Background: an optimization exercise with open tools, aiming at small area and a short achievable clock period. Do not read the settings as production practice.
RTL that was checked went through simulation tests only; none was proved equivalent to the original.
Some runs may be left out. An edit can pass the tests and still lose a function that they never use.
For runs 2 and 3, only the layout was checked, not whether the RTL still works.

==> design/flow/design.v <==
module pe_mac #(
  parameter int WA       = 16,     
  parameter int WB       = 16,     
  parameter int ACCW     = 40,     
  parameter int MULT_LAT = 1,      
  parameter int ADD_LAT  = 0       
) (
  input  logic                    clk,
  input  logic                    rst_n,
  input  logic                    in_valid,
  output logic                    in_ready,
  input  logic signed [WA-1:0]    a_in,
  input  logic signed [WB-1:0]    b_in,
  input  logic signed [ACCW-1:0]  psum_in,
  output logic                    out_valid,
  input  logic                    out_ready,
  output logic signed [WA-1:0]    a_out,
  output logic signed [WB-1:0]    b_out,
  output logic signed [ACCW-1:0]  psum_out
);
  localparam int PRODW = WA + WB;
  logic signed [WA-1:0]   a_reg;
  logic signed [WB-1:0]   b_reg;
  logic signed [ACCW-1:0] psum_reg;
  assign in_ready = out_ready;
  always_ff @(posedge clk) begin
    if (!rst_n) begin
      a_reg    <= '0;
      b_reg    <= '0;
      psum_reg <= '0;
    end else if (in_valid && in_ready) begin
      a_reg    <= a_in;
      b_reg    <= b_in;
      psum_reg <= psum_in;
    end
  end
  logic signed [PRODW-1:0] mult_pipe [0:MAX_MULT_PIPE-1];
  localparam int MAX_MULT_PIPE = (MULT_LAT>0)? MULT_LAT : 1;
  genvar i;
  generate
    if (MULT_LAT == 0) begin
      logic signed [PRODW-1:0] mult0;
      assign mult0 = a_reg * b_reg;
      assign mult_pipe[0] = mult0;
    end else begin
      for (i=0; i<MAX_MULT_PIPE; i=i+1) begin : mult_stages
        if (i==0) begin
          always_ff @(posedge clk) if (!rst_n) mult_pipe[i] <= '0; else mult_pipe[i] <= a_reg * b_reg; 
        end else begin
          always_ff @(posedge clk) if (!rst_n) mult_pipe[i] <= '0; else mult_pipe[i] <= mult_pipe[i-1];
        end
      end
    end
  endgenerate
  logic signed [ACCW-1:0] add_pipe [0:1];  
  logic signed [ACCW-1:0] mult_ext;
  assign mult_ext = $signed(mult_pipe[MAX_MULT_PIPE-1]);
  if (ADD_LAT == 0) begin : add_nopipe
    always_comb begin
      add_pipe[0] = psum_reg + mult_ext;
    end
    always_ff @(posedge clk) begin
      if (!rst_n) add_pipe[1] <= '0; else add_pipe[1] <= add_pipe[0];
    end
  end else begin : add_pipe_gen
    always_ff @(posedge clk) begin
      if (!rst_n) add_pipe[0] <= '0; else add_pipe[0] <= psum_reg + mult_ext;
      if (!rst_n) add_pipe[1] <= '0; else add_pipe[1] <= add_pipe[0];
    end
  end
  assign psum_out = add_pipe[1];
  assign a_out    = a_reg;
  assign b_out    = b_reg;
  logic valid_reg;
  always_ff @(posedge clk) begin
    if (!rst_n) valid_reg <= 1'b0;
    else valid_reg <= in_valid && in_ready;
  end
  logic [MAX_LAT-1:0] valid_pipe;
  localparam int MAX_LAT = MAX_MULT_PIPE + 2;  
  integer vp;
  always_ff @(posedge clk) begin
    if (!rst_n) valid_pipe <= '0;
    else begin
      valid_pipe <= {valid_pipe[MAX_LAT-2:0], valid_reg};
    end
  end
  assign out_valid = valid_pipe[MAX_LAT-1];
endmodule
==> design/flow/run.sh <==
#!/bin/bash
# synth_recipe.tcl (not shown) runs the flow's synth.tcl, then flattens the netlist and writes it again
# the make line also repeats each setting of config.mk as NAME=value (left out here)
make -C /OpenROAD-flow-scripts/flow DESIGN_CONFIG=/design/flow/config.mk WORK_HOME=/design/flow/orfs CLKGATE_MAP_FILE= SYNTH_SCRIPT=/design/flow/synth_recipe.tcl finish
==> design/flow/config.mk <==
export PLATFORM = sky130hd
export DESIGN_NAME = pe_mac
export DESIGN_NICKNAME = pe_mac
export VERILOG_FILES = /design/flow/design.v
export SDC_FILE = /design/flow/constraint.sdc
export NUM_CORES = 4
export LEC_CHECK = 0
export CAP_MARGIN = 20
export CORE_MARGIN = 2
export CORE_UTILIZATION = 40
export SLEW_MARGIN = 20
==> design/flow/constraint.sdc <==
create_clock -name core_clock -period 6.0 [get_ports {clk}]
set_input_delay 1.2000 -clock core_clock [delete_from_list [all_inputs] [get_ports {clk}]]
set_output_delay 1.2000 -clock core_clock [all_outputs]
set_load 0.01 [all_outputs]
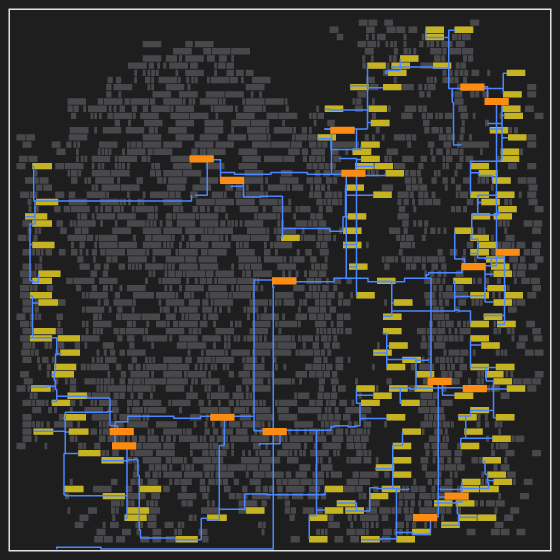
run_1/clock_map.png
Orange is cells driving clock nets, count 17. Yellow is flip-flops, count 148. Blue is clock wires, length 2500 um.
There are 18 routed clock nets.

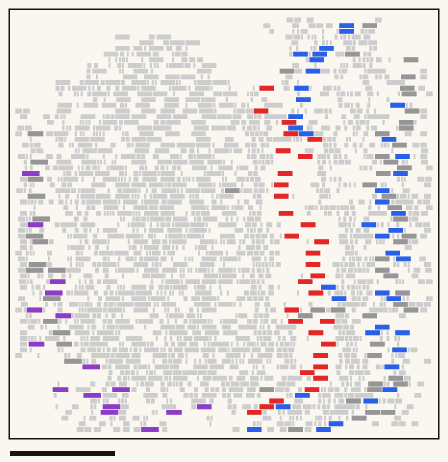
run_1/registers.png
Bar = 50 um.
Purple is `a_reg`, sequential cells 16, where lower left. Red is `mult_pipe`, sequential cells 32. Blue is `psum_reg`, sequential cells 40, where a vertical strip on the right.
Another 60 sequential cells are not coloured.
register area: 3040 um2
sequential share of cell area: 0.155
Core Util, Final: 0.496

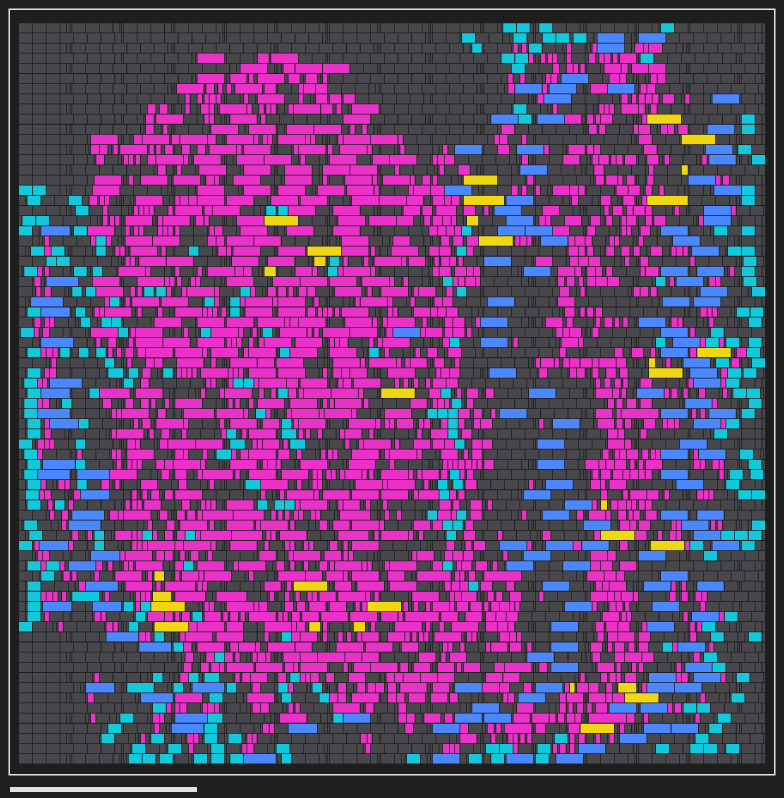
run_1/cell_classes.png
Bar = 50 um. Fill, decap, tap and diode cells in grey.
Blue is flip-flops, cells 148. Magenta is all other logic, cells 1615. Cyan is other buffers and delay cells, cells 262. Yellow is clock drivers and dummy loads, cells 31.
fin area: 19700 um2
row cnt: 73
Core Area: 39700 um2

==> flow_metrics.tcl, run 1 <==
set metrics [dict create \
    grt_pass1_vias 13000 \
    yosysTopAreaCellShare 0.327 \
    drt_pass1_iterations 5 \
    n_antenna_cell 0 \
    vias_per_cell 4.81 \
    crit_top_cell "fa_1" \
    fin_nets 2504 \
    hold_path.class "reg -> reg" \
    setup_viol 0 \
    drc 0 \
    crit_path_max_incr_delay_ps 570 \
    grt_pass1_wl_mm 67.6 \
    ys_types 52 \
    drt-initial-drc-count 533 \
    path_clk_slew_ps 60 \
    status "complete, no violations" \
    ys_seq_area_frac 0.184 \
    num_vias 12400 \
    ys_async_sr_fraction 0 \
    whs_path_depth 1 \
    critPathRequiredTime_ps 6330 \
    synthTopCellsByArea "fa_1 (33%), dfxtp_1 (18%), ha_1 (9.4%)" \
    synth_area_per_cell_um2 8.78 \
    routed_wl_mm 40.8 \
    cp_num_buf_inv 6 \
    synth_nets 2295 \
    die_x_um 205 \
    slew_headroom 0.364 \
    slew_violations 0 \
    htree_num_levels 4 \
    synth_area_um2 16100 \
    cp_top_family "adder cells" \
    finalCritPeriodShare 0.968 \
    final_common_cell "inv_1" \
    grt_max_degree 76 \
    period_minus_slack_ps 5810 \
    finClkSkew_ps 16.4 \
    place_congestion 0.877 \
    hp-start "valid_pipe[0]" \
    cts_buffers 17 \
    r2r_slack_ps 190 \
    clk_path_buf_depth 2 \
    hold_violations 0 \
    instances_no_fill 2581 \
    final_cell_mix "inv_1 (296), nand2_1 (293), fa_1 (251)" \
    grt_overflow 0 \
    antenna_left 0 \
    die_y_um 205 \
    ys_ff_latch 148 \
    dieArea_um2 41900 \
    cp.arrival_ps 6130 \
    ff2ff_path_depth 21 \
    synthCells 1835 \
    synth-edff-count 0 \
    io_buffers 149 \
    fin_tns_setup_ps 0 \
    path_class "reg -> reg" \
    rsz0062_at_grt "true" \
    synth_top_cell_by_area "fa_1" \
    syn_to_final_growth_pct 22.3 \
    r2r-start "b_reg[7]" \
    antenna_found_initial 0 \
    dp.cells 2528 \
    wl_per_cell_um 15.8 \
    dp.final_hpwl_mm 33.1 \
    critPathCaptureType "flop" \
    worstSetupStartpoint "b_reg[7]" \
    crit_path_cell_trace "buf_6 -> buf_4 -> nand2_1 -> fa_1 -> inv_1 -> fa_1 -> fa_1 -> fa_1 -> fa_1 -> inv_1 -> fa_1 -> inv_1 -> ha_1 -> a21o_1 -> or2_2 -> o211a_1 -> o21ai_2 -> o21ai_2 -> buf_4 -> o2111ai_1 -> nand3_1" \
    grt_usage 0.204 \
    cts-root-buf "clkbuf_16" \
    layout-drive-gt1-share 0.109 \
]
## run 1: routing by layer
metal  GRT usage  vias up  wire length, um
li1            -     6121                -
met1       0.288     5976            20200
met2       0.326      274            18100
met3      0.0328       32             1890
met4      0.0549        0              590
met5           0        -                0
## run 1: through the flow
step / hold slack, ps / util / area (um2) / setup WS (ps)
after global placement: 415 / 0.471 / 18700 / -69.8
after global routing: 463 / 0.496 / 19700 / -57.5
after floorplan: 412 / - / 16100 / 17.0
after detailed placement: 417 / 0.471 / 18700 / -180
after CTS: 432 / 0.486 / 19300 / 10.3
final: 435 / 0.496 / 19700 / 193
## run 1: cell families after synthesis
kind of cell,share of synthesized area
XOR/XNOR,0.0304
adder cells (fa/ha/maj),0.421
multiplexers,0.00311
AND/OR/NAND/NOR,0.170
AO/OA/AOI/OAI,0.105
buffers and inverters,0.0876
flip-flops,0.184
## run 1: synth_stat cells (4+ instances only)
cell type,number
o21ai_1,7
nand2b_1,21
mux2i_1,5
a2111oi_0,5
nand3_1,16
dfxtp_1,148
nor3b_1,4
a31oi_1,8
clkbuf_1,69
nand4_1,6
or3_1,6
ha_1,121
inv_1,303
a211oi_1,10
o21bai_1,7
xnor2_1,32
a21o_1,17
a21oi_1,135
o21a_1,9
o211ai_1,6
or2_2,4
o31ai_1,4
nor3_1,8
and2_1,137
a41oi_1,4
nor2b_1,5
xor2_1,24
nand2_1,296
o21ai_0,39
nor2_1,85
fa_1,263
## run 1: cell type report
| cell class | count | area (um2) | area share |
|---|---|---|---|
| multi-input combinational | 1312 | 11900 | 0.603 |
| sequential | 148 | 3040 | 0.155 |
| timing repair buffer | 262 | 2390 | 0.122 |
| inverter | 303 | 1140 | 0.0579 |
| tap | 525 | 657 | 0.0333 |
| clock buffer | 20 | 457 | 0.0232 |
| clock inverter | 11 | 126 | 0.00642 |
## run 1: timing repair
| item | in CTS | in global routing |
|---|---|---|
| gates resized for setup | 22 | 79 |
| hold buffers | 0 | 0 |
| endpoints found under the setup margin | 6 | 11 |
| setup buffers | 0 | 23 |
| pin swaps | 0 | 37 |
## Run 2: files that changed since run 1, shown whole
==> design/flow/design.v <==
module pe_mac #(
  parameter int WA       = 16,
  parameter int WB       = 16,
  parameter int ACCW     = 40,
  parameter int MULT_LAT = 1,
  parameter int ADD_LAT  = 0
) (
  input  logic                    clk,
  input  logic                    rst_n,
  input  logic                    in_valid,
  output logic                    in_ready,
  input  logic signed [WA-1:0]    a_in,
  input  logic signed [WB-1:0]    b_in,
  input  logic signed [ACCW-1:0]  psum_in,
  output logic                    out_valid,
  input  logic                    out_ready,
  output logic signed [WA-1:0]    a_out,
  output logic signed [WB-1:0]    b_out,
  output logic signed [ACCW-1:0]  psum_out
);
  logic        acc;
  logic [15:0] A, B;
  logic [39:0] P;           
  logic [39:0] S;
  logic [3:0]  V;
  logic [39:0] psum_off;
  assign in_ready = out_ready;
  assign acc      = in_valid & out_ready;
  assign psum_off = {psum_in[39:31] - 9'd1, psum_in[30:0]};
  always_ff @(posedge clk) begin
    if (!rst_n) begin
      A <= '0;
      B <= '0;
      P <= 40'hFF80000000;
    end else if (acc) begin
      A <= a_in;
      B <= b_in;
      P <= psum_off;
    end
  end
  logic bo0;
  logic bt0;
  logic bn0;
  logic pp0_0;
  logic pp0_1;
  logic pp0_2;
  logic pp0_3;
  logic pp0_4;
  logic pp0_5;
  logic pp0_6;
  logic pp0_7;
  logic pp0_8;
  logic pp0_9;
  logic pp0_10;
  logic pp0_11;
  logic pp0_12;
  logic pp0_13;
  logic pp0_14;
  logic pp0_15;
  logic pp0_16;
  logic ns0;
  logic bo1;
  logic bt1;
  logic bn1;
  logic pp1_0;
  logic pp1_1;
  logic pp1_2;
  logic pp1_3;
  logic pp1_4;
  logic pp1_5;
  logic pp1_6;
  logic pp1_7;
  logic pp1_8;
  logic pp1_9;
  logic pp1_10;
  logic pp1_11;
  logic pp1_12;
  logic pp1_13;
  logic pp1_14;
  logic pp1_15;
  logic pp1_16;
  logic ns1;
  logic bo2;
  logic bt2;
  logic bn2;
  logic pp2_0;
  logic pp2_1;
  logic pp2_2;
  logic pp2_3;
  logic pp2_4;
  logic pp2_5;
  logic pp2_6;
  logic pp2_7;
  logic pp2_8;
  logic pp2_9;
  logic pp2_10;
  logic pp2_11;
  logic pp2_12;
  logic pp2_13;
  logic pp2_14;
  logic pp2_15;
  logic pp2_16;
  logic ns2;
  logic bo3;
  logic bt3;
  logic bn3;
  logic pp3_0;
  logic pp3_1;
  logic pp3_2;
  logic pp3_3;
  logic pp3_4;
  logic pp3_5;
  logic pp3_6;
  logic pp3_7;
  logic pp3_8;
  logic pp3_9;
  logic pp3_10;
  logic pp3_11;
  logic pp3_12;
  logic pp3_13;
  logic pp3_14;
  logic pp3_15;
  logic pp3_16;
  logic ns3;
  logic bo4;
  logic bt4;
  logic bn4;
  logic pp4_0;
  logic pp4_1;
  logic pp4_2;
  logic pp4_3;
  logic pp4_4;
  logic pp4_5;
  logic pp4_6;
  logic pp4_7;
  logic pp4_8;
  logic pp4_9;
  logic pp4_10;
  logic pp4_11;
  logic pp4_12;
  logic pp4_13;
  logic pp4_14;
  logic pp4_15;
  logic pp4_16;
  logic ns4;
  logic bo5;
  logic bt5;
  logic bn5;
  logic pp5_0;
  logic pp5_1;
  logic pp5_2;
  logic pp5_3;
  logic pp5_4;
  logic pp5_5;
  logic pp5_6;
  logic pp5_7;
  logic pp5_8;
  logic pp5_9;
  logic pp5_10;
  logic pp5_11;
  logic pp5_12;
  logic pp5_13;
  logic pp5_14;
  logic pp5_15;
  logic pp5_16;
  logic ns5;
  logic bo6;
  logic bt6;
  logic bn6;
  logic pp6_0;
  logic pp6_1;
  logic pp6_2;
  logic pp6_3;
  logic pp6_4;
  logic pp6_5;
  logic pp6_6;
  logic pp6_7;
  logic pp6_8;
  logic pp6_9;
  logic pp6_10;
  logic pp6_11;
  logic pp6_12;
  logic pp6_13;
  logic pp6_14;
  logic pp6_15;
  logic pp6_16;
  logic ns6;
  logic bo7;
  logic bt7;
  logic bn7;
  logic pp7_0;
  logic pp7_1;
  logic pp7_2;
  logic pp7_3;
  logic pp7_4;
  logic pp7_5;
  logic pp7_6;
  logic pp7_7;
  logic pp7_8;
  logic pp7_9;
  logic pp7_10;
  logic pp7_11;
  logic pp7_12;
  logic pp7_13;
  logic pp7_14;
  logic pp7_15;
  logic pp7_16;
  logic ns7;
  logic hs0;
  logic hc0;
  logic hs1;
  logic hc1;
  logic fs2;
  logic fc2;
  logic hs3;
  logic hc3;
  logic fs4;
  logic fc4;
  logic hs5;
  logic hc5;
  logic fs6;
  logic fc6;
  logic fs7;
  logic fc7;
  logic hs8;
  logic hc8;
  logic fs9;
  logic fc9;
  logic fs10;
  logic fc10;
  logic hs11;
  logic hc11;
  logic fs12;
  logic fc12;
  logic fs13;
  logic fc13;
  logic hs14;
  logic hc14;
  logic fs15;
  logic fc15;
  logic fs16;
  logic fc16;
  logic hs17;
  logic hc17;
  logic fs18;
  logic fc18;
  logic fs19;
  logic fc19;
  logic hs20;
  logic hc20;
  logic fs21;
  logic fc21;
  logic fs22;
  logic fc22;
  logic fs23;
  logic fc23;
  logic hs24;
  logic hc24;
  logic hs25;
  logic hc25;
  logic hs26;
  logic hc26;
  logic fs27;
  logic fc27;
  logic hs28;
  logic hc28;
  logic fs29;
  logic fc29;
  logic hs30;
  logic hc30;
  logic fs31;
  logic fc31;
  logic fs32;
  logic fc32;
  logic fs33;
  logic fc33;
  logic fs34;
  logic fc34;
  logic fs35;
  logic fc35;
  logic fs36;
  logic fc36;
  logic fs37;
  logic fc37;
  logic fs38;
  logic fc38;
  logic fs39;
  logic fc39;
  logic fs40;
  logic fc40;
  logic fs41;
  logic fc41;
  logic fs42;
  logic fc42;
  logic fs43;
  logic fc43;
  logic fs44;
  logic fc44;
  logic fs45;
  logic fc45;
  logic fs46;
  logic fc46;
  logic fs47;
  logic fc47;
  logic fs48;
  logic fc48;
  logic fs49;
  logic fc49;
  logic fs50;
  logic fc50;
  logic fs51;
  logic fc51;
  logic fs52;
  logic fc52;
  logic fs53;
  logic fc53;
  logic fs54;
  logic fc54;
  logic fs55;
  logic fc55;
  logic fs56;
  logic fc56;
  logic fs57;
  logic fc57;
  logic hs58;
  logic hc58;
  logic fs59;
  logic fc59;
  logic hs60;
  logic hc60;
  logic hs61;
  logic hc61;
  logic hs62;
  logic hc62;
  logic fs63;
  logic fc63;
  logic fs64;
  logic fc64;
  logic fs65;
  logic fc65;
  logic fs66;
  logic fc66;
  logic fs67;
  logic fc67;
  logic fs68;
  logic fc68;
  logic fs69;
  logic fc69;
  logic fs70;
  logic fc70;
  logic fs71;
  logic fc71;
  logic fs72;
  logic fc72;
  logic fs73;
  logic fc73;
  logic fs74;
  logic fc74;
  logic fs75;
  logic fc75;
  logic fs76;
  logic fc76;
  logic fs77;
  logic fc77;
  logic fs78;
  logic fc78;
  logic fs79;
  logic fc79;
  logic fs80;
  logic fc80;
  logic fs81;
  logic fc81;
  logic fs82;
  logic fc82;
  logic fs83;
  logic fc83;
  logic hs84;
  logic hc84;
  logic hs85;
  logic hc85;
  logic hs86;
  logic hc86;
  logic fs87;
  logic fc87;
  logic fs88;
  logic fc88;
  logic fs89;
  logic fc89;
  logic fs90;
  logic fc90;
  logic fs91;
  logic fc91;
  logic fs92;
  logic fc92;
  logic fs93;
  logic fc93;
  logic fs94;
  logic fc94;
  logic fs95;
  logic fc95;
  logic fs96;
  logic fc96;
  logic fs97;
  logic fc97;
  logic fs98;
  logic fc98;
  logic fs99;
  logic fc99;
  logic fs100;
  logic fc100;
  logic fs101;
  logic fc101;
  logic fs102;
  logic fc102;
  logic fs103;
  logic fc103;
  logic fs104;
  logic fc104;
  logic fs105;
  logic fc105;
  logic fs106;
  logic fc106;
  logic fs107;
  logic fc107;
  logic fs108;
  logic fc108;
  logic fs109;
  logic fc109;
  logic fs110;
  logic fc110;
  logic fs111;
  logic fc111;
  logic hs112;
  logic hc112;
  assign bo0 = B[0] ^ 1'b0;
  assign bt0 = (B[1] & ~B[0] & ~1'b0) | (~B[1] & B[0] & 1'b0);
  assign bn0 = B[1];
  assign pp0_0 = (bo0 & A[0]) ^ bn0;
  assign pp0_1 = ((bo0 & A[1]) | (bt0 & A[0])) ^ bn0;
  assign pp0_2 = ((bo0 & A[2]) | (bt0 & A[1])) ^ bn0;
  assign pp0_3 = ((bo0 & A[3]) | (bt0 & A[2])) ^ bn0;
  assign pp0_4 = ((bo0 & A[4]) | (bt0 & A[3])) ^ bn0;
  assign pp0_5 = ((bo0 & A[5]) | (bt0 & A[4])) ^ bn0;
  assign pp0_6 = ((bo0 & A[6]) | (bt0 & A[5])) ^ bn0;
  assign pp0_7 = ((bo0 & A[7]) | (bt0 & A[6])) ^ bn0;
  assign pp0_8 = ((bo0 & A[8]) | (bt0 & A[7])) ^ bn0;
  assign pp0_9 = ((bo0 & A[9]) | (bt0 & A[8])) ^ bn0;
  assign pp0_10 = ((bo0 & A[10]) | (bt0 & A[9])) ^ bn0;
  assign pp0_11 = ((bo0 & A[11]) | (bt0 & A[10])) ^ bn0;
  assign pp0_12 = ((bo0 & A[12]) | (bt0 & A[11])) ^ bn0;
  assign pp0_13 = ((bo0 & A[13]) | (bt0 & A[12])) ^ bn0;
  assign pp0_14 = ((bo0 & A[14]) | (bt0 & A[13])) ^ bn0;
  assign pp0_15 = ((bo0 & A[15]) | (bt0 & A[14])) ^ bn0;
  assign pp0_16 = ((bo0 & A[15]) | (bt0 & A[15])) ^ bn0;
  assign ns0 = ~pp0_16;
  assign bo1 = B[2] ^ B[1];
  assign bt1 = (B[3] & ~B[2] & ~B[1]) | (~B[3] & B[2] & B[1]);
  assign bn1 = B[3];
  assign pp1_0 = (bo1 & A[0]) ^ bn1;
  assign pp1_1 = ((bo1 & A[1]) | (bt1 & A[0])) ^ bn1;
  assign pp1_2 = ((bo1 & A[2]) | (bt1 & A[1])) ^ bn1;
  assign pp1_3 = ((bo1 & A[3]) | (bt1 & A[2])) ^ bn1;
  assign pp1_4 = ((bo1 & A[4]) | (bt1 & A[3])) ^ bn1;
  assign pp1_5 = ((bo1 & A[5]) | (bt1 & A[4])) ^ bn1;
  assign pp1_6 = ((bo1 & A[6]) | (bt1 & A[5])) ^ bn1;
  assign pp1_7 = ((bo1 & A[7]) | (bt1 & A[6])) ^ bn1;
  assign pp1_8 = ((bo1 & A[8]) | (bt1 & A[7])) ^ bn1;
  assign pp1_9 = ((bo1 & A[9]) | (bt1 & A[8])) ^ bn1;
  assign pp1_10 = ((bo1 & A[10]) | (bt1 & A[9])) ^ bn1;
  assign pp1_11 = ((bo1 & A[11]) | (bt1 & A[10])) ^ bn1;
  assign pp1_12 = ((bo1 & A[12]) | (bt1 & A[11])) ^ bn1;
  assign pp1_13 = ((bo1 & A[13]) | (bt1 & A[12])) ^ bn1;
  assign pp1_14 = ((bo1 & A[14]) | (bt1 & A[13])) ^ bn1;
  assign pp1_15 = ((bo1 & A[15]) | (bt1 & A[14])) ^ bn1;
  assign pp1_16 = ((bo1 & A[15]) | (bt1 & A[15])) ^ bn1;
  assign ns1 = ~pp1_16;
  assign bo2 = B[4] ^ B[3];
  assign bt2 = (B[5] & ~B[4] & ~B[3]) | (~B[5] & B[4] & B[3]);
  assign bn2 = B[5];
  assign pp2_0 = (bo2 & A[0]) ^ bn2;
  assign pp2_1 = ((bo2 & A[1]) | (bt2 & A[0])) ^ bn2;
  assign pp2_2 = ((bo2 & A[2]) | (bt2 & A[1])) ^ bn2;
  assign pp2_3 = ((bo2 & A[3]) | (bt2 & A[2])) ^ bn2;
  assign pp2_4 = ((bo2 & A[4]) | (bt2 & A[3])) ^ bn2;
  assign pp2_5 = ((bo2 & A[5]) | (bt2 & A[4])) ^ bn2;
  assign pp2_6 = ((bo2 & A[6]) | (bt2 & A[5])) ^ bn2;
  assign pp2_7 = ((bo2 & A[7]) | (bt2 & A[6])) ^ bn2;
  assign pp2_8 = ((bo2 & A[8]) | (bt2 & A[7])) ^ bn2;
  assign pp2_9 = ((bo2 & A[9]) | (bt2 & A[8])) ^ bn2;
  assign pp2_10 = ((bo2 & A[10]) | (bt2 & A[9])) ^ bn2;
  assign pp2_11 = ((bo2 & A[11]) | (bt2 & A[10])) ^ bn2;
  assign pp2_12 = ((bo2 & A[12]) | (bt2 & A[11])) ^ bn2;
  assign pp2_13 = ((bo2 & A[13]) | (bt2 & A[12])) ^ bn2;
  assign pp2_14 = ((bo2 & A[14]) | (bt2 & A[13])) ^ bn2;
  assign pp2_15 = ((bo2 & A[15]) | (bt2 & A[14])) ^ bn2;
  assign pp2_16 = ((bo2 & A[15]) | (bt2 & A[15])) ^ bn2;
  assign ns2 = ~pp2_16;
  assign bo3 = B[6] ^ B[5];
  assign bt3 = (B[7] & ~B[6] & ~B[5]) | (~B[7] & B[6] & B[5]);
  assign bn3 = B[7];
  assign pp3_0 = (bo3 & A[0]) ^ bn3;
  assign pp3_1 = ((bo3 & A[1]) | (bt3 & A[0])) ^ bn3;
  assign pp3_2 = ((bo3 & A[2]) | (bt3 & A[1])) ^ bn3;
  assign pp3_3 = ((bo3 & A[3]) | (bt3 & A[2])) ^ bn3;
  assign pp3_4 = ((bo3 & A[4]) | (bt3 & A[3])) ^ bn3;
  assign pp3_5 = ((bo3 & A[5]) | (bt3 & A[4])) ^ bn3;
  assign pp3_6 = ((bo3 & A[6]) | (bt3 & A[5])) ^ bn3;
  assign pp3_7 = ((bo3 & A[7]) | (bt3 & A[6])) ^ bn3;
  assign pp3_8 = ((bo3 & A[8]) | (bt3 & A[7])) ^ bn3;
  assign pp3_9 = ((bo3 & A[9]) | (bt3 & A[8])) ^ bn3;
  assign pp3_10 = ((bo3 & A[10]) | (bt3 & A[9])) ^ bn3;
  assign pp3_11 = ((bo3 & A[11]) | (bt3 & A[10])) ^ bn3;
  assign pp3_12 = ((bo3 & A[12]) | (bt3 & A[11])) ^ bn3;
  assign pp3_13 = ((bo3 & A[13]) | (bt3 & A[12])) ^ bn3;
  assign pp3_14 = ((bo3 & A[14]) | (bt3 & A[13])) ^ bn3;
  assign pp3_15 = ((bo3 & A[15]) | (bt3 & A[14])) ^ bn3;
  assign pp3_16 = ((bo3 & A[15]) | (bt3 & A[15])) ^ bn3;
  assign ns3 = ~pp3_16;
  assign bo4 = B[8] ^ B[7];
  assign bt4 = (B[9] & ~B[8] & ~B[7]) | (~B[9] & B[8] & B[7]);
  assign bn4 = B[9];
  assign pp4_0 = (bo4 & A[0]) ^ bn4;
  assign pp4_1 = ((bo4 & A[1]) | (bt4 & A[0])) ^ bn4;
  assign pp4_2 = ((bo4 & A[2]) | (bt4 & A[1])) ^ bn4;
  assign pp4_3 = ((bo4 & A[3]) | (bt4 & A[2])) ^ bn4;
  assign pp4_4 = ((bo4 & A[4]) | (bt4 & A[3])) ^ bn4;
  assign pp4_5 = ((bo4 & A[5]) | (bt4 & A[4])) ^ bn4;
  assign pp4_6 = ((bo4 & A[6]) | (bt4 & A[5])) ^ bn4;
  assign pp4_7 = ((bo4 & A[7]) | (bt4 & A[6])) ^ bn4;
  assign pp4_8 = ((bo4 & A[8]) | (bt4 & A[7])) ^ bn4;
  assign pp4_9 = ((bo4 & A[9]) | (bt4 & A[8])) ^ bn4;
  assign pp4_10 = ((bo4 & A[10]) | (bt4 & A[9])) ^ bn4;
  assign pp4_11 = ((bo4 & A[11]) | (bt4 & A[10])) ^ bn4;
  assign pp4_12 = ((bo4 & A[12]) | (bt4 & A[11])) ^ bn4;
  assign pp4_13 = ((bo4 & A[13]) | (bt4 & A[12])) ^ bn4;
  assign pp4_14 = ((bo4 & A[14]) | (bt4 & A[13])) ^ bn4;
  assign pp4_15 = ((bo4 & A[15]) | (bt4 & A[14])) ^ bn4;
  assign pp4_16 = ((bo4 & A[15]) | (bt4 & A[15])) ^ bn4;
  assign ns4 = ~pp4_16;
  assign bo5 = B[10] ^ B[9];
  assign bt5 = (B[11] & ~B[10] & ~B[9]) | (~B[11] & B[10] & B[9]);
  assign bn5 = B[11];
  assign pp5_0 = (bo5 & A[0]) ^ bn5;
  assign pp5_1 = ((bo5 & A[1]) | (bt5 & A[0])) ^ bn5;
  assign pp5_2 = ((bo5 & A[2]) | (bt5 & A[1])) ^ bn5;
  assign pp5_3 = ((bo5 & A[3]) | (bt5 & A[2])) ^ bn5;
  assign pp5_4 = ((bo5 & A[4]) | (bt5 & A[3])) ^ bn5;
  assign pp5_5 = ((bo5 & A[5]) | (bt5 & A[4])) ^ bn5;
  assign pp5_6 = ((bo5 & A[6]) | (bt5 & A[5])) ^ bn5;
  assign pp5_7 = ((bo5 & A[7]) | (bt5 & A[6])) ^ bn5;
  assign pp5_8 = ((bo5 & A[8]) | (bt5 & A[7])) ^ bn5;
  assign pp5_9 = ((bo5 & A[9]) | (bt5 & A[8])) ^ bn5;
  assign pp5_10 = ((bo5 & A[10]) | (bt5 & A[9])) ^ bn5;
  assign pp5_11 = ((bo5 & A[11]) | (bt5 & A[10])) ^ bn5;
  assign pp5_12 = ((bo5 & A[12]) | (bt5 & A[11])) ^ bn5;
  assign pp5_13 = ((bo5 & A[13]) | (bt5 & A[12])) ^ bn5;
  assign pp5_14 = ((bo5 & A[14]) | (bt5 & A[13])) ^ bn5;
  assign pp5_15 = ((bo5 & A[15]) | (bt5 & A[14])) ^ bn5;
  assign pp5_16 = ((bo5 & A[15]) | (bt5 & A[15])) ^ bn5;
  assign ns5 = ~pp5_16;
  assign bo6 = B[12] ^ B[11];
  assign bt6 = (B[13] & ~B[12] & ~B[11]) | (~B[13] & B[12] & B[11]);
  assign bn6 = B[13];
  assign pp6_0 = (bo6 & A[0]) ^ bn6;
  assign pp6_1 = ((bo6 & A[1]) | (bt6 & A[0])) ^ bn6;
  assign pp6_2 = ((bo6 & A[2]) | (bt6 & A[1])) ^ bn6;
  assign pp6_3 = ((bo6 & A[3]) | (bt6 & A[2])) ^ bn6;
  assign pp6_4 = ((bo6 & A[4]) | (bt6 & A[3])) ^ bn6;
  assign pp6_5 = ((bo6 & A[5]) | (bt6 & A[4])) ^ bn6;
  assign pp6_6 = ((bo6 & A[6]) | (bt6 & A[5])) ^ bn6;
  assign pp6_7 = ((bo6 & A[7]) | (bt6 & A[6])) ^ bn6;
  assign pp6_8 = ((bo6 & A[8]) | (bt6 & A[7])) ^ bn6;
  assign pp6_9 = ((bo6 & A[9]) | (bt6 & A[8])) ^ bn6;
  assign pp6_10 = ((bo6 & A[10]) | (bt6 & A[9])) ^ bn6;
  assign pp6_11 = ((bo6 & A[11]) | (bt6 & A[10])) ^ bn6;
  assign pp6_12 = ((bo6 & A[12]) | (bt6 & A[11])) ^ bn6;
  assign pp6_13 = ((bo6 & A[13]) | (bt6 & A[12])) ^ bn6;
  assign pp6_14 = ((bo6 & A[14]) | (bt6 & A[13])) ^ bn6;
  assign pp6_15 = ((bo6 & A[15]) | (bt6 & A[14])) ^ bn6;
  assign pp6_16 = ((bo6 & A[15]) | (bt6 & A[15])) ^ bn6;
  assign ns6 = ~pp6_16;
  assign bo7 = B[14] ^ B[13];
  assign bt7 = (B[15] & ~B[14] & ~B[13]) | (~B[15] & B[14] & B[13]);
  assign bn7 = B[15];
  assign pp7_0 = (bo7 & A[0]) ^ bn7;
  assign pp7_1 = ((bo7 & A[1]) | (bt7 & A[0])) ^ bn7;
  assign pp7_2 = ((bo7 & A[2]) | (bt7 & A[1])) ^ bn7;
  assign pp7_3 = ((bo7 & A[3]) | (bt7 & A[2])) ^ bn7;
  assign pp7_4 = ((bo7 & A[4]) | (bt7 & A[3])) ^ bn7;
  assign pp7_5 = ((bo7 & A[5]) | (bt7 & A[4])) ^ bn7;
  assign pp7_6 = ((bo7 & A[6]) | (bt7 & A[5])) ^ bn7;
  assign pp7_7 = ((bo7 & A[7]) | (bt7 & A[6])) ^ bn7;
  assign pp7_8 = ((bo7 & A[8]) | (bt7 & A[7])) ^ bn7;
  assign pp7_9 = ((bo7 & A[9]) | (bt7 & A[8])) ^ bn7;
  assign pp7_10 = ((bo7 & A[10]) | (bt7 & A[9])) ^ bn7;
  assign pp7_11 = ((bo7 & A[11]) | (bt7 & A[10])) ^ bn7;
  assign pp7_12 = ((bo7 & A[12]) | (bt7 & A[11])) ^ bn7;
  assign pp7_13 = ((bo7 & A[13]) | (bt7 & A[12])) ^ bn7;
  assign pp7_14 = ((bo7 & A[14]) | (bt7 & A[13])) ^ bn7;
  assign pp7_15 = ((bo7 & A[15]) | (bt7 & A[14])) ^ bn7;
  assign pp7_16 = ((bo7 & A[15]) | (bt7 & A[15])) ^ bn7;
  assign ns7 = ~pp7_16;
  assign hs0 = pp0_10 ^ pp1_8;
  assign hc0 = pp0_10 & pp1_8;
  assign hs1 = pp0_11 ^ pp1_9;
  assign hc1 = pp0_11 & pp1_9;
  assign fs2 = pp0_12 ^ pp1_10 ^ pp2_8;
  assign fc2 = (pp0_12 & pp1_10) | (pp0_12 & pp2_8) | (pp1_10 & pp2_8);
  assign hs3 = pp3_6 ^ pp4_4;
  assign hc3 = pp3_6 & pp4_4;
  assign fs4 = pp0_13 ^ pp1_11 ^ pp2_9;
  assign fc4 = (pp0_13 & pp1_11) | (pp0_13 & pp2_9) | (pp1_11 & pp2_9);
  assign hs5 = pp3_7 ^ pp4_5;
  assign hc5 = pp3_7 & pp4_5;
  assign fs6 = pp0_14 ^ pp1_12 ^ pp2_10;
  assign fc6 = (pp0_14 & pp1_12) | (pp0_14 & pp2_10) | (pp1_12 & pp2_10);
  assign fs7 = pp3_8 ^ pp4_6 ^ pp5_4;
  assign fc7 = (pp3_8 & pp4_6) | (pp3_8 & pp5_4) | (pp4_6 & pp5_4);
  assign hs8 = pp6_2 ^ pp7_0;
  assign hc8 = pp6_2 & pp7_0;
  assign fs9 = pp0_15 ^ pp1_13 ^ pp2_11;
  assign fc9 = (pp0_15 & pp1_13) | (pp0_15 & pp2_11) | (pp1_13 & pp2_11);
  assign fs10 = pp3_9 ^ pp4_7 ^ pp5_5;
  assign fc10 = (pp3_9 & pp4_7) | (pp3_9 & pp5_5) | (pp4_7 & pp5_5);
  assign hs11 = pp6_3 ^ pp7_1;
  assign hc11 = pp6_3 & pp7_1;
  assign fs12 = pp0_16 ^ pp1_14 ^ pp2_12;
  assign fc12 = (pp0_16 & pp1_14) | (pp0_16 & pp2_12) | (pp1_14 & pp2_12);
  assign fs13 = pp3_10 ^ pp4_8 ^ pp5_6;
  assign fc13 = (pp3_10 & pp4_8) | (pp3_10 & pp5_6) | (pp4_8 & pp5_6);
  assign hs14 = pp6_4 ^ pp7_2;
  assign hc14 = pp6_4 & pp7_2;
  assign fs15 = pp0_16 ^ pp1_15 ^ pp2_13;
  assign fc15 = (pp0_16 & pp1_15) | (pp0_16 & pp2_13) | (pp1_15 & pp2_13);
  assign fs16 = pp3_11 ^ pp4_9 ^ pp5_7;
  assign fc16 = (pp3_11 & pp4_9) | (pp3_11 & pp5_7) | (pp4_9 & pp5_7);
  assign hs17 = pp6_5 ^ pp7_3;
  assign hc17 = pp6_5 & pp7_3;
  assign fs18 = ns0 ^ ns1 ^ pp2_14;
  assign fc18 = (ns0 & ns1) | (ns0 & pp2_14) | (ns1 & pp2_14);
  assign fs19 = pp3_12 ^ pp4_10 ^ pp5_8;
  assign fc19 = (pp3_12 & pp4_10) | (pp3_12 & pp5_8) | (pp4_10 & pp5_8);
  assign hs20 = pp6_6 ^ pp7_4;
  assign hc20 = pp6_6 & pp7_4;
  assign fs21 = pp2_15 ^ pp3_13 ^ pp4_11;
  assign fc21 = (pp2_15 & pp3_13) | (pp2_15 & pp4_11) | (pp3_13 & pp4_11);
  assign fs22 = pp5_9 ^ pp6_7 ^ pp7_5;
  assign fc22 = (pp5_9 & pp6_7) | (pp5_9 & pp7_5) | (pp6_7 & pp7_5);
  assign fs23 = ns2 ^ pp3_14 ^ pp4_12;
  assign fc23 = (ns2 & pp3_14) | (ns2 & pp4_12) | (pp3_14 & pp4_12);
  assign hs24 = pp3_15 ^ pp4_13;
  assign hc24 = pp3_15 & pp4_13;
  assign hs25 = pp0_6 ^ pp1_4;
  assign hc25 = pp0_6 & pp1_4;
  assign hs26 = pp0_7 ^ pp1_5;
  assign hc26 = pp0_7 & pp1_5;
  assign fs27 = pp0_8 ^ pp1_6 ^ pp2_4;
  assign fc27 = (pp0_8 & pp1_6) | (pp0_8 & pp2_4) | (pp1_6 & pp2_4);
  assign hs28 = pp3_2 ^ pp4_0;
  assign hc28 = pp3_2 & pp4_0;
  assign fs29 = pp0_9 ^ pp1_7 ^ pp2_5;
  assign fc29 = (pp0_9 & pp1_7) | (pp0_9 & pp2_5) | (pp1_7 & pp2_5);
  assign hs30 = pp3_3 ^ pp4_1;
  assign hc30 = pp3_3 & pp4_1;
  assign fs31 = pp2_6 ^ pp3_4 ^ pp4_2;
  assign fc31 = (pp2_6 & pp3_4) | (pp2_6 & pp4_2) | (pp3_4 & pp4_2);
  assign fs32 = pp5_0 ^ bn5 ^ hs0;
  assign fc32 = (pp5_0 & bn5) | (pp5_0 & hs0) | (bn5 & hs0);
  assign fs33 = pp2_7 ^ pp3_5 ^ pp4_3;
  assign fc33 = (pp2_7 & pp3_5) | (pp2_7 & pp4_3) | (pp3_5 & pp4_3);
  assign fs34 = pp5_1 ^ hs1 ^ hc0;
  assign fc34 = (pp5_1 & hs1) | (pp5_1 & hc0) | (hs1 & hc0);
  assign fs35 = pp5_2 ^ pp6_0 ^ bn6;
  assign fc35 = (pp5_2 & pp6_0) | (pp5_2 & bn6) | (pp6_0 & bn6);
  assign fs36 = fs2 ^ hs3 ^ hc1;
  assign fc36 = (fs2 & hs3) | (fs2 & hc1) | (hs3 & hc1);
  assign fs37 = pp5_3 ^ pp6_1 ^ fs4;
  assign fc37 = (pp5_3 & pp6_1) | (pp5_3 & fs4) | (pp6_1 & fs4);
  assign fs38 = hs5 ^ fc2 ^ hc3;
  assign fc38 = (hs5 & fc2) | (hs5 & hc3) | (fc2 & hc3);
  assign fs39 = bn7 ^ fs6 ^ fs7;
  assign fc39 = (bn7 & fs6) | (bn7 & fs7) | (fs6 & fs7);
  assign fs40 = hs8 ^ fc4 ^ hc5;
  assign fc40 = (hs8 & fc4) | (hs8 & hc5) | (fc4 & hc5);
  assign fs41 = fs9 ^ fs10 ^ hs11;
  assign fc41 = (fs9 & fs10) | (fs9 & hs11) | (fs10 & hs11);
  assign fs42 = fc6 ^ fc7 ^ hc8;
  assign fc42 = (fc6 & fc7) | (fc6 & hc8) | (fc7 & hc8);
  assign fs43 = fs12 ^ fs13 ^ hs14;
  assign fc43 = (fs12 & fs13) | (fs12 & hs14) | (fs13 & hs14);
  assign fs44 = fc9 ^ fc10 ^ hc11;
  assign fc44 = (fc9 & fc10) | (fc9 & hc11) | (fc10 & hc11);
  assign fs45 = fs15 ^ fs16 ^ hs17;
  assign fc45 = (fs15 & fs16) | (fs15 & hs17) | (fs16 & hs17);
  assign fs46 = fc12 ^ fc13 ^ hc14;
  assign fc46 = (fc12 & fc13) | (fc12 & hc14) | (fc13 & hc14);
  assign fs47 = fs18 ^ fs19 ^ hs20;
  assign fc47 = (fs18 & fs19) | (fs18 & hs20) | (fs19 & hs20);
  assign fs48 = fc15 ^ fc16 ^ hc17;
  assign fc48 = (fc15 & fc16) | (fc15 & hc17) | (fc16 & hc17);
  assign fs49 = 1'b1 ^ fs21 ^ fs22;
  assign fc49 = (1'b1 & fs21) | (1'b1 & fs22) | (fs21 & fs22);
  assign fs50 = fc18 ^ fc19 ^ hc20;
  assign fc50 = (fc18 & fc19) | (fc18 & hc20) | (fc19 & hc20);
  assign fs51 = pp5_10 ^ pp6_8 ^ pp7_6;
  assign fc51 = (pp5_10 & pp6_8) | (pp5_10 & pp7_6) | (pp6_8 & pp7_6);
  assign fs52 = fs23 ^ fc21 ^ fc22;
  assign fc52 = (fs23 & fc21) | (fs23 & fc22) | (fc21 & fc22);
  assign fs53 = pp5_11 ^ pp6_9 ^ pp7_7;
  assign fc53 = (pp5_11 & pp6_9) | (pp5_11 & pp7_7) | (pp6_9 & pp7_7);
  assign fs54 = 1'b1 ^ hs24 ^ fc23;
  assign fc54 = (1'b1 & hs24) | (1'b1 & fc23) | (hs24 & fc23);
  assign fs55 = ns3 ^ pp4_14 ^ pp5_12;
  assign fc55 = (ns3 & pp4_14) | (ns3 & pp5_12) | (pp4_14 & pp5_12);
  assign fs56 = pp6_10 ^ pp7_8 ^ hc24;
  assign fc56 = (pp6_10 & pp7_8) | (pp6_10 & hc24) | (pp7_8 & hc24);
  assign fs57 = pp4_15 ^ pp5_13 ^ pp6_11;
  assign fc57 = (pp4_15 & pp5_13) | (pp4_15 & pp6_11) | (pp5_13 & pp6_11);
  assign hs58 = pp7_9 ^ 1'b1;
  assign hc58 = pp7_9 & 1'b1;
  assign fs59 = ns4 ^ pp5_14 ^ pp6_12;
  assign fc59 = (ns4 & pp5_14) | (ns4 & pp6_12) | (pp5_14 & pp6_12);
  assign hs60 = pp5_15 ^ pp6_13;
  assign hc60 = pp5_15 & pp6_13;
  assign hs61 = pp0_4 ^ pp1_2;
  assign hc61 = pp0_4 & pp1_2;
  assign hs62 = pp0_5 ^ pp1_3;
  assign hc62 = pp0_5 & pp1_3;
  assign fs63 = pp2_2 ^ pp3_0 ^ bn3;
  assign fc63 = (pp2_2 & pp3_0) | (pp2_2 & bn3) | (pp3_0 & bn3);
  assign fs64 = pp2_3 ^ pp3_1 ^ hs26;
  assign fc64 = (pp2_3 & pp3_1) | (pp2_3 & hs26) | (pp3_1 & hs26);
  assign fs65 = bn4 ^ fs27 ^ hs28;
  assign fc65 = (bn4 & fs27) | (bn4 & hs28) | (fs27 & hs28);
  assign fs66 = fs29 ^ hs30 ^ fc27;
  assign fc66 = (fs29 & hs30) | (fs29 & fc27) | (hs30 & fc27);
  assign fs67 = fs31 ^ fs32 ^ fc29;
  assign fc67 = (fs31 & fs32) | (fs31 & fc29) | (fs32 & fc29);
  assign fs68 = fs33 ^ fs34 ^ fc31;
  assign fc68 = (fs33 & fs34) | (fs33 & fc31) | (fs34 & fc31);
  assign fs69 = fs35 ^ fs36 ^ fc33;
  assign fc69 = (fs35 & fs36) | (fs35 & fc33) | (fs36 & fc33);
  assign fs70 = fs37 ^ fs38 ^ fc35;
  assign fc70 = (fs37 & fs38) | (fs37 & fc35) | (fs38 & fc35);
  assign fs71 = fs39 ^ fs40 ^ fc37;
  assign fc71 = (fs39 & fs40) | (fs39 & fc37) | (fs40 & fc37);
  assign fs72 = fs41 ^ fs42 ^ fc39;
  assign fc72 = (fs41 & fs42) | (fs41 & fc39) | (fs42 & fc39);
  assign fs73 = fs43 ^ fs44 ^ fc41;
  assign fc73 = (fs43 & fs44) | (fs43 & fc41) | (fs44 & fc41);
  assign fs74 = fs45 ^ fs46 ^ fc43;
  assign fc74 = (fs45 & fs46) | (fs45 & fc43) | (fs46 & fc43);
  assign fs75 = fs47 ^ fs48 ^ fc45;
  assign fc75 = (fs47 & fs48) | (fs47 & fc45) | (fs48 & fc45);
  assign fs76 = fs49 ^ fs50 ^ fc47;
  assign fc76 = (fs49 & fs50) | (fs49 & fc47) | (fs50 & fc47);
  assign fs77 = fs51 ^ fs52 ^ fc49;
  assign fc77 = (fs51 & fs52) | (fs51 & fc49) | (fs52 & fc49);
  assign fs78 = fs53 ^ fs54 ^ fc51;
  assign fc78 = (fs53 & fs54) | (fs53 & fc51) | (fs54 & fc51);
  assign fs79 = fs55 ^ fs56 ^ fc53;
  assign fc79 = (fs55 & fs56) | (fs55 & fc53) | (fs56 & fc53);
  assign fs80 = fs57 ^ hs58 ^ fc55;
  assign fc80 = (fs57 & hs58) | (fs57 & fc55) | (hs58 & fc55);
  assign fs81 = pp7_10 ^ fs59 ^ fc57;
  assign fc81 = (pp7_10 & fs59) | (pp7_10 & fc57) | (fs59 & fc57);
  assign fs82 = pp7_11 ^ 1'b1 ^ hs60;
  assign fc82 = (pp7_11 & 1'b1) | (pp7_11 & hs60) | (1'b1 & hs60);
  assign fs83 = ns5 ^ pp6_14 ^ pp7_12;
  assign fc83 = (ns5 & pp6_14) | (ns5 & pp7_12) | (pp6_14 & pp7_12);
  assign hs84 = pp6_15 ^ pp7_13;
  assign hc84 = pp6_15 & pp7_13;
  assign hs85 = pp0_2 ^ pp1_0;
  assign hc85 = pp0_2 & pp1_0;
  assign hs86 = pp0_3 ^ pp1_1;
  assign hc86 = pp0_3 & pp1_1;
  assign fs87 = pp2_0 ^ bn2 ^ hs61;
  assign fc87 = (pp2_0 & bn2) | (pp2_0 & hs61) | (bn2 & hs61);
  assign fs88 = pp2_1 ^ hs62 ^ hc61;
  assign fc88 = (pp2_1 & hs62) | (pp2_1 & hc61) | (hs62 & hc61);
  assign fs89 = hs25 ^ fs63 ^ hc62;
  assign fc89 = (hs25 & fs63) | (hs25 & hc62) | (fs63 & hc62);
  assign fs90 = hc25 ^ fs64 ^ fc63;
  assign fc90 = (hc25 & fs64) | (hc25 & fc63) | (fs64 & fc63);
  assign fs91 = hc26 ^ fs65 ^ fc64;
  assign fc91 = (hc26 & fs65) | (hc26 & fc64) | (fs65 & fc64);
  assign fs92 = hc28 ^ fs66 ^ fc65;
  assign fc92 = (hc28 & fs66) | (hc28 & fc65) | (fs66 & fc65);
  assign fs93 = hc30 ^ fs67 ^ fc66;
  assign fc93 = (hc30 & fs67) | (hc30 & fc66) | (fs67 & fc66);
  assign fs94 = fc32 ^ fs68 ^ fc67;
  assign fc94 = (fc32 & fs68) | (fc32 & fc67) | (fs68 & fc67);
  assign fs95 = fc34 ^ fs69 ^ fc68;
  assign fc95 = (fc34 & fs69) | (fc34 & fc68) | (fs69 & fc68);
  assign fs96 = fc36 ^ fs70 ^ fc69;
  assign fc96 = (fc36 & fs70) | (fc36 & fc69) | (fs70 & fc69);
  assign fs97 = fc38 ^ fs71 ^ fc70;
  assign fc97 = (fc38 & fs71) | (fc38 & fc70) | (fs71 & fc70);
  assign fs98 = fc40 ^ fs72 ^ fc71;
  assign fc98 = (fc40 & fs72) | (fc40 & fc71) | (fs72 & fc71);
  assign fs99 = fc42 ^ fs73 ^ fc72;
  assign fc99 = (fc42 & fs73) | (fc42 & fc72) | (fs73 & fc72);
  assign fs100 = fc44 ^ fs74 ^ fc73;
  assign fc100 = (fc44 & fs74) | (fc44 & fc73) | (fs74 & fc73);
  assign fs101 = fc46 ^ fs75 ^ fc74;
  assign fc101 = (fc46 & fs75) | (fc46 & fc74) | (fs75 & fc74);
  assign fs102 = fc48 ^ fs76 ^ fc75;
  assign fc102 = (fc48 & fs76) | (fc48 & fc75) | (fs76 & fc75);
  assign fs103 = fc50 ^ fs77 ^ fc76;
  assign fc103 = (fc50 & fs77) | (fc50 & fc76) | (fs77 & fc76);
  assign fs104 = fc52 ^ fs78 ^ fc77;
  assign fc104 = (fc52 & fs78) | (fc52 & fc77) | (fs78 & fc77);
  assign fs105 = fc54 ^ fs79 ^ fc78;
  assign fc105 = (fc54 & fs79) | (fc54 & fc78) | (fs79 & fc78);
  assign fs106 = fc56 ^ fs80 ^ fc79;
  assign fc106 = (fc56 & fs80) | (fc56 & fc79) | (fs80 & fc79);
  assign fs107 = hc58 ^ fs81 ^ fc80;
  assign fc107 = (hc58 & fs81) | (hc58 & fc80) | (fs81 & fc80);
  assign fs108 = fc59 ^ fs82 ^ fc81;
  assign fc108 = (fc59 & fs82) | (fc59 & fc81) | (fs82 & fc81);
  assign fs109 = hc60 ^ fs83 ^ fc82;
  assign fc109 = (hc60 & fs83) | (hc60 & fc82) | (fs83 & fc82);
  assign fs110 = 1'b1 ^ hs84 ^ fc83;
  assign fc110 = (1'b1 & hs84) | (1'b1 & fc83) | (hs84 & fc83);
  assign fs111 = ns6 ^ pp7_14 ^ hc84;
  assign fc111 = (ns6 & pp7_14) | (ns6 & hc84) | (pp7_14 & hc84);
  assign hs112 = pp7_15 ^ 1'b1;
  assign hc112 = pp7_15 & 1'b1;
  logic [31:0] ms_d, mc_d, Ms, Mc;
  assign ms_d[0] = pp0_0;
  assign ms_d[1] = pp0_1;
  assign ms_d[2] = bn1;
  assign ms_d[3] = hs86;
  assign ms_d[4] = fs87;
  assign ms_d[5] = fs88;
  assign ms_d[6] = fs89;
  assign ms_d[7] = fs90;
  assign ms_d[8] = fs91;
  assign ms_d[9] = fs92;
  assign ms_d[10] = fs93;
  assign ms_d[11] = fs94;
  assign ms_d[12] = fs95;
  assign ms_d[13] = fs96;
  assign ms_d[14] = fs97;
  assign ms_d[15] = fs98;
  assign ms_d[16] = fs99;
  assign ms_d[17] = fs100;
  assign ms_d[18] = fs101;
  assign ms_d[19] = fs102;
  assign ms_d[20] = fs103;
  assign ms_d[21] = fs104;
  assign ms_d[22] = fs105;
  assign ms_d[23] = fs106;
  assign ms_d[24] = fs107;
  assign ms_d[25] = fs108;
  assign ms_d[26] = fs109;
  assign ms_d[27] = fs110;
  assign ms_d[28] = fs111;
  assign ms_d[29] = hs112;
  assign ms_d[30] = ns7;
  assign ms_d[31] = 1'b0;
  assign mc_d[0] = bn0;
  assign mc_d[1] = 1'b0;
  assign mc_d[2] = hs85;
  assign mc_d[3] = hc85;
  assign mc_d[4] = hc86;
  assign mc_d[5] = fc87;
  assign mc_d[6] = fc88;
  assign mc_d[7] = fc89;
  assign mc_d[8] = fc90;
  assign mc_d[9] = fc91;
  assign mc_d[10] = fc92;
  assign mc_d[11] = fc93;
  assign mc_d[12] = fc94;
  assign mc_d[13] = fc95;
  assign mc_d[14] = fc96;
  assign mc_d[15] = fc97;
  assign mc_d[16] = fc98;
  assign mc_d[17] = fc99;
  assign mc_d[18] = fc100;
  assign mc_d[19] = fc101;
  assign mc_d[20] = fc102;
  assign mc_d[21] = fc103;
  assign mc_d[22] = fc104;
  assign mc_d[23] = fc105;
  assign mc_d[24] = fc106;
  assign mc_d[25] = fc107;
  assign mc_d[26] = fc108;
  assign mc_d[27] = fc109;
  assign mc_d[28] = fc110;
  assign mc_d[29] = fc111;
  assign mc_d[30] = hc112;
  assign mc_d[31] = 1'b0;
  always_ff @(posedge clk) begin
    if (!rst_n) begin
      Ms <= 32'h80000000;
      Mc <= 32'h0;
    end else begin
      Ms <= ms_d;
      Mc <= mc_d;
    end
  end
  logic [31:0] cs_s, cs_c;
  assign cs_s = P[31:0] ^ Ms ^ Mc;
  assign cs_c = (P[31:0] & Ms) | (P[31:0] & Mc) | (Ms & Mc);
  logic [39:0] sum;
  assign sum = {P[39:32], cs_s} + {7'd0, cs_c, 1'b0};
  always_ff @(posedge clk) begin
    if (!rst_n) begin
      S <= '0;
      V <= '0;
    end else begin
      S <= sum;
      V <= {V[2:0], acc};
    end
  end
  assign a_out     = A;
  assign b_out     = B;
  assign psum_out  = S;
  assign out_valid = V[3];
endmodule
==> design/flow/config.mk <==
export PLATFORM = sky130hd
export DESIGN_NAME = pe_mac
export DESIGN_NICKNAME = pe_mac
export VERILOG_FILES = /design/flow/design.v
export SDC_FILE = /design/flow/constraint.sdc
export NUM_CORES = 4
export LEC_CHECK = 0
export CAP_MARGIN = 20
export CORE_MARGIN = 2
export CORE_UTILIZATION = 40
export SETUP_SLACK_MARGIN = 3.0
export SLEW_MARGIN = 20
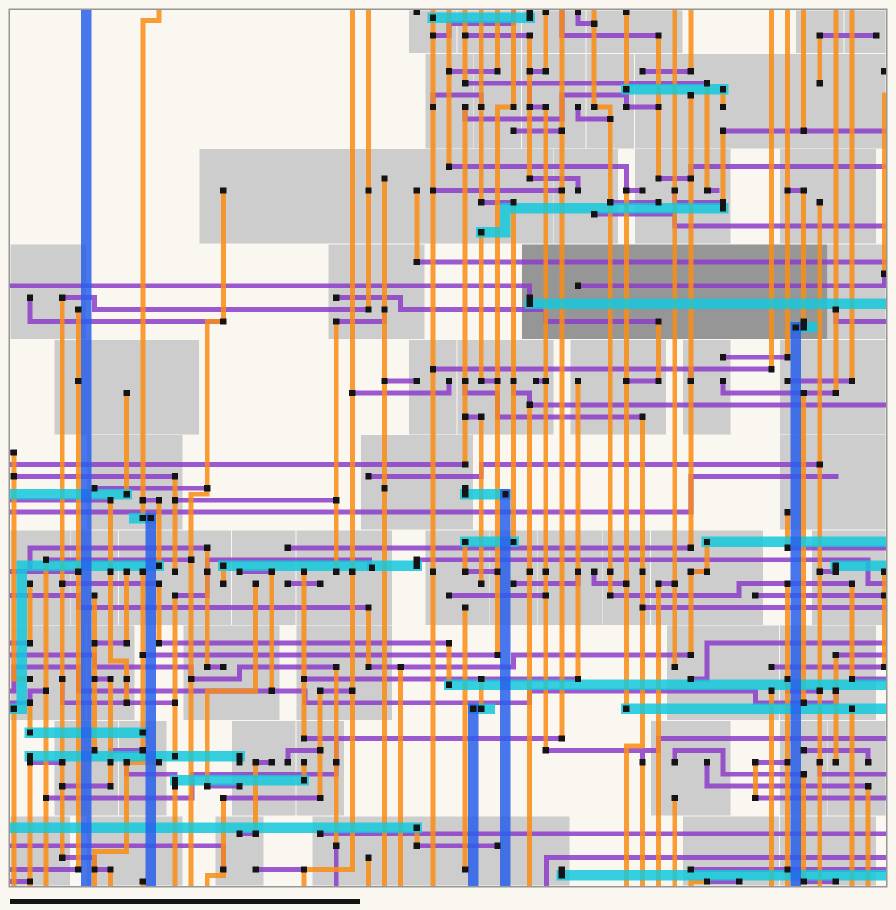
run_2/zoom.png
Bar = 10 um. Region (36, 134) to (61, 159) um. Cells in grey, sequential cells in the stronger grey; small squares are vias.
Purple is met1. Orange is met2. Cyan is met3. Blue is met4.
Sequential cells in the window: 1. 47 logic cells have their middle in the window. Most frequent: nand2_1 (12), buf_4 (11), a21oi_1 (4). Netlist names of flops here include `B` (1).

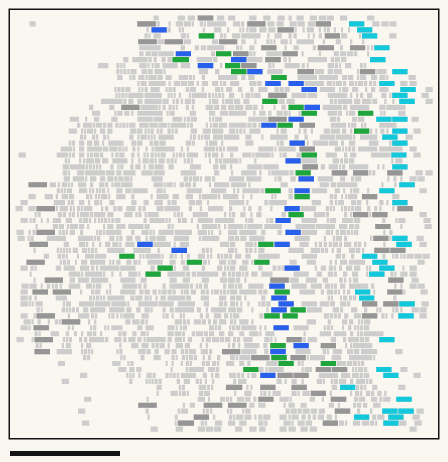
run_2/registers.png
Bar = 50 um.
Cyan is `S`, sequential cells 40, where a vertical strip on the right. Green is `Ms`, sequential cells 32. Blue is `Mc`, sequential cells 30.
sequential share of cell area: 0.193
Core Util, Final: 0.522
register area: 3660 um2

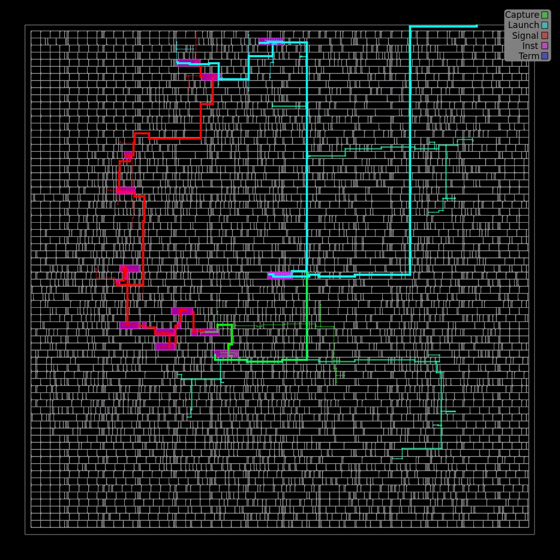
run_2/final_worst_path.png
Fin Setup TNS: 0 ps
min Tclk post-route: 3460 ps
Non-Filler Instances: 2549

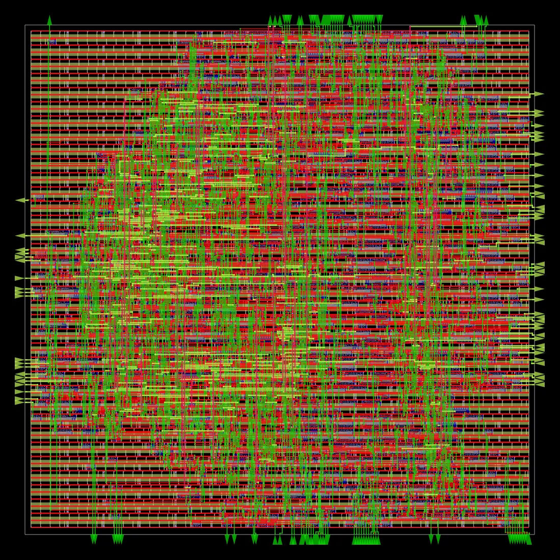
run_2/final_routing.png
uppermost routed layer: met4
DRT met1 WL: 21.8 mm
All-Layer GR Usage: 0.247
WL met3: 3.21 mm

==> run 2 against run 1 <==
Still clean. Sequential share of layout area rose by 3.8 points. Hold slack better by 10 ps. Synthesized cell count rose by 5.8%. Routed wire length grew 18%. Register-to-register slack gained 2300 ps. Die area fell by 8.9%. Global-route usage grew 4.3 points. Via count grew 14%. Critical endpoint is now Ms[20]. Largest cell class unchanged. Highest routed layer unchanged.
==> flow_metrics.tcl, run 2 <==
set metrics [dict create \
    antenna_found_initial 0 \
    ys_ff_latch 178 \
    synthCells 1942 \
    crit_path_cell_trace "buf_12 -> buf_4 -> nand2_8 -> nand2_1 -> a21oi_1 -> nor2_1 -> a221oi_2 -> fa_1 -> inv_1 -> fa_1 -> fa_1 -> inv_1 -> fa_2 -> and2_1" \
    crit_top_cell "fa_1" \
    syn_to_final_growth_pct 29.5 \
    n_antenna_cell 0 \
    io_buffers 149 \
    whs_path_depth 1 \
    critPathCaptureType "flop" \
    setup_viol 0 \
    ys_types 58 \
    ff2ff_path_depth 14 \
    hold_violations 0 \
    final_cell_mix "nand2_1 (383), a21oi_1 (203), dfxtp_1 (148)" \
    final_common_cell "nand2_1" \
    yosys-top-cells-count "nand2_1 (394), a21oi_1 (224), dfxtp_1 (178), clkbuf_1 (148), nor2_1 (124)" \
    drc 0 \
    dp.final_hpwl_mm 31.3 \
    postCtsHoldBufs 0 \
    cp_top_family "adder cells" \
    wl_per_cell_um 18.9 \
    core-area_um2 36300 \
    cp.arrival_ps 3860 \
    crit_path_max_incr_delay_ps 510 \
    critPathRequiredTime_ps 6400 \
    routed_wl_mm 48.3 \
    grt_overflow 0 \
    cp_num_buf_inv 4 \
    synthTopCellsByArea "dfxtp_1 (24%), fa_1 (15%), nand2_1 (10%)" \
    vias_per_cell 5.56 \
    status "complete, no violations" \
    dp.cells 2402 \
    fin_nets 2314 \
    ys_seq_area_frac 0.243 \
    cts-root-buf "clkbuf_16" \
    layout-drive-gt1-share 0.194 \
    clock-sinks 178 \
    drt-initial-drc-count 1360 \
    hold_ws_ps 445 \
    yosysMostFrequentCell "nand2_1" \
    path_clk_slew_ps 70 \
    hold_path.class "reg -> reg" \
    rsz0062_at_grt "true" \
    finClkSkew_ps 15.2 \
    die_x_um 195 \
    synth_nets 2188 \
    antenna_left 0 \
    num_vias 14200 \
    grt_pass1_vias 13400 \
    synth-edff-count 0 \
    yosysTopAreaCellShare 0.243 \
    slew_headroom 0.346 \
    std_cell_rows 70 \
    die_y_um 195 \
    grt_pass1_wl_mm 74.1 \
    ys_async_sr_fraction 0 \
    synth_top_cell_by_area "dfxtp_1" \
    clk_path_buf_depth 2 \
    finalCritPeriodShare 0.577 \
    slew_violations 0 \
    dieArea_um2 38200 \
    synth_area_um2 14700 \
    path_class "reg -> reg" \
    drt_pass1_iterations 5 \
]
run 2: final timing paths:
check                           from  endpoint  slack, ps
worst min-delay path            V[0]      V[1]        450
worst min register to register  V[0]      V[1]        450
worst max-delay path            B[5]    Ms[20]       2540
worst max register to register  B[5]    Ms[20]       2540
run 2: layout make-up:
cell class                 count  area [um2]
tap                          468         586
timing repair buffer         290        2880
inverter                     117         444
sequential                   178        3660
fill                        3430       17400
clock buffer                  17         425
timing repair inverter         1        7.51
multi-input combinational   1463       10800
clock inverter                15         169
run 2: logic make-up (layout without fill, tap and decap cells):
logic type / count (synthesis) / after routing / synth area share
AO/OA/AOI/OAI: 524 / 524 / 0.215
XOR/XNOR: 65 / 65 / 0.0389
adder cells (fa/ha/maj): 204 / 204 / 0.225
buffers and inverters: 306 / 440 / 0.0811
flip-flops: 178 / 178 / 0.243
multiplexers: 8 / 8 / 0.00555
AND/OR/NAND/NOR: 657 / 662 / 0.191
run 2: stage by stage:
step | setup slack [ps] | instance area, um2 | util
2_1_floorplan | 2540 | 14900 | -
3_3_place_gp | 1770 | 16300 | 0.449
3_5_place_dp | 1730 | 16300 | 0.449
4_1_cts | 2600 | 18300 | 0.502
5_1_grt | 2450 | 19000 | 0.522
6_report | 2540 | 19000 | 0.522
run 2: layer usage:
metal	wire, um	vias to the layer above	track usage	share of wire
li1	-	6722	-	-
met1	21800	6717	0.342	0.45
met2	21400	631	0.389	0.44
met3	3210	110	0.0404	0.067
met4	1790	0	0.0891	0.037
met5	0	-	0	0
run 2: timing repair:
item | CTS | global route
gates cloned | 7 | 4
endpoints found under the setup margin | 74 | 57
resized for setup | 199 | 122
setup buffers | 70 | 34
pin swaps | 48 | 72
--- run 3 (diff from run 2) ---
--- a/design/flow/config.mk
+++ b/design/flow/config.mk
@@ -9,4 +9,3 @@
 export CORE_MARGIN = 2
 export CORE_UTILIZATION = 40
-export SETUP_SLACK_MARGIN = 3.0
 export SLEW_MARGIN = 20
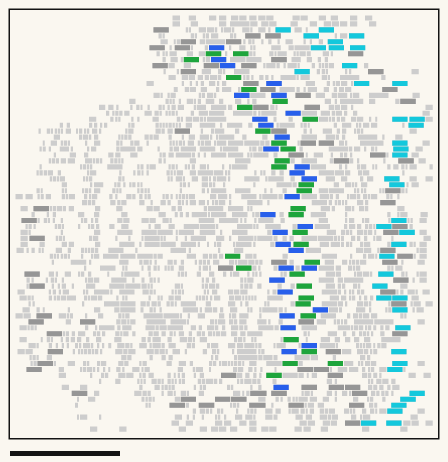
run_3/registers.png
Bar = 50 um.
register area: 3570 um2

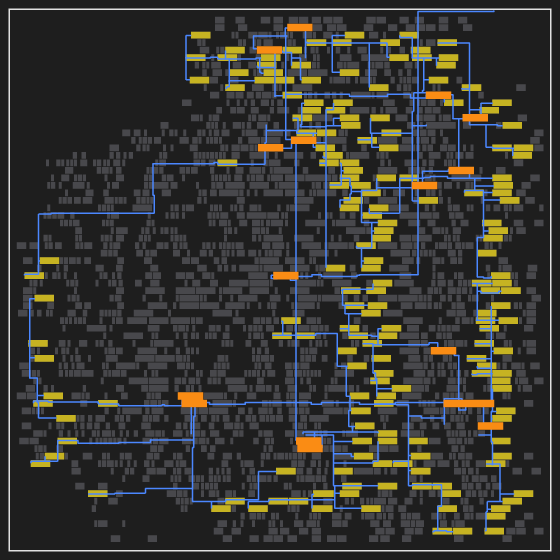
run_3/clock_map.png
Orange is cells driving clock nets, count 17. Blue is clock wires, length 2640 um. Yellow is flip-flops, count 178.
There are 18 routed clock nets.
worst skew pair latency: 460 ps

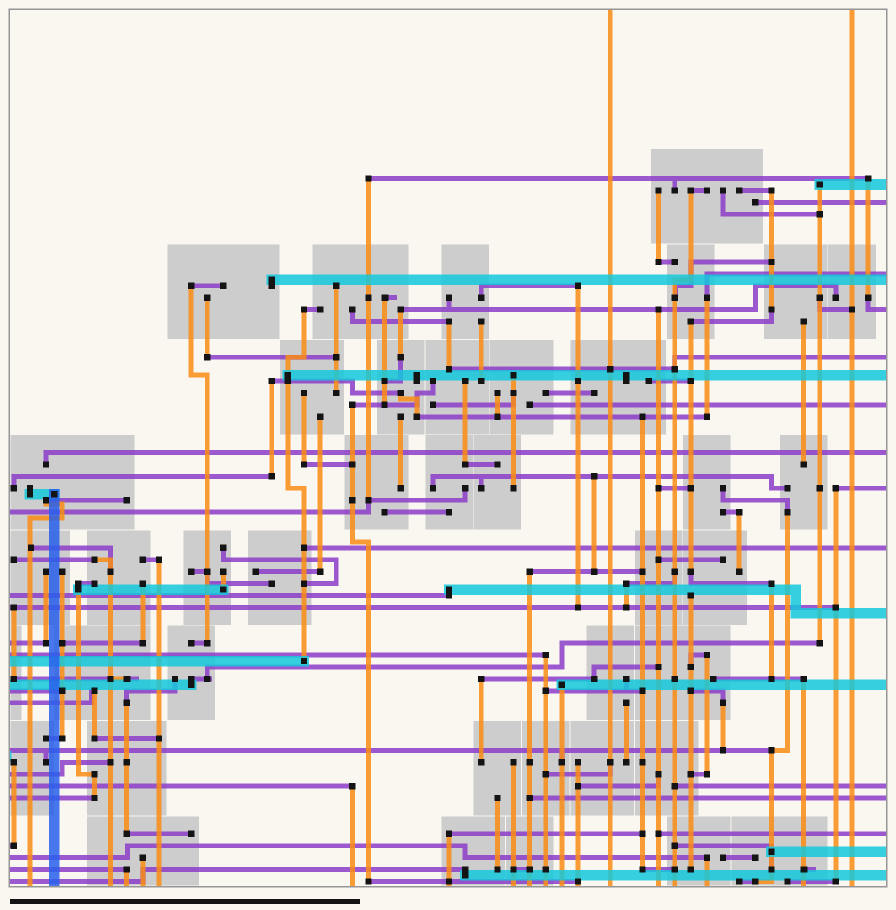
run_3/zoom.png
Bar = 10 um. Region (36, 134) to (61, 159) um. Cells in grey, sequential cells in the stronger grey; small squares are vias.
Purple is met1. Cyan is met3. Blue is met4. Orange is met2.
39 logic cells have their middle in the window. Most frequent: nand2_1 (15), a21oi_1 (7), o21ai_0 (6). Sequential cells in the window: 0.

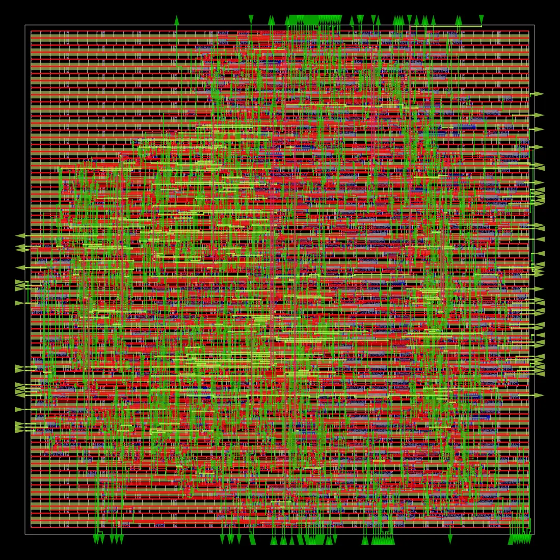
run_3/final_routing.png
All-Layer GR Usage: 0.227
WL/cell: 17.8 um
WL met3: 2.64 mm
via count: 13200
DRT met1 WL: 20.8 mm

==> run 3 against run 2 <==
Synthesized cell count stayed put. Sequential share of layout area is 1.8 points higher. Core utilization decreased by 5.8 points. Via count decreased by 7.0%. Setup slack got worse by 790 ps. Clock skew is 1.3 ps higher. Still clean on timing, DRC and antenna. First-iteration DRC count shrank 22%.
==> flow_metrics.tcl, run 3 <==
set metrics [dict create \
    clk_path_buf_depth 2 \
    status "complete, no violations" \
    final_common_cell "nand2_1" \
    n_antenna_cell 0 \
    post_cts_buffers 0 \
    io_buffers 149 \
    ys_async_sr_fraction 0 \
    clock-sinks 178 \
    yosysMostFrequentCell "nand2_1" \
    rsz0062_at_grt "false" \
    multiInputGateArea_um2 9900 \
    final_cell_mix "nand2_1 (393), a21oi_1 (224), dfxtp_1 (176)" \
    drt-initial-drc-count 1056 \
    crit_path_max_incr_delay_ps 620 \
    die_y_um 195 \
    finalCritPeriodShare 0.709 \
    die_x_um 195 \
    ys_types 58 \
    ys_ff_latch 178 \
    synth_area_um2 14700 \
    critPathCaptureType "flop" \
    finClkSkew_ps 16.5 \
    slew_headroom 0.333 \
    grt_pass1_wl_mm 68.4 \
    cp.arrival_ps 4600 \
    cp_top_family "adder cells" \
    hold_path.class "reg -> reg" \
    dp.cells 2409 \
    antenna_found_initial 1 \
    ys_seq_area_frac 0.243 \
    setup_viol 0 \
    hold_ws_ps 433 \
    std_cell_rows 70 \
    yosys-top-cells-count "nand2_1 (394), a21oi_1 (224), dfxtp_1 (178), clkbuf_1 (148), nor2_1 (124)" \
    slew_violations 0 \
    synth_nets 2188 \
    vias_per_cell 5.41 \
    hold_violations 0 \
    synthCells 1942 \
    yosysTopAreaCellShare 0.243 \
    synth-edff-count 0 \
    syn_to_final_growth_pct 15.2 \
    postCtsHoldBufs 0 \
    cts_resized 0 \
]
-- run 3: worst paths after layout --
| kind | endpoint | from | cells past startpoint | slack (ps) |
|---|---|---|---|---|
| min reg2reg | V[2] | V[1] | 1 | 430 |
| max | Ms[14] | B[3] | 12 | 1750 |
| max reg2reg | Ms[14] | B[3] | 12 | 1750 |
| min | V[2] | V[1] | 1 | 430 |
-- run 3: final cells by class --
| type | count | share of cell area |
|---|---|---|
| multi-input cells | 1458 | 0.587 |
| inverters | 117 | 0.0261 |
| clock inverters | 12 | 0.00882 |
| well taps | 468 | 0.0347 |
| repair buffers | 188 | 0.106 |
| flip-flops and latches | 178 | 0.211 |
| clock buffers | 18 | 0.0260 |
-- run 3: per-layer routing --
layer / vias to the layer above / part of all wire / global-route usage
li1: 6494 / - / -
met1: 6251 / 0.48 / 0.335
met2: 393 / 0.44 / 0.345
met3: 49 / 0.061 / 0.0313
met4: 0 / 0.022 / 0.0670
met5: - / 0 / 0
-- run 3: cells by family (layout without fill, tap and decap cells) --
family / Yosys count / count (layout) / share of synthesized area
AO/OA/AOI/OAI: 524 / 524 / 0.215
XOR/XNOR: 65 / 65 / 0.0389
adder cells (fa/ha/maj): 204 / 204 / 0.225
buffers and inverters: 306 / 335 / 0.0811
flip-flops: 178 / 178 / 0.243
multiplexers: 8 / 8 / 0.00555
AND/OR/NAND/NOR: 657 / 657 / 0.191
-- run 3: per-stage QoR --
step / setup WS, ps / area (um2)
2_1_floorplan: 2110 / 14700
3_3_place_gp: 1820 / 16300
3_5_place_dp: 1850 / 16300
4_1_cts: 1800 / 16900
5_1_grt: 1500 / 16900
6_report: 1750 / 16900
-- run 3: worst reg2reg max path, cell delays in order (launching register included) --
cell	delay, ps
dfxtp_1	620
and2_1	540
nand2_1	100
a21oi_1	160
nor2_1	50
a221oi_1	380
fa_1	520
fa_1	530
inv_1	60
fa_1	520
inv_1	50
fa_1	440
and2_1	160
--- run 4 (diff from run 3) ---
--- a/design/flow/design.v
+++ b/design/flow/design.v
@@ -893,25 +893,365 @@
   assign mc_d[31] = 1'b0;
   always_ff @(posedge clk) begin
-    if (!rst_n) begin
-      Ms <= 32'h80000000;
-      Mc <= 32'h0;
-    end else begin
-      Ms <= ms_d;
-      Mc <= mc_d;
-    end
+    Ms <= ms_d;
+    Mc <= mc_d;
   end
+  logic rq, sclr;
+  always_ff @(posedge clk) rq <= ~rst_n;
+  assign sclr = ~rst_n | rq;
   logic [31:0] cs_s, cs_c;
   assign cs_s = P[31:0] ^ Ms ^ Mc;
   assign cs_c = (P[31:0] & Ms) | (P[31:0] & Mc) | (Ms & Mc);
-  logic [39:0] sum;
-  assign sum = {P[39:32], cs_s} + {7'd0, cs_c, 1'b0};
+  logic [39:0] xx, yy, sum;
+  assign xx = {P[39:32], cs_s};
+  assign yy = {7'd0, cs_c, 1'b0};
+  logic [39:0] a_g0, a_p0;
+  assign a_g0 = xx & yy;
+  assign a_p0 = xx ^ yy;
+  logic a_G0, a_P0;
+  assign a_G0 = a_g0[1] | (a_p0[1] & a_g0[0]);
+  assign a_P0 = a_p0[1] & a_p0[0];
+  logic a_G1, a_P1;
+  assign a_G1 = a_g0[3] | (a_p0[3] & a_g0[2]);
+  assign a_P1 = a_p0[3] & a_p0[2];
+  logic a_G2, a_P2;
+  assign a_G2 = a_g0[5] | (a_p0[5] & a_g0[4]);
+  assign a_P2 = a_p0[5] & a_p0[4];
+  logic a_G3, a_P3;
+  assign a_G3 = a_g0[7] | (a_p0[7] & a_g0[6]);
+  assign a_P3 = a_p0[7] & a_p0[6];
+  logic a_G4, a_P4;
+  assign a_G4 = a_g0[9] | (a_p0[9] & a_g0[8]);
+  assign a_P4 = a_p0[9] & a_p0[8];
+  logic a_G5, a_P5;
+  assign a_G5 = a_g0[11] | (a_p0[11] & a_g0[10]);
+  assign a_P5 = a_p0[11] & a_p0[10];
+  logic a_G6, a_P6;
+  assign a_G6 = a_g0[13] | (a_p0[13] & a_g0[12]);
+  assign a_P6 = a_p0[13] & a_p0[12];
+  logic a_G7, a_P7;
+  assign a_G7 = a_g0[15] | (a_p0[15] & a_g0[14]);
+  assign a_P7 = a_p0[15] & a_p0[14];
+  logic a_G8, a_P8;
+  assign a_G8 = a_g0[17] | (a_p0[17] & a_g0[16]);
+  assign a_P8 = a_p0[17] & a_p0[16];
+  logic a_G9, a_P9;
+  assign a_G9 = a_g0[19] | (a_p0[19] & a_g0[18]);
+  assign a_P9 = a_p0[19] & a_p0[18];
+  logic a_G10, a_P10;
+  assign a_G10 = a_g0[21] | (a_p0[21] & a_g0[20]);
+  assign a_P10 = a_p0[21] & a_p0[20];
+  logic a_G11, a_P11;
+  assign a_G11 = a_g0[23] | (a_p0[23] & a_g0[22]);
+  assign a_P11 = a_p0[23] & a_p0[22];
+  logic a_G12, a_P12;
+  assign a_G12 = a_g0[25] | (a_p0[25] & a_g0[24]);
+  assign a_P12 = a_p0[25] & a_p0[24];
+  logic a_G13, a_P13;
+  assign a_G13 = a_g0[27] | (a_p0[27] & a_g0[26]);
+  assign a_P13 = a_p0[27] & a_p0[26];
+  logic a_G14, a_P14;
+  assign a_G14 = a_g0[29] | (a_p0[29] & a_g0[28]);
+  assign a_P14 = a_p0[29] & a_p0[28];
+  logic a_G15, a_P15;
+  assign a_G15 = a_g0[31] | (a_p0[31] & a_g0[30]);
+  assign a_P15 = a_p0[31] & a_p0[30];
+  logic a_G16, a_P16;
+  assign a_G16 = a_g0[33] | (a_p0[33] & a_g0[32]);
+  assign a_P16 = a_p0[33] & a_p0[32];
+  logic a_G17, a_P17;
+  assign a_G17 = a_g0[35] | (a_p0[35] & a_g0[34]);
+  assign a_P17 = a_p0[35] & a_p0[34];
+  logic a_G18, a_P18;
+  assign a_G18 = a_g0[37] | (a_p0[37] & a_g0[36]);
+  assign a_P18 = a_p0[37] & a_p0[36];
+  logic a_G19, a_P19;
+  assign a_G19 = a_g0[39] | (a_p0[39] & a_g0[38]);
+  assign a_P19 = a_p0[39] & a_p0[38];
+  logic a_G20, a_P20;
+  assign a_G20 = a_g0[2] | (a_p0[2] & a_G0);
+  assign a_P20 = a_p0[2] & a_P0;
+  logic a_G21, a_P21;
+  assign a_G21 = a_G1 | (a_P1 & a_G0);
+  assign a_P21 = a_P1 & a_P0;
+  logic a_G22, a_P22;
+  assign a_G22 = a_g0[6] | (a_p0[6] & a_G2);
+  assign a_P22 = a_p0[6] & a_P2;
+  logic a_G23, a_P23;
+  assign a_G23 = a_G3 | (a_P3 & a_G2);
+  assign a_P23 = a_P3 & a_P2;
+  logic a_G24, a_P24;
+  assign a_G24 = a_g0[10] | (a_p0[10] & a_G4);
+  assign a_P24 = a_p0[10] & a_P4;
+  logic a_G25, a_P25;
+  assign a_G25 = a_G5 | (a_P5 & a_G4);
+  assign a_P25 = a_P5 & a_P4;
+  logic a_G26, a_P26;
+  assign a_G26 = a_g0[14] | (a_p0[14] & a_G6);
+  assign a_P26 = a_p0[14] & a_P6;
+  logic a_G27, a_P27;
+  assign a_G27 = a_G7 | (a_P7 & a_G6);
+  assign a_P27 = a_P7 & a_P6;
+  logic a_G28, a_P28;
+  assign a_G28 = a_g0[18] | (a_p0[18] & a_G8);
+  assign a_P28 = a_p0[18] & a_P8;
+  logic a_G29, a_P29;
+  assign a_G29 = a_G9 | (a_P9 & a_G8);
+  assign a_P29 = a_P9 & a_P8;
+  logic a_G30, a_P30;
+  assign a_G30 = a_g0[22] | (a_p0[22] & a_G10);
+  assign a_P30 = a_p0[22] & a_P10;
+  logic a_G31, a_P31;
+  assign a_G31 = a_G11 | (a_P11 & a_G10);
+  assign a_P31 = a_P11 & a_P10;
+  logic a_G32, a_P32;
+  assign a_G32 = a_g0[26] | (a_p0[26] & a_G12);
+  assign a_P32 = a_p0[26] & a_P12;
+  logic a_G33, a_P33;
+  assign a_G33 = a_G13 | (a_P13 & a_G12);
+  assign a_P33 = a_P13 & a_P12;
+  logic a_G34, a_P34;
+  assign a_G34 = a_g0[30] | (a_p0[30] & a_G14);
+  assign a_P34 = a_p0[30] & a_P14;
+  logic a_G35, a_P35;
+  assign a_G35 = a_G15 | (a_P15 & a_G14);
+  assign a_P35 = a_P15 & a_P14;
+  logic a_G36, a_P36;
+  assign a_G36 = a_g0[34] | (a_p0[34] & a_G16);
+  assign a_P36 = a_p0[34] & a_P16;
+  logic a_G37, a_P37;
+  assign a_G37 = a_G17 | (a_P17 & a_G16);
+  assign a_P37 = a_P17 & a_P16;
+  logic a_G38, a_P38;
+  assign a_G38 = a_g0[38] | (a_p0[38] & a_G18);
+  assign a_P38 = a_p0[38] & a_P18;
+  logic a_G39, a_P39;
+  assign a_G39 = a_G19 | (a_P19 & a_G18);
+  assign a_P39 = a_P19 & a_P18;
+  logic a_G40, a_P40;
+  assign a_G40 = a_g0[4] | (a_p0[4] & a_G21);
+  assign a_P40 = a_p0[4] & a_P21;
+  logic a_G41, a_P41;
+  assign a_G41 = a_G2 | (a_P2 & a_G21);
+  assign a_P41 = a_P2 & a_P21;
+  logic a_G42, a_P42;
+  assign a_G42 = a_G22 | (a_P22 & a_G21);
+  assign a_P42 = a_P22 & a_P21;
+  logic a_G43, a_P43;
+  assign a_G43 = a_G23 | (a_P23 & a_G21);
+  assign a_P43 = a_P23 & a_P21;
+  logic a_G44, a_P44;
+  assign a_G44 = a_g0[12] | (a_p0[12] & a_G25);
+  assign a_P44 = a_p0[12] & a_P25;
+  logic a_G45, a_P45;
+  assign a_G45 = a_G6 | (a_P6 & a_G25);
+  assign a_P45 = a_P6 & a_P25;
+  logic a_G46, a_P46;
+  assign a_G46 = a_G26 | (a_P26 & a_G25);
+  assign a_P46 = a_P26 & a_P25;
+  logic a_G47, a_P47;
+  assign a_G47 = a_G27 | (a_P27 & a_G25);
+  assign a_P47 = a_P27 & a_P25;
+  logic a_G48, a_P48;
+  assign a_G48 = a_g0[20] | (a_p0[20] & a_G29);
+  assign a_P48 = a_p0[20] & a_P29;
+  logic a_G49, a_P49;
+  assign a_G49 = a_G10 | (a_P10 & a_G29);
+  assign a_P49 = a_P10 & a_P29;
+  logic a_G50, a_P50;
+  assign a_G50 = a_G30 | (a_P30 & a_G29);
+  assign a_P50 = a_P30 & a_P29;
+  logic a_G51, a_P51;
+  assign a_G51 = a_G31 | (a_P31 & a_G29);
+  assign a_P51 = a_P31 & a_P29;
+  logic a_G52, a_P52;
+  assign a_G52 = a_g0[28] | (a_p0[28] & a_G33);
+  assign a_P52 = a_p0[28] & a_P33;
+  logic a_G53, a_P53;
+  assign a_G53 = a_G14 | (a_P14 & a_G33);
+  assign a_P53 = a_P14 & a_P33;
+  logic a_G54, a_P54;
+  assign a_G54 = a_G34 | (a_P34 & a_G33);
+  assign a_P54 = a_P34 & a_P33;
+  logic a_G55, a_P55;
+  assign a_G55 = a_G35 | (a_P35 & a_G33);
+  assign a_P55 = a_P35 & a_P33;
+  logic a_G56, a_P56;
+  assign a_G56 = a_g0[36] | (a_p0[36] & a_G37);
+  assign a_P56 = a_p0[36] & a_P37;
+  logic a_G57, a_P57;
+  assign a_G57 = a_G18 | (a_P18 & a_G37);
+  assign a_P57 = a_P18 & a_P37;
+  logic a_G58, a_P58;
+  assign a_G58 = a_G38 | (a_P38 & a_G37);
+  assign a_P58 = a_P38 & a_P37;
+  logic a_G59, a_P59;
+  assign a_G59 = a_G39 | (a_P39 & a_G37);
+  assign a_P59 = a_P39 & a_P37;
+  logic a_G60, a_P60;
+  assign a_G60 = a_g0[8] | (a_p0[8] & a_G43);
+  assign a_P60 = a_p0[8] & a_P43;
+  logic a_G61, a_P61;
+  assign a_G61 = a_G4 | (a_P4 & a_G43);
+  assign a_P61 = a_P4 & a_P43;
+  logic a_G62, a_P62;
+  assign a_G62 = a_G24 | (a_P24 & a_G43);
+  assign a_P62 = a_P24 & a_P43;
+  logic a_G63, a_P63;
+  assign a_G63 = a_G25 | (a_P25 & a_G43);
+  assign a_P63 = a_P25 & a_P43;
+  logic a_G64, a_P64;
+  assign a_G64 = a_G44 | (a_P44 & a_G43);
+  assign a_P64 = a_P44 & a_P43;
+  logic a_G65, a_P65;
+  assign a_G65 = a_G45 | (a_P45 & a_G43);
+  assign a_P65 = a_P45 & a_P43;
+  logic a_G66, a_P66;
+  assign a_G66 = a_G46 | (a_P46 & a_G43);
+  assign a_P66 = a_P46 & a_P43;
+  logic a_G67, a_P67;
+  assign a_G67 = a_G47 | (a_P47 & a_G43);
+  assign a_P67 = a_P47 & a_P43;
+  logic a_G68, a_P68;
+  assign a_G68 = a_g0[24] | (a_p0[24] & a_G51);
+  assign a_P68 = a_p0[24] & a_P51;
+  logic a_G69, a_P69;
+  assign a_G69 = a_G12 | (a_P12 & a_G51);
+  assign a_P69 = a_P12 & a_P51;
+  logic a_G70, a_P70;
+  assign a_G70 = a_G32 | (a_P32 & a_G51);
+  assign a_P70 = a_P32 & a_P51;
+  logic a_G71, a_P71;
+  assign a_G71 = a_G33 | (a_P33 & a_G51);
+  assign a_P71 = a_P33 & a_P51;
+  logic a_G72, a_P72;
+  assign a_G72 = a_G52 | (a_P52 & a_G51);
+  assign a_P72 = a_P52 & a_P51;
+  logic a_G73, a_P73;
+  assign a_G73 = a_G53 | (a_P53 & a_G51);
+  assign a_P73 = a_P53 & a_P51;
+  logic a_G74, a_P74;
+  assign a_G74 = a_G54 | (a_P54 & a_G51);
+  assign a_P74 = a_P54 & a_P51;
+  logic a_G75, a_P75;
+  assign a_G75 = a_G55 | (a_P55 & a_G51);
+  assign a_P75 = a_P55 & a_P51;
+  logic a_G76, a_P76;
+  assign a_G76 = a_g0[16] | (a_p0[16] & a_G67);
+  assign a_P76 = a_p0[16] & a_P67;
+  logic a_G77, a_P77;
+  assign a_G77 = a_G8 | (a_P8 & a_G67);
+  assign a_P77 = a_P8 & a_P67;
+  logic a_G78, a_P78;
+  assign a_G78 = a_G28 | (a_P28 & a_G67);
+  assign a_P78 = a_P28 & a_P67;
+  logic a_G79, a_P79;
+  assign a_G79 = a_G29 | (a_P29 & a_G67);
+  assign a_P79 = a_P29 & a_P67;
+  logic a_G80, a_P80;
+  assign a_G80 = a_G48 | (a_P48 & a_G67);
+  assign a_P80 = a_P48 & a_P67;
+  logic a_G81, a_P81;
+  assign a_G81 = a_G49 | (a_P49 & a_G67);
+  assign a_P81 = a_P49 & a_P67;
+  logic a_G82, a_P82;
+  assign a_G82 = a_G50 | (a_P50 & a_G67);
+  assign a_P82 = a_P50 & a_P67;
+  logic a_G83, a_P83;
+  assign a_G83 = a_G51 | (a_P51 & a_G67);
+  assign a_P83 = a_P51 & a_P67;
+  logic a_G84, a_P84;
+  assign a_G84 = a_G68 | (a_P68 & a_G67);
+  assign a_P84 = a_P68 & a_P67;
+  logic a_G85, a_P85;
+  assign a_G85 = a_G69 | (a_P69 & a_G67);
+  assign a_P85 = a_P69 & a_P67;
+  logic a_G86, a_P86;
+  assign a_G86 = a_G70 | (a_P70 & a_G67);
+  assign a_P86 = a_P70 & a_P67;
+  logic a_G87, a_P87;
+  assign a_G87 = a_G71 | (a_P71 & a_G67);
+  assign a_P87 = a_P71 & a_P67;
+  logic a_G88, a_P88;
+  assign a_G88 = a_G72 | (a_P72 & a_G67);
+  assign a_P88 = a_P72 & a_P67;
+  logic a_G89, a_P89;
+  assign a_G89 = a_G73 | (a_P73 & a_G67);
+  assign a_P89 = a_P73 & a_P67;
+  logic a_G90, a_P90;
+  assign a_G90 = a_G74 | (a_P74 & a_G67);
+  assign a_P90 = a_P74 & a_P67;
+  logic a_G91, a_P91;
+  assign a_G91 = a_G75 | (a_P75 & a_G67);
+  assign a_P91 = a_P75 & a_P67;
+  logic a_G92, a_P92;
+  assign a_G92 = a_g0[32] | (a_p0[32] & a_G91);
+  assign a_P92 = a_p0[32] & a_P91;
+  logic a_G93, a_P93;
+  assign a_G93 = a_G16 | (a_P16 & a_G91);
+  assign a_P93 = a_P16 & a_P91;
+  logic a_G94, a_P94;
+  assign a_G94 = a_G36 | (a_P36 & a_G91);
+  assign a_P94 = a_P36 & a_P91;
+  logic a_G95, a_P95;
+  assign a_G95 = a_G37 | (a_P37 & a_G91);
+  assign a_P95 = a_P37 & a_P91;
+  logic a_G96, a_P96;
+  assign a_G96 = a_G56 | (a_P56 & a_G91);
+  assign a_P96 = a_P56 & a_P91;
+  logic a_G97, a_P97;
+  assign a_G97 = a_G57 | (a_P57 & a_G91);
+  assign a_P97 = a_P57 & a_P91;
+  logic a_G98, a_P98;
+  assign a_G98 = a_G58 | (a_P58 & a_G91);
+  assign a_P98 = a_P58 & a_P91;
+  logic a_G99, a_P99;
+  assign a_G99 = a_G59 | (a_P59 & a_G91);
+  assign a_P99 = a_P59 & a_P91;
+  logic [39:0] a_cc;
+  assign a_cc[0] = 1'b0;
+  assign a_cc[1] = a_g0[0];
+  assign a_cc[2] = a_G0;
+  assign a_cc[3] = a_G20;
+  assign a_cc[4] = a_G21;
+  assign a_cc[5] = a_G40;
+  assign a_cc[6] = a_G41;
+  assign a_cc[7] = a_G42;
+  assign a_cc[8] = a_G43;
+  assign a_cc[9] = a_G60;
+  assign a_cc[10] = a_G61;
+  assign a_cc[11] = a_G62;
+  assign a_cc[12] = a_G63;
+  assign a_cc[13] = a_G64;
+  assign a_cc[14] = a_G65;
+  assign a_cc[15] = a_G66;
+  assign a_cc[16] = a_G67;
+  assign a_cc[17] = a_G76;
+  assign a_cc[18] = a_G77;
+  assign a_cc[19] = a_G78;
+  assign a_cc[20] = a_G79;
+  assign a_cc[21] = a_G80;
+  assign a_cc[22] = a_G81;
+  assign a_cc[23] = a_G82;
+  assign a_cc[24] = a_G83;
+  assign a_cc[25] = a_G84;
+  assign a_cc[26] = a_G85;
+  assign a_cc[27] = a_G86;
+  assign a_cc[28] = a_G87;
+  assign a_cc[29] = a_G88;
+  assign a_cc[30] = a_G89;
+  assign a_cc[31] = a_G90;
+  assign a_cc[32] = a_G91;
+  assign a_cc[33] = a_G92;
+  assign a_cc[34] = a_G93;
+  assign a_cc[35] = a_G94;
+  assign a_cc[36] = a_G95;
+  assign a_cc[37] = a_G96;
+  assign a_cc[38] = a_G97;
+  assign a_cc[39] = a_G98;
+  assign sum = a_p0 ^ a_cc;
   always_ff @(posedge clk) begin
-    if (!rst_n) begin
-      S <= '0;
-      V <= '0;
-    end else begin
-      S <= sum;
-      V <= {V[2:0], acc};
-    end
+    S <= sum & {40{~sclr}};
+    if (!rst_n) V <= '0;
+    else        V <= {V[2:0], acc};
   end
   assign a_out     = A;
--- a/design/flow/config.mk
+++ b/design/flow/config.mk
@@ -9,3 +9,4 @@
 export CORE_MARGIN = 2
 export CORE_UTILIZATION = 40
+export SETUP_SLACK_MARGIN = 3.0
 export SLEW_MARGIN = 20
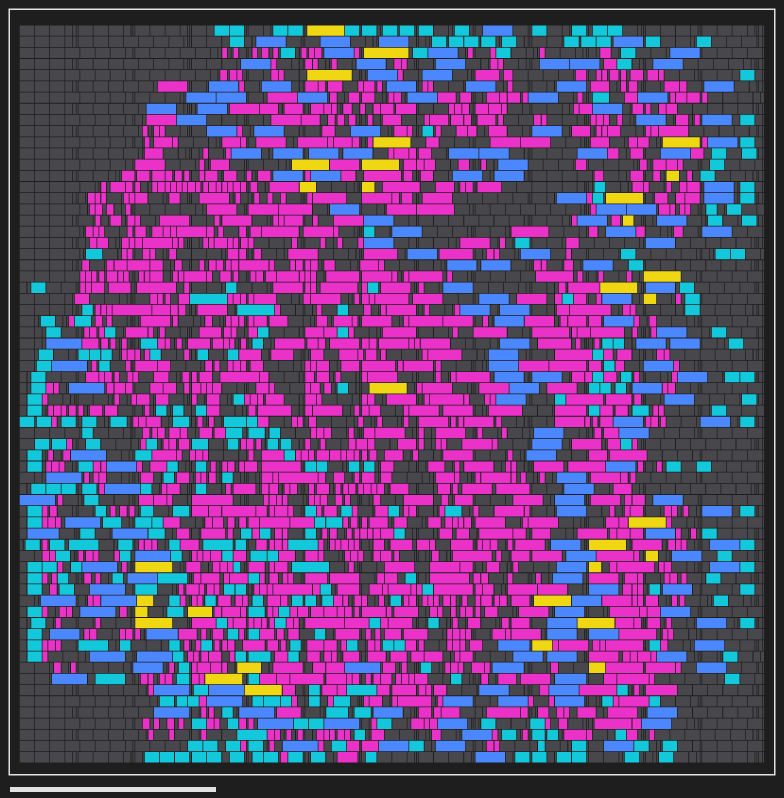
run_4/cell_classes.png
Bar = 50 um. Fill, decap, tap and diode cells in grey.
row cnt: 66
sequential share of cell area: 0.203
Core Util, Final: 0.556
Core Area: 32500 um2
fin area: 18100 um2

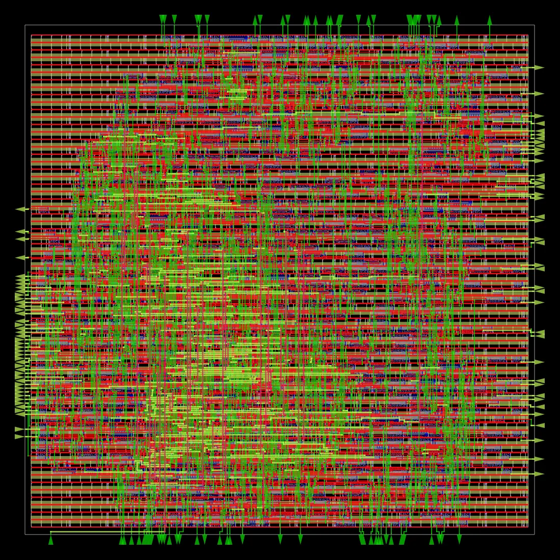
run_4/final_routing.png
via count: 12400
All-Layer GR Usage: 0.239
WL met3: 3.55 mm
final wirelength: 41.9 mm
DRT met1 WL: 18.1 mm

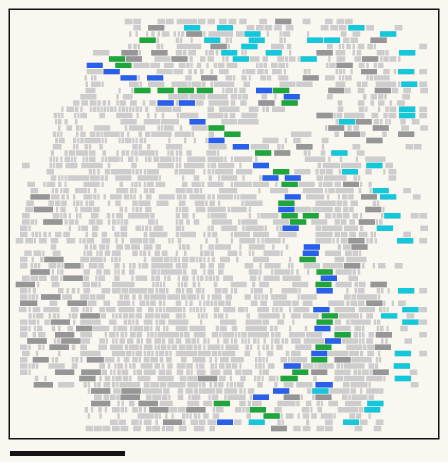
run_4/registers.png
Bar = 50 um.
Green is `Ms`, sequential cells 31. Cyan is `S`, sequential cells 40. Blue is `Mc`, sequential cells 30.
register area: 3670 um2

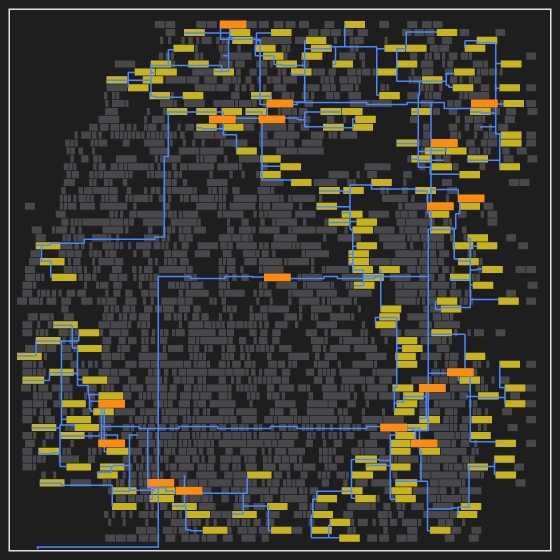
run_4/clock_map.png
final clock skew: 14.6 ps

==> run 4 against run 3 <==
Critical path depth decreased by 2. Setup slack improved by 930 ps. Non-clock buffer count increased by 127. Critical endpoint is now Ms[14]. First-iteration DRC count increased by 14%. Register-to-register slack improved by 930 ps.
==> flow_metrics.tcl, run 4 <==
set metrics [dict create \
    path_class "reg -> reg" \
    cp_num_buf_inv 3 \
    final_common_cell "nand2_1" \
    slew_headroom 0.467 \
    synthMuxAreaShare 0.00624 \
    cp_top_family "adder cells" \
    yosys-top-cells-count "nand2_1 (386), a21oi_1 (199), dfxtp_1 (178), clkbuf_1 (128), inv_1 (117)" \
    r2r_slack_ps 2680 \
    cts_buffers 17 \
    syn_to_final_growth_pct 36.6 \
    fin_tns_setup_ps 0 \
    antenna_found_initial 0 \
    tritoncts "done" \
    placed_cell_area_um2 14900 \
    clock-sinks 178 \
    rsz0062_at_grt "true" \
    grt_pass1_wl_mm 63.6 \
    synth_nets 1928 \
    critPathRequiredTime_ps 6340 \
    maxCapViolCount 0 \
    antenna_left 0 \
    dominantRegCellSynth "dfxtp_1" \
    synthAdderAreaFrac 0.234 \
    dpl_worst_slack_ps 1860 \
    io_buffers 149 \
    place_congestion 0.909 \
    slew_violations 0 \
    setup_viol 0 \
    die_x_um 186 \
    r2r-start "B[4]" \
    yosysTopAreaCellShare 0.269 \
    synth_compound_area_frac 0.195 \
    synth-edff-count 0 \
    synthCells 1680 \
    cp_max_fo 6 \
    worstSkewPairLatency_ps 460 \
    synth_xor_area_frac 0.0450 \
    yosys_warnings 1 \
    n_antenna_cell 0 \
    critPathCaptureType "flop" \
    crit_path_cell_trace "xor2_2 -> and2_4 -> buf_4 -> a221oi_4 -> fa_1 -> fa_1 -> inv_1 -> fa_1 -> inv_1 -> fa_1" \
    r2r_end "Ms[14]" \
    worstSetupStartpoint "B[4]" \
    hold_path.class "reg -> reg" \
    crit_top_cell "fa_1" \
    io_pins 150 \
    finalCritPeriodShare 0.553 \
    grt_pass1_vias 11700 \
    fin_nets 2104 \
    period_minus_slack_ps 3320 \
    ff2ff_path_depth 10 \
    ys_seq_area_frac 0.269 \
    start_util 0.407 \
    ys_ff_latch 178 \
    synth_area_per_cell_um2 7.88 \
    path_clk_slew_ps 80 \
    dieArea_um2 34600 \
    status "complete, no violations" \
    drc 0 \
    die_y_um 186 \
    synthTopCellsByArea "dfxtp_1 (27%), fa_1 (17%), nand2_1 (11%)" \
    synth_top_family_by_area "adder cells" \
    crit_cells 10 \
    final_cell_mix "nand2_1 (372), a21oi_1 (179), dfxtp_1 (146)" \
    dp.final_hpwl_mm 26.5 \
    clk_path_buf_depth 2 \
    yosysMostFrequentCell "nand2_1" \
    hold_violations 0 \
    htree_num_levels 4 \
    synthSimpleGateAreaFrac 0.168 \
    fillCellCount 2914 \
    max_freq_ghz 0.301 \
    cp-endpoint "Ms[14]" \
    crit_path_max_incr_delay_ps 520 \
    ys_async_sr_fraction 0 \
    cpMaxStageDelayCell "fa_1" \
    grt_overflow 0 \
    tightest_slew_ps 797 \
    layout-drive-gt1-share 0.238 \
    synth_top_cell_by_area "dfxtp_1" \
    synth_area_um2 13200 \
    drt_pass1_iterations 6 \
    vias_per_cell 5.36 \
    cts-root-buf "clkbuf_16" \
    cp.arrival_ps 3660 \
    wl_per_cell_um 18.2 \
    ys_types 57 \
    grt_max_degree 66 \
    postCtsHoldBufs 0 \
    cp-start-kind "flop" \
    worst_slack_ps 2680 \
    drt-initial-drc-count 1207 \
]
-- run 4: layout make-up --
| cell class | instances | area [um2] | area share |
|---|---|---|---|
| multi-input cells | 1227 | 9800 | 0.542 |
| flip-flops and latches | 178 | 3670 | 0.203 |
| clock buffers | 18 | 439 | 0.0243 |
| well taps | 442 | 553 | 0.0306 |
| repair buffers | 315 | 2990 | 0.166 |
| clock inverters | 14 | 186 | 0.0103 |
| inverters | 117 | 439 | 0.0243 |
-- run 4: what timing repair did --
item                                    in CTS  in global routing
buffers inserted                            91                 38
cloned                                       7                  4
endpoints found under the setup margin      76                 50
resized for setup                          252                114
pin swaps                                   40                 65
-- run 4: per-layer routing --
| metal | global-route usage | up-vias | part of all wire |
|---|---|---|---|
| met4 | 0.0803 | 0 | 0.037 |
| met3 | 0.0620 | 84 | 0.085 |
| met1 | 0.323 | 5868 | 0.43 |
| met5 | 0 | - | 0 |
| li1 | - | 5882 | - |
| met2 | 0.372 | 553 | 0.45 |
-- run 4: worst min-delay path by stage --
stage / end / cells after the start / startpoint / slack (ps)
floorplan: Ms[2] / 0 / B[3] / 350
global placement: V[2] / 1 / V[1] / 420
detailed placement: V[1] / 1 / V[0] / 420
CTS: V[2] / 1 / V[1] / 440
global route: V[1] / 1 / V[0] / 450
finish: V[2] / 1 / V[1] / 440
-- run 4: metrics by stage --
stage	hold WS [ps]	instances
2_1_floorplan	349	1680
3_3_place_gp	415	2139
3_5_place_dp	420	2139
4_1_cts	440	2269
5_1_grt	448	2311
6_report	437	2311
-- run 4: cell families after synthesis --
kind of cell               Yosys count
buffers and inverters              279
xor gates and xnor gates            68
adders and majority gates          181
AOI/OAI and AO/OA                  423
and+or+nand+nor                    543
muxes                                8
DFF                                178
--- run 5 (diff from run 4) ---
--- a/design/flow/config.mk
+++ b/design/flow/config.mk
@@ -6,4 +6,5 @@
 export NUM_CORES = 4
 export LEC_CHECK = 0
+export ABC_AREA = 1
 export CAP_MARGIN = 20
 export CORE_MARGIN = 2
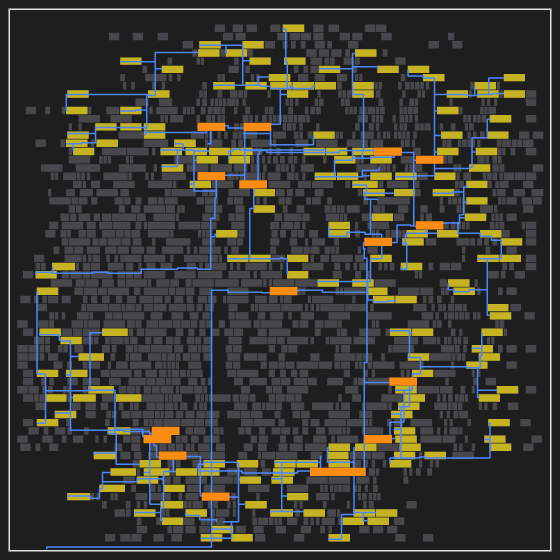
run_5/clock_map.png
Yellow is flip-flops, count 178. Orange is cells driving clock nets, count 17. Blue is clock wires, length 2390 um.
Position of the flops: all over the die. There are 18 routed clock nets.
final clock skew: 18.5 ps
worst skew pair latency: 440 ps

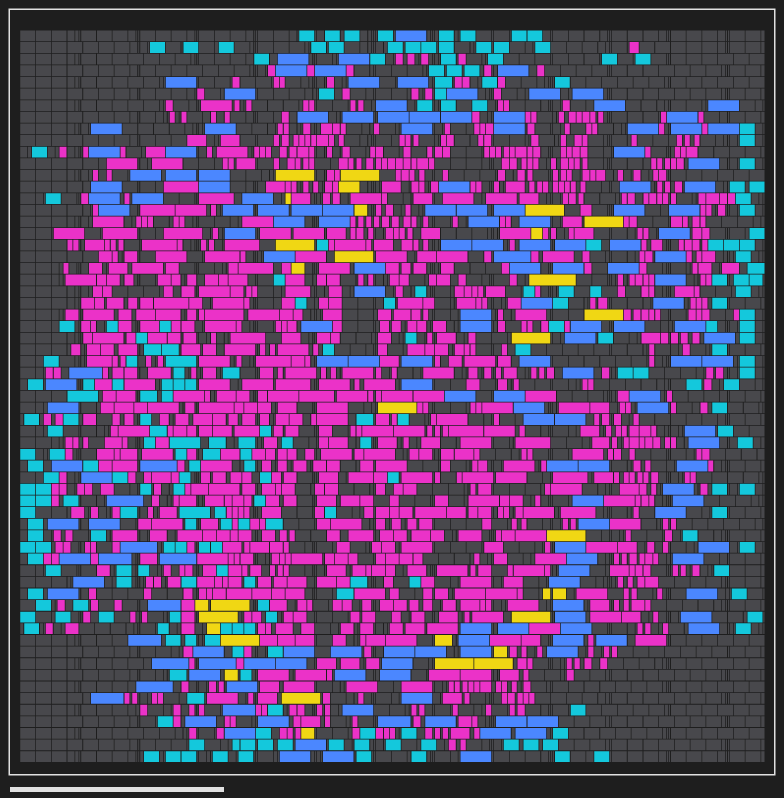
run_5/cell_classes.png
Bar = 50 um. Fill, decap, tap and diode cells in grey.
Core Util, Final: 0.530
Core Area: 29900 um2
row cnt: 63
fin area: 15800 um2

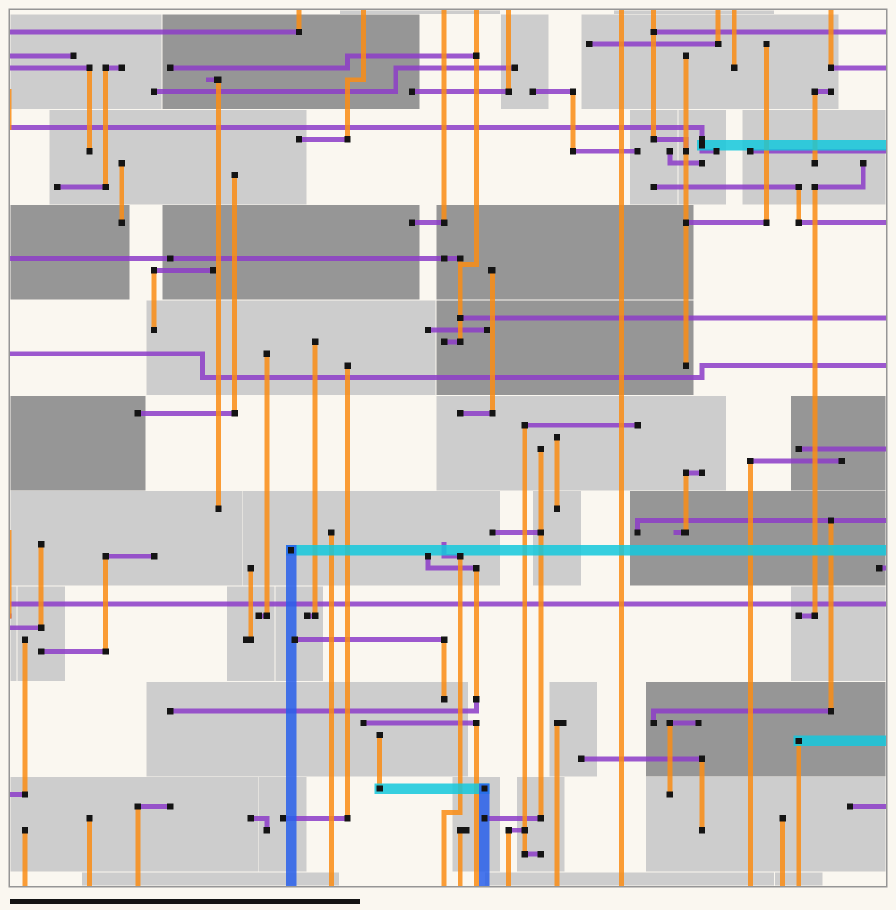
run_5/zoom.png
Bar = 10 um. Region (32, 122) to (57, 147) um. Cells in grey, sequential cells in the stronger grey; small squares are vias.
Cyan is met3. Purple is met1. Orange is met2. Blue is met4.
Sequential cells in the window: 7. Most frequent: dfxtp_1 (7), inv_1 (5), fa_2 (5). 29 logic cells have their middle in the window. Netlist names of flops here include `Mc` (4), `Ms` (3).

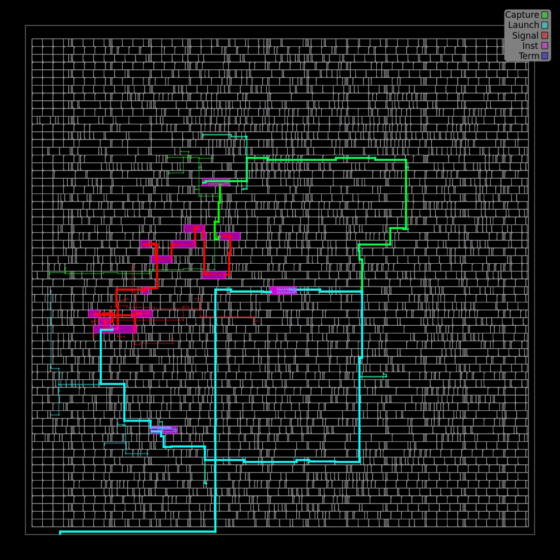
run_5/final_worst_path.png
final worst slack: 2650 ps
Non-Filler Instances: 2015
min Tclk post-route: 3350 ps

==> run 5 against run 4 <==
Routed wire length fell by 18%. Global-route usage fell by 1.9 points. Non-clock buffer count fell by 85. Synthesized area fell by 7.7%. Fmax fell by 0.86%.
==> flow_metrics.tcl, run 5 <==
set metrics [dict create \
    die_x_um 179 \
    setup_viol 0 \
    grt_max_degree 58 \
    maxCapViolCount 0 \
    grt_overflow 0 \
    ys_ff_latch 178 \
    ys_seq_area_frac 0.292 \
    cp.arrival_ps 3670 \
    vias_per_cell 5.10 \
    wl_per_cell_um 17.0 \
    drc 0 \
    dominantRegCellSynth "dfxtp_1" \
    clk_path_buf_depth 2 \
    hold_violations 0 \
    postCtsHoldBufs 0 \
    final_cell_mix "dfxtp_1 (163), inv_1 (163), clkdlybuf4s50_1 (146)" \
    ys_async_sr_fraction 0 \
    synth_area_um2 12200 \
    synth_compound_area_frac 0.145 \
    yosys-top-cells-count "inv_1 (186), dfxtp_1 (178), nand2_1 (154), nor2_1 (144), xor2_1 (135)" \
    cts-root-buf "clkbuf_16" \
    clock-sinks 178 \
    syn_to_final_growth_pct 29.5 \
    path_clk_slew_ps 70 \
    num_vias 10300 \
    synth_nets 1696 \
    grt_pass1_wl_mm 54.1 \
    fin_tns_setup_ps 0 \
    synth-edff-count 0 \
    synthAdderAreaFrac 0.246 \
    drt_pass1_iterations 5 \
    cp-start-kind "flop" \
    met2_usage 0.352 \
    path_class "reg -> reg" \
    synth_top_family_by_area "adder cells" \
    drt-initial-drc-count 787 \
    yosys_warnings 1 \
    grt_usage 0.220 \
    critPathRequiredTime_ps 6320 \
    slew_violations 0 \
    synth_xor_area_frac 0.0996 \
    status "complete, no violations" \
    cp_max_fo 5 \
    tritoncts "done" \
    placed_cell_area_um2 14000 \
    slew_headroom 0.541 \
    use_met1 0.300 \
    fin_nets 1861 \
    start_util 0.409 \
    cts_buffers 17 \
    grt_pass1_vias 10200 \
    dp.final_hpwl_mm 24.0 \
    tightest_slew_ps 687 \
    ys_types 38 \
    critPathCaptureType "flop" \
    antenna_found_initial 0 \
    io_pins 150 \
    io_buffers 149 \
]
==> run 5: changes by cell type in the layout (fill, tap and decap cells not counted), moves of 40 or more <==
| cell | change |
|---|---|
| inv_1 | +57 |
| nor2_1 | +45 |
| o22ai_1 | +87 |
| buf_4 | -67 |
| a21oi_1 | -97 |
| a22oi_1 | -43 |
| xor2_1 | +98 |
| nand2_1 | -239 |
| o21ai_0 | +40 |
==> run 5: kinds of logic (layout without fill, tap and decap cells) <==
family,Yosys count,in the layout
AND/OR/NAND/NOR,358,358
AO/OA/AOI/OAI,309,310
buffers and inverters,292,468
flip-flops,178,178
adder cells (fa/ha/maj),172,172
XOR/XNOR,139,139
==> run 5: layout make-up <==
class | count | area (um2)
timing repair buffer | 230 | 2200
inverter | 207 | 875
fill | 2741 | 14100
tap | 390 | 488
clock inverter | 12 | 124
multi-input combinational | 979 | 8080
sequential | 178 | 3600
clock buffer | 19 | 443
==> run 5: final timing paths <==
kind	start	to	slack, ps	cells after the start
setup / recovery	B[7]	Ms[18]	2650	11
hold / removal	V[1]	V[2]	410	2
setup reg to reg	B[7]	Ms[18]	2650	11
hold reg to reg	V[1]	V[2]	410	2
==> run 5: worst max-delay path, stage by stage, from the launching register on <==
cell and delay [ps]:
dfxtp_4 390, buf_12 120, nand2_4 70, nand2_4 100, o21ai_4 100, o22ai_1 210, xor2_1 230, fa_1 480
fa_2 590, fa_1 420, inv_2 80, fa_2 430
==> run 5: through the flow <==
step	util	std cells	setup WS (ps)	hold WS [ps]
after detailed placement	0.470	1908	1920	398
after floorplan	-	1448	2720	352
after CTS	0.522	2006	2690	414
after global placement	0.470	1908	2000	398
final	0.530	2015	2650	412
after global routing	0.530	2015	2590	442
==> run 5: repair_timing <==
action,4_1_cts,5_1_grt
setup buffers,66,9
gates cloned,1,0
resized for setup,123,44
pin swaps,49,28
endpoints found under the setup margin,41,37
==> run 5: routing by layer <==
metal  wire (um)  up-vias
met5           0        -
met4         828        0
li1            -     4984
met2       15500      312
met1       15800     4936
met3        2120       52
--- run 6 (diff from run 5) ---
==> design/flow/flow/run.sh (new file) <==
#!/bin/bash
# Own flow: the standard layout, with the port buffers made of the
# smallest buffer cell (sky130_fd_sc_hd__buf_1) instead of the default.
set -euo pipefail
export BUFFER_PORTS_ARGS="-buffer_cell sky130_fd_sc_hd__buf_1"
bash standard.sh > standard.log 2>&1
==> design/flow/standard.sh (new file) <==
#!/bin/bash
# synth_recipe.tcl (not shown) runs the flow's synth.tcl, then flattens the netlist and writes it again
# the make line also repeats each setting of config.mk as NAME=value (left out here)
make -C /OpenROAD-flow-scripts/flow DESIGN_CONFIG=/design/flow/config.mk WORK_HOME=/design/flow/orfs CLKGATE_MAP_FILE= SYNTH_SCRIPT=/design/flow/synth_recipe.tcl "${@:-finish}"
removed: design/flow/run.sh
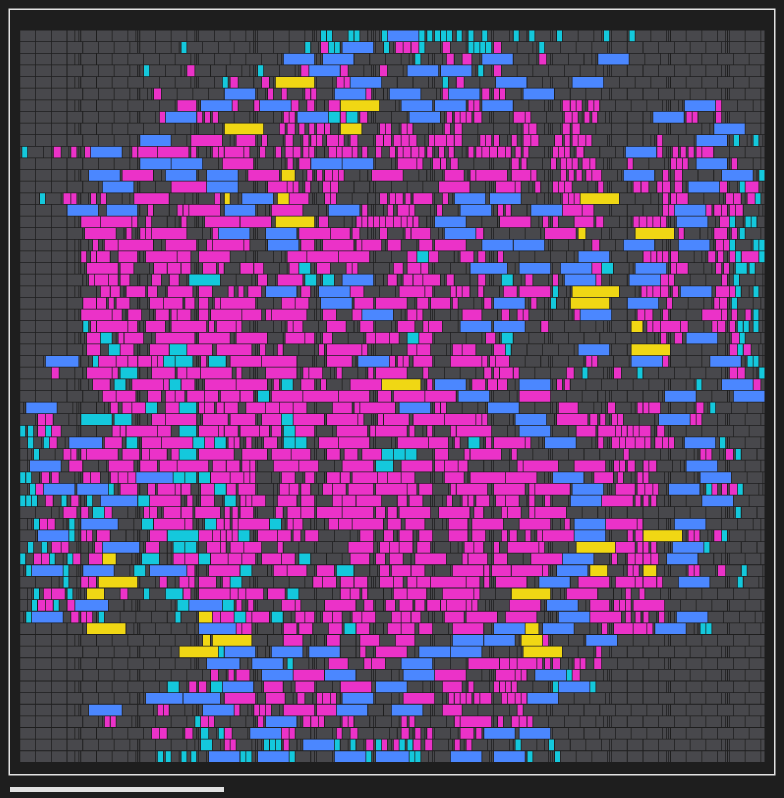
run_6/cell_classes.png
Bar = 50 um. Fill, decap, tap and diode cells in grey.
Magenta is all other logic, cells 1189. Blue is flip-flops, cells 178. Cyan is other buffers and delay cells, cells 221. Yellow is clock drivers and dummy loads, cells 32.
Core Util, Final: 0.500
fin area: 14900 um2
sequential share of cell area: 0.242

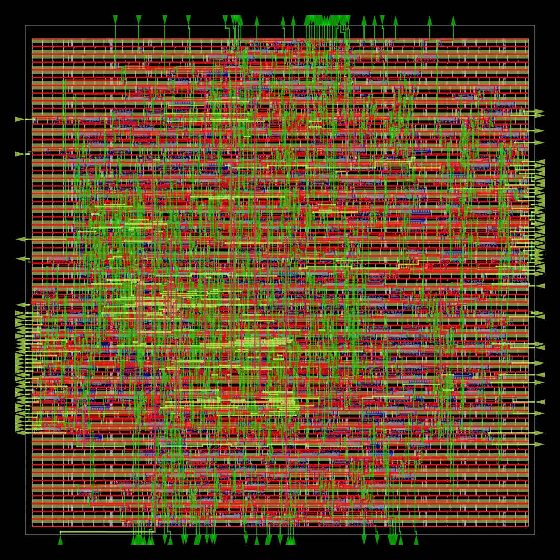
run_6/final_routing.png
DRT met1 WL: 15.7 mm
via count: 10200
met2 WL: 15.3 mm

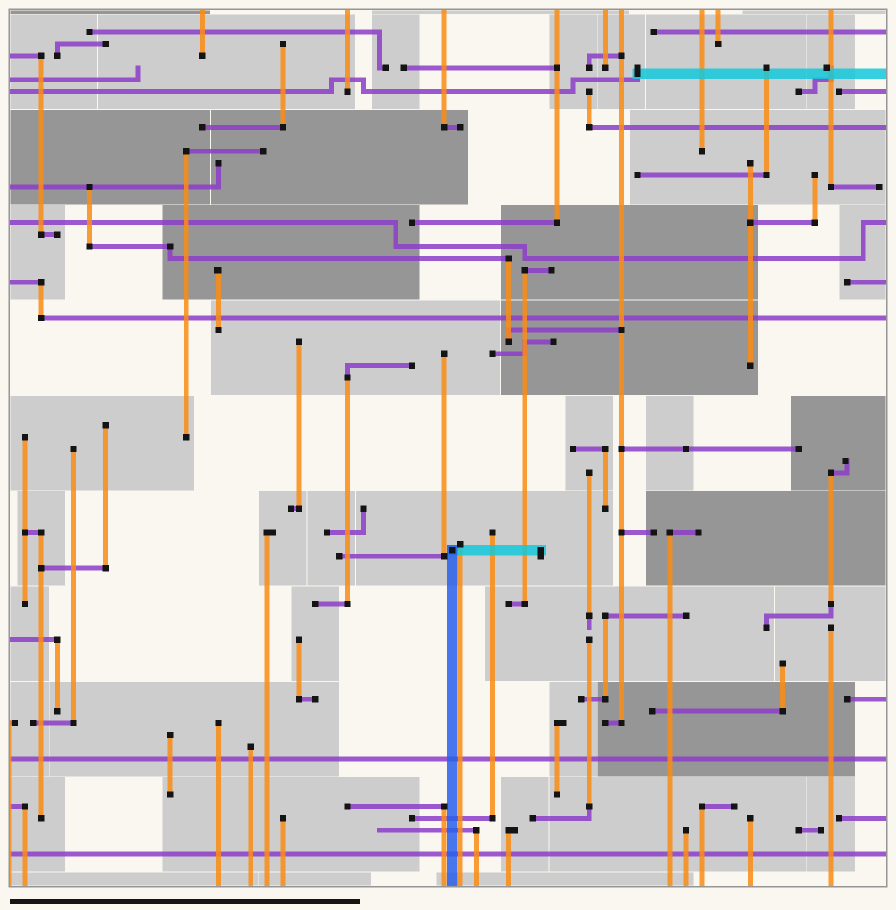
run_6/zoom.png
Bar = 10 um. Region (32, 122) to (57, 147) um. Cells in grey, sequential cells in the stronger grey; small squares are vias.
Purple is met1. Blue is met4. Orange is met2. Cyan is met3.
Sequential cells in the window: 7. Netlist names of flops here include `Mc` (5), `Ms` (2). Most frequent: inv_1 (8), dfxtp_1 (7), fa_1 (5). 33 logic cells have their middle in the window.

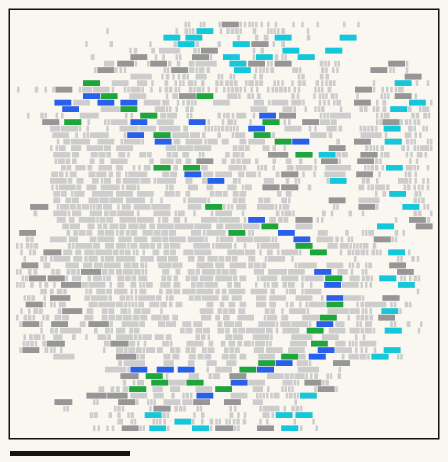
run_6/registers.png
Bar = 50 um.
Green is `Ms`, sequential cells 31. Blue is `Mc`, sequential cells 30. Cyan is `S`, sequential cells 40.
register area: 3610 um2

==> run 6 against run 5 <==
Still clean on timing, DRC and antenna. Fmax decreased by 0.21%. Sequential cell count unchanged. Count of clock-buffer cells in the layout increased by 1. Non-clock buffer count decreased by 9. Routed wire length decreased by 0.49%. Cell count decreased by 0.25%. Critical path type unchanged.
==> flow_metrics.tcl, run 6 <==
set metrics [dict create \
    status "complete, no violations" \
    core-area_um2 29900 \
    grt_usage 0.221 \
    antenna_found_initial 0 \
    dominantRegCellSynth "dfxtp_1" \
    critPathRequiredTime_ps 6330 \
    std_cell_rows 63 \
    yosysTopAreaCellShare 0.292 \
    cp.arrival_ps 3680 \
    vias_per_cell 5.09 \
    worstSkewPairLatency_ps 450 \
    ys_seq_area_frac 0.292 \
    final_common_cell "inv_1" \
    n_antenna_cell 0 \
    hold_ws_ps 412 \
    layout-drive-gt1-share 0.172 \
    grt_pass1_wl_mm 53.9 \
    io_pins 150 \
    htree_num_levels 4 \
    synth_top_cell_by_area "dfxtp_1" \
    drt-initial-drc-count 679 \
    path_class "reg -> reg" \
    io_buffers 149 \
    slew_headroom 0.341 \
    synthCells 1448 \
    synth_area_per_cell_um2 8.44 \
    slew_violations 0 \
    maxCapViolCount 0 \
    cp-start-kind "flop" \
    yosysMostFrequentCell "inv_1" \
    drt_pass1_iterations 5 \
    wl_per_cell_um 16.9 \
    fin_nets 1855 \
    fin_tns_setup_ps 0 \
    ys_ff_latch 178 \
    hold_path.class "reg -> reg" \
    fillCellCount 2815 \
    max_freq_ghz 0.298 \
    grt_pass1_vias 10300 \
    die_x_um 179 \
    grt_overflow 0 \
    final_cell_mix "inv_1 (166), dfxtp_1 (162), buf_1 (148)" \
    syn_to_final_growth_pct 22.2 \
    hold_violations 0 \
    synth-edff-count 0 \
    drc 0 \
    cp_max_fo 5 \
    r2r_slack_ps 2650 \
    dieArea_um2 32000 \
    ys_async_sr_fraction 0 \
    rsz0062_at_grt "true" \
    dp.final_hpwl_mm 23.5 \
    path_clk_slew_ps 70 \
    tightest_slew_ps 987 \
    die_y_um 179 \
    start_util 0.409 \
    synth_area_um2 12200 \
    finClkSkew_ps 13.3 \
    yosys-top-cells-count "inv_1 (186), dfxtp_1 (178), nand2_1 (154), nor2_1 (144), xor2_1 (135)" \
    routed_wl_mm 34.1 \
    setup_viol 0 \
    synth_nets 1696 \
    finalCritPeriodShare 0.559 \
    antenna_left 0 \
    grt_max_degree 101 \
    place_congestion 0.917 \
    clk_path_buf_depth 2 \
    cts_buffers 17 \
    critPathCaptureType "flop" \
    clock-sinks 178 \
    yosys_warnings 1 \
    period_minus_slack_ps 3350 \
    tritoncts "done" \
    ys_types 38 \
    cts-root-buf "clkbuf_16" \
    synthTopCellsByArea "dfxtp_1 (29%), fa_1 (19%), xor2_1 (9.7%)" \
]
## run 6: changes by cell type in the layout (fill, tap and decap cells not counted), moves of 3 or more
cell	change
inv_1	+3
clkinv_4	-5
o22ai_1	-4
xor2_2	+8
o22ai_4	+4
xor2_1	-8
clkdlybuf4s50_1	-146
buf_1	+148
inv_2	-3
inv_8	+3
inv_6	+3
buf_6	-4
buf_4	-4
## run 6: kinds of logic after synthesis
kind of cell | synth area share
AOI/OAI and AO/OA | 0.145
xor gates and xnor gates | 0.0996
adders and majority gates | 0.246
buffers and inverters | 0.0986
DFF | 0.292
and+or+nand+nor | 0.119
## run 6: what timing repair did
| item | 4_1_cts | 5_1_grt |
|---|---|---|
| pin swaps | 50 | 28 |
| endpoints found under the hold margin | 0 | 0 |
| cloned | 3 | 1 |
| hold buffers | 0 | 0 |
| endpoints found under the setup margin | 37 | 33 |
| setup buffers | 61 | 5 |
| resized for setup | 112 | 60 |
## run 6: metal layers
metal / GRT usage / part of all wire
met1: 0.294 / 0.46
met2: 0.355 / 0.45
met3: 0.0490 / 0.061
met4: 0.0772 / 0.029
met5: 0 / 0
## run 6: area by class of cell
type | count | area, um2 | share of cell area
multi-input combinational | 982 | 8200 | 0.549
sequential | 178 | 3610 | 0.242
timing repair buffer | 221 | 1180 | 0.0793
inverter | 207 | 872 | 0.0584
tap | 390 | 488 | 0.0327
clock buffer | 20 | 457 | 0.0306
clock inverter | 12 | 121 | 0.00813
## run 6: path summary, 6_finish.rpt
check,start,to,depth (start not counted)
min,V[2],V[3],2
max,B[7],Ms[15],10
min reg2reg,V[2],V[3],2
max reg2reg,B[7],Ms[15],10
## run 6: worst max-delay path, cell delays in order (launching register included)
cell	delay, ps
dfxtp_4	380
clkinvlp_4	150
o21ai_4	260
buf_4	190
o22ai_2	70
xor2_1	240
fa_1	490
fa_2	560
fa_1	410
inv_1	90
fa_1	400
## run 6: through the flow
stage	std cells	worst slack (ps)	instance area [um2]
after floorplan	1448	2720	12500
after global placement	1908	1930	13100
after detailed placement	1908	1860	13100
after CTS	2004	2720	14600
after global routing	2010	2560	14900
final	2010	2650	14900

port drivers added, routing unchanged:
In the flow no input, the clock included, has a driving cell. The finished layouts below were timed again as built, in two steps. Step 1 (the two cells are an assumption about what drives the block):
set clk [get_ports {clk}]
set_driving_cell -lib_cell sky130_fd_sc_hd__clkbuf_16 $clk
set_driving_cell -lib_cell sky130_fd_sc_hd__buf_2 [delete_from_list [all_inputs] $clk]
Step 2 moves the port delays by t, midway between the first and last clock arrival at a register: inputs arrive t later, outputs are due t later. That takes back most of the time a late clock gives input paths. Slacks: no drivers / after step 1 / after step 2; pairs: no drivers / after step 1.
run | shift t [ns] | setup WS [ns] | worst setup path at the end | latest minus earliest clock arrival (ns) | slew at the worst register clock pin (ns)
run 1 | 0.504 | 0.193 / 0.193 / 0.193 | register to register | 0.017 / 0.016 | 0.07 / 0.07
run 2 | 0.505 | 2.537 / 2.537 / 2.537 | register to register | 0.016 / 0.016 | 0.08 / 0.08
run 3 | 0.505 | 1.747 / 1.747 / 1.747 | register to register | 0.018 / 0.018 | 0.08 / 0.08
run 4 | 0.509 | 2.681 / 2.681 / 2.681 | register to register | 0.016 / 0.016 | 0.08 / 0.08
run 5 | 0.477 | 2.652 / 2.652 / 2.652 | register to register | 0.019 / 0.019 | 0.07 / 0.07
run 6 | 0.497 | 2.645 / 2.645 / 2.645 | register to register | 0.017 / 0.017 | 0.07 / 0.07
After both steps setup and hold are still met in every run listed.
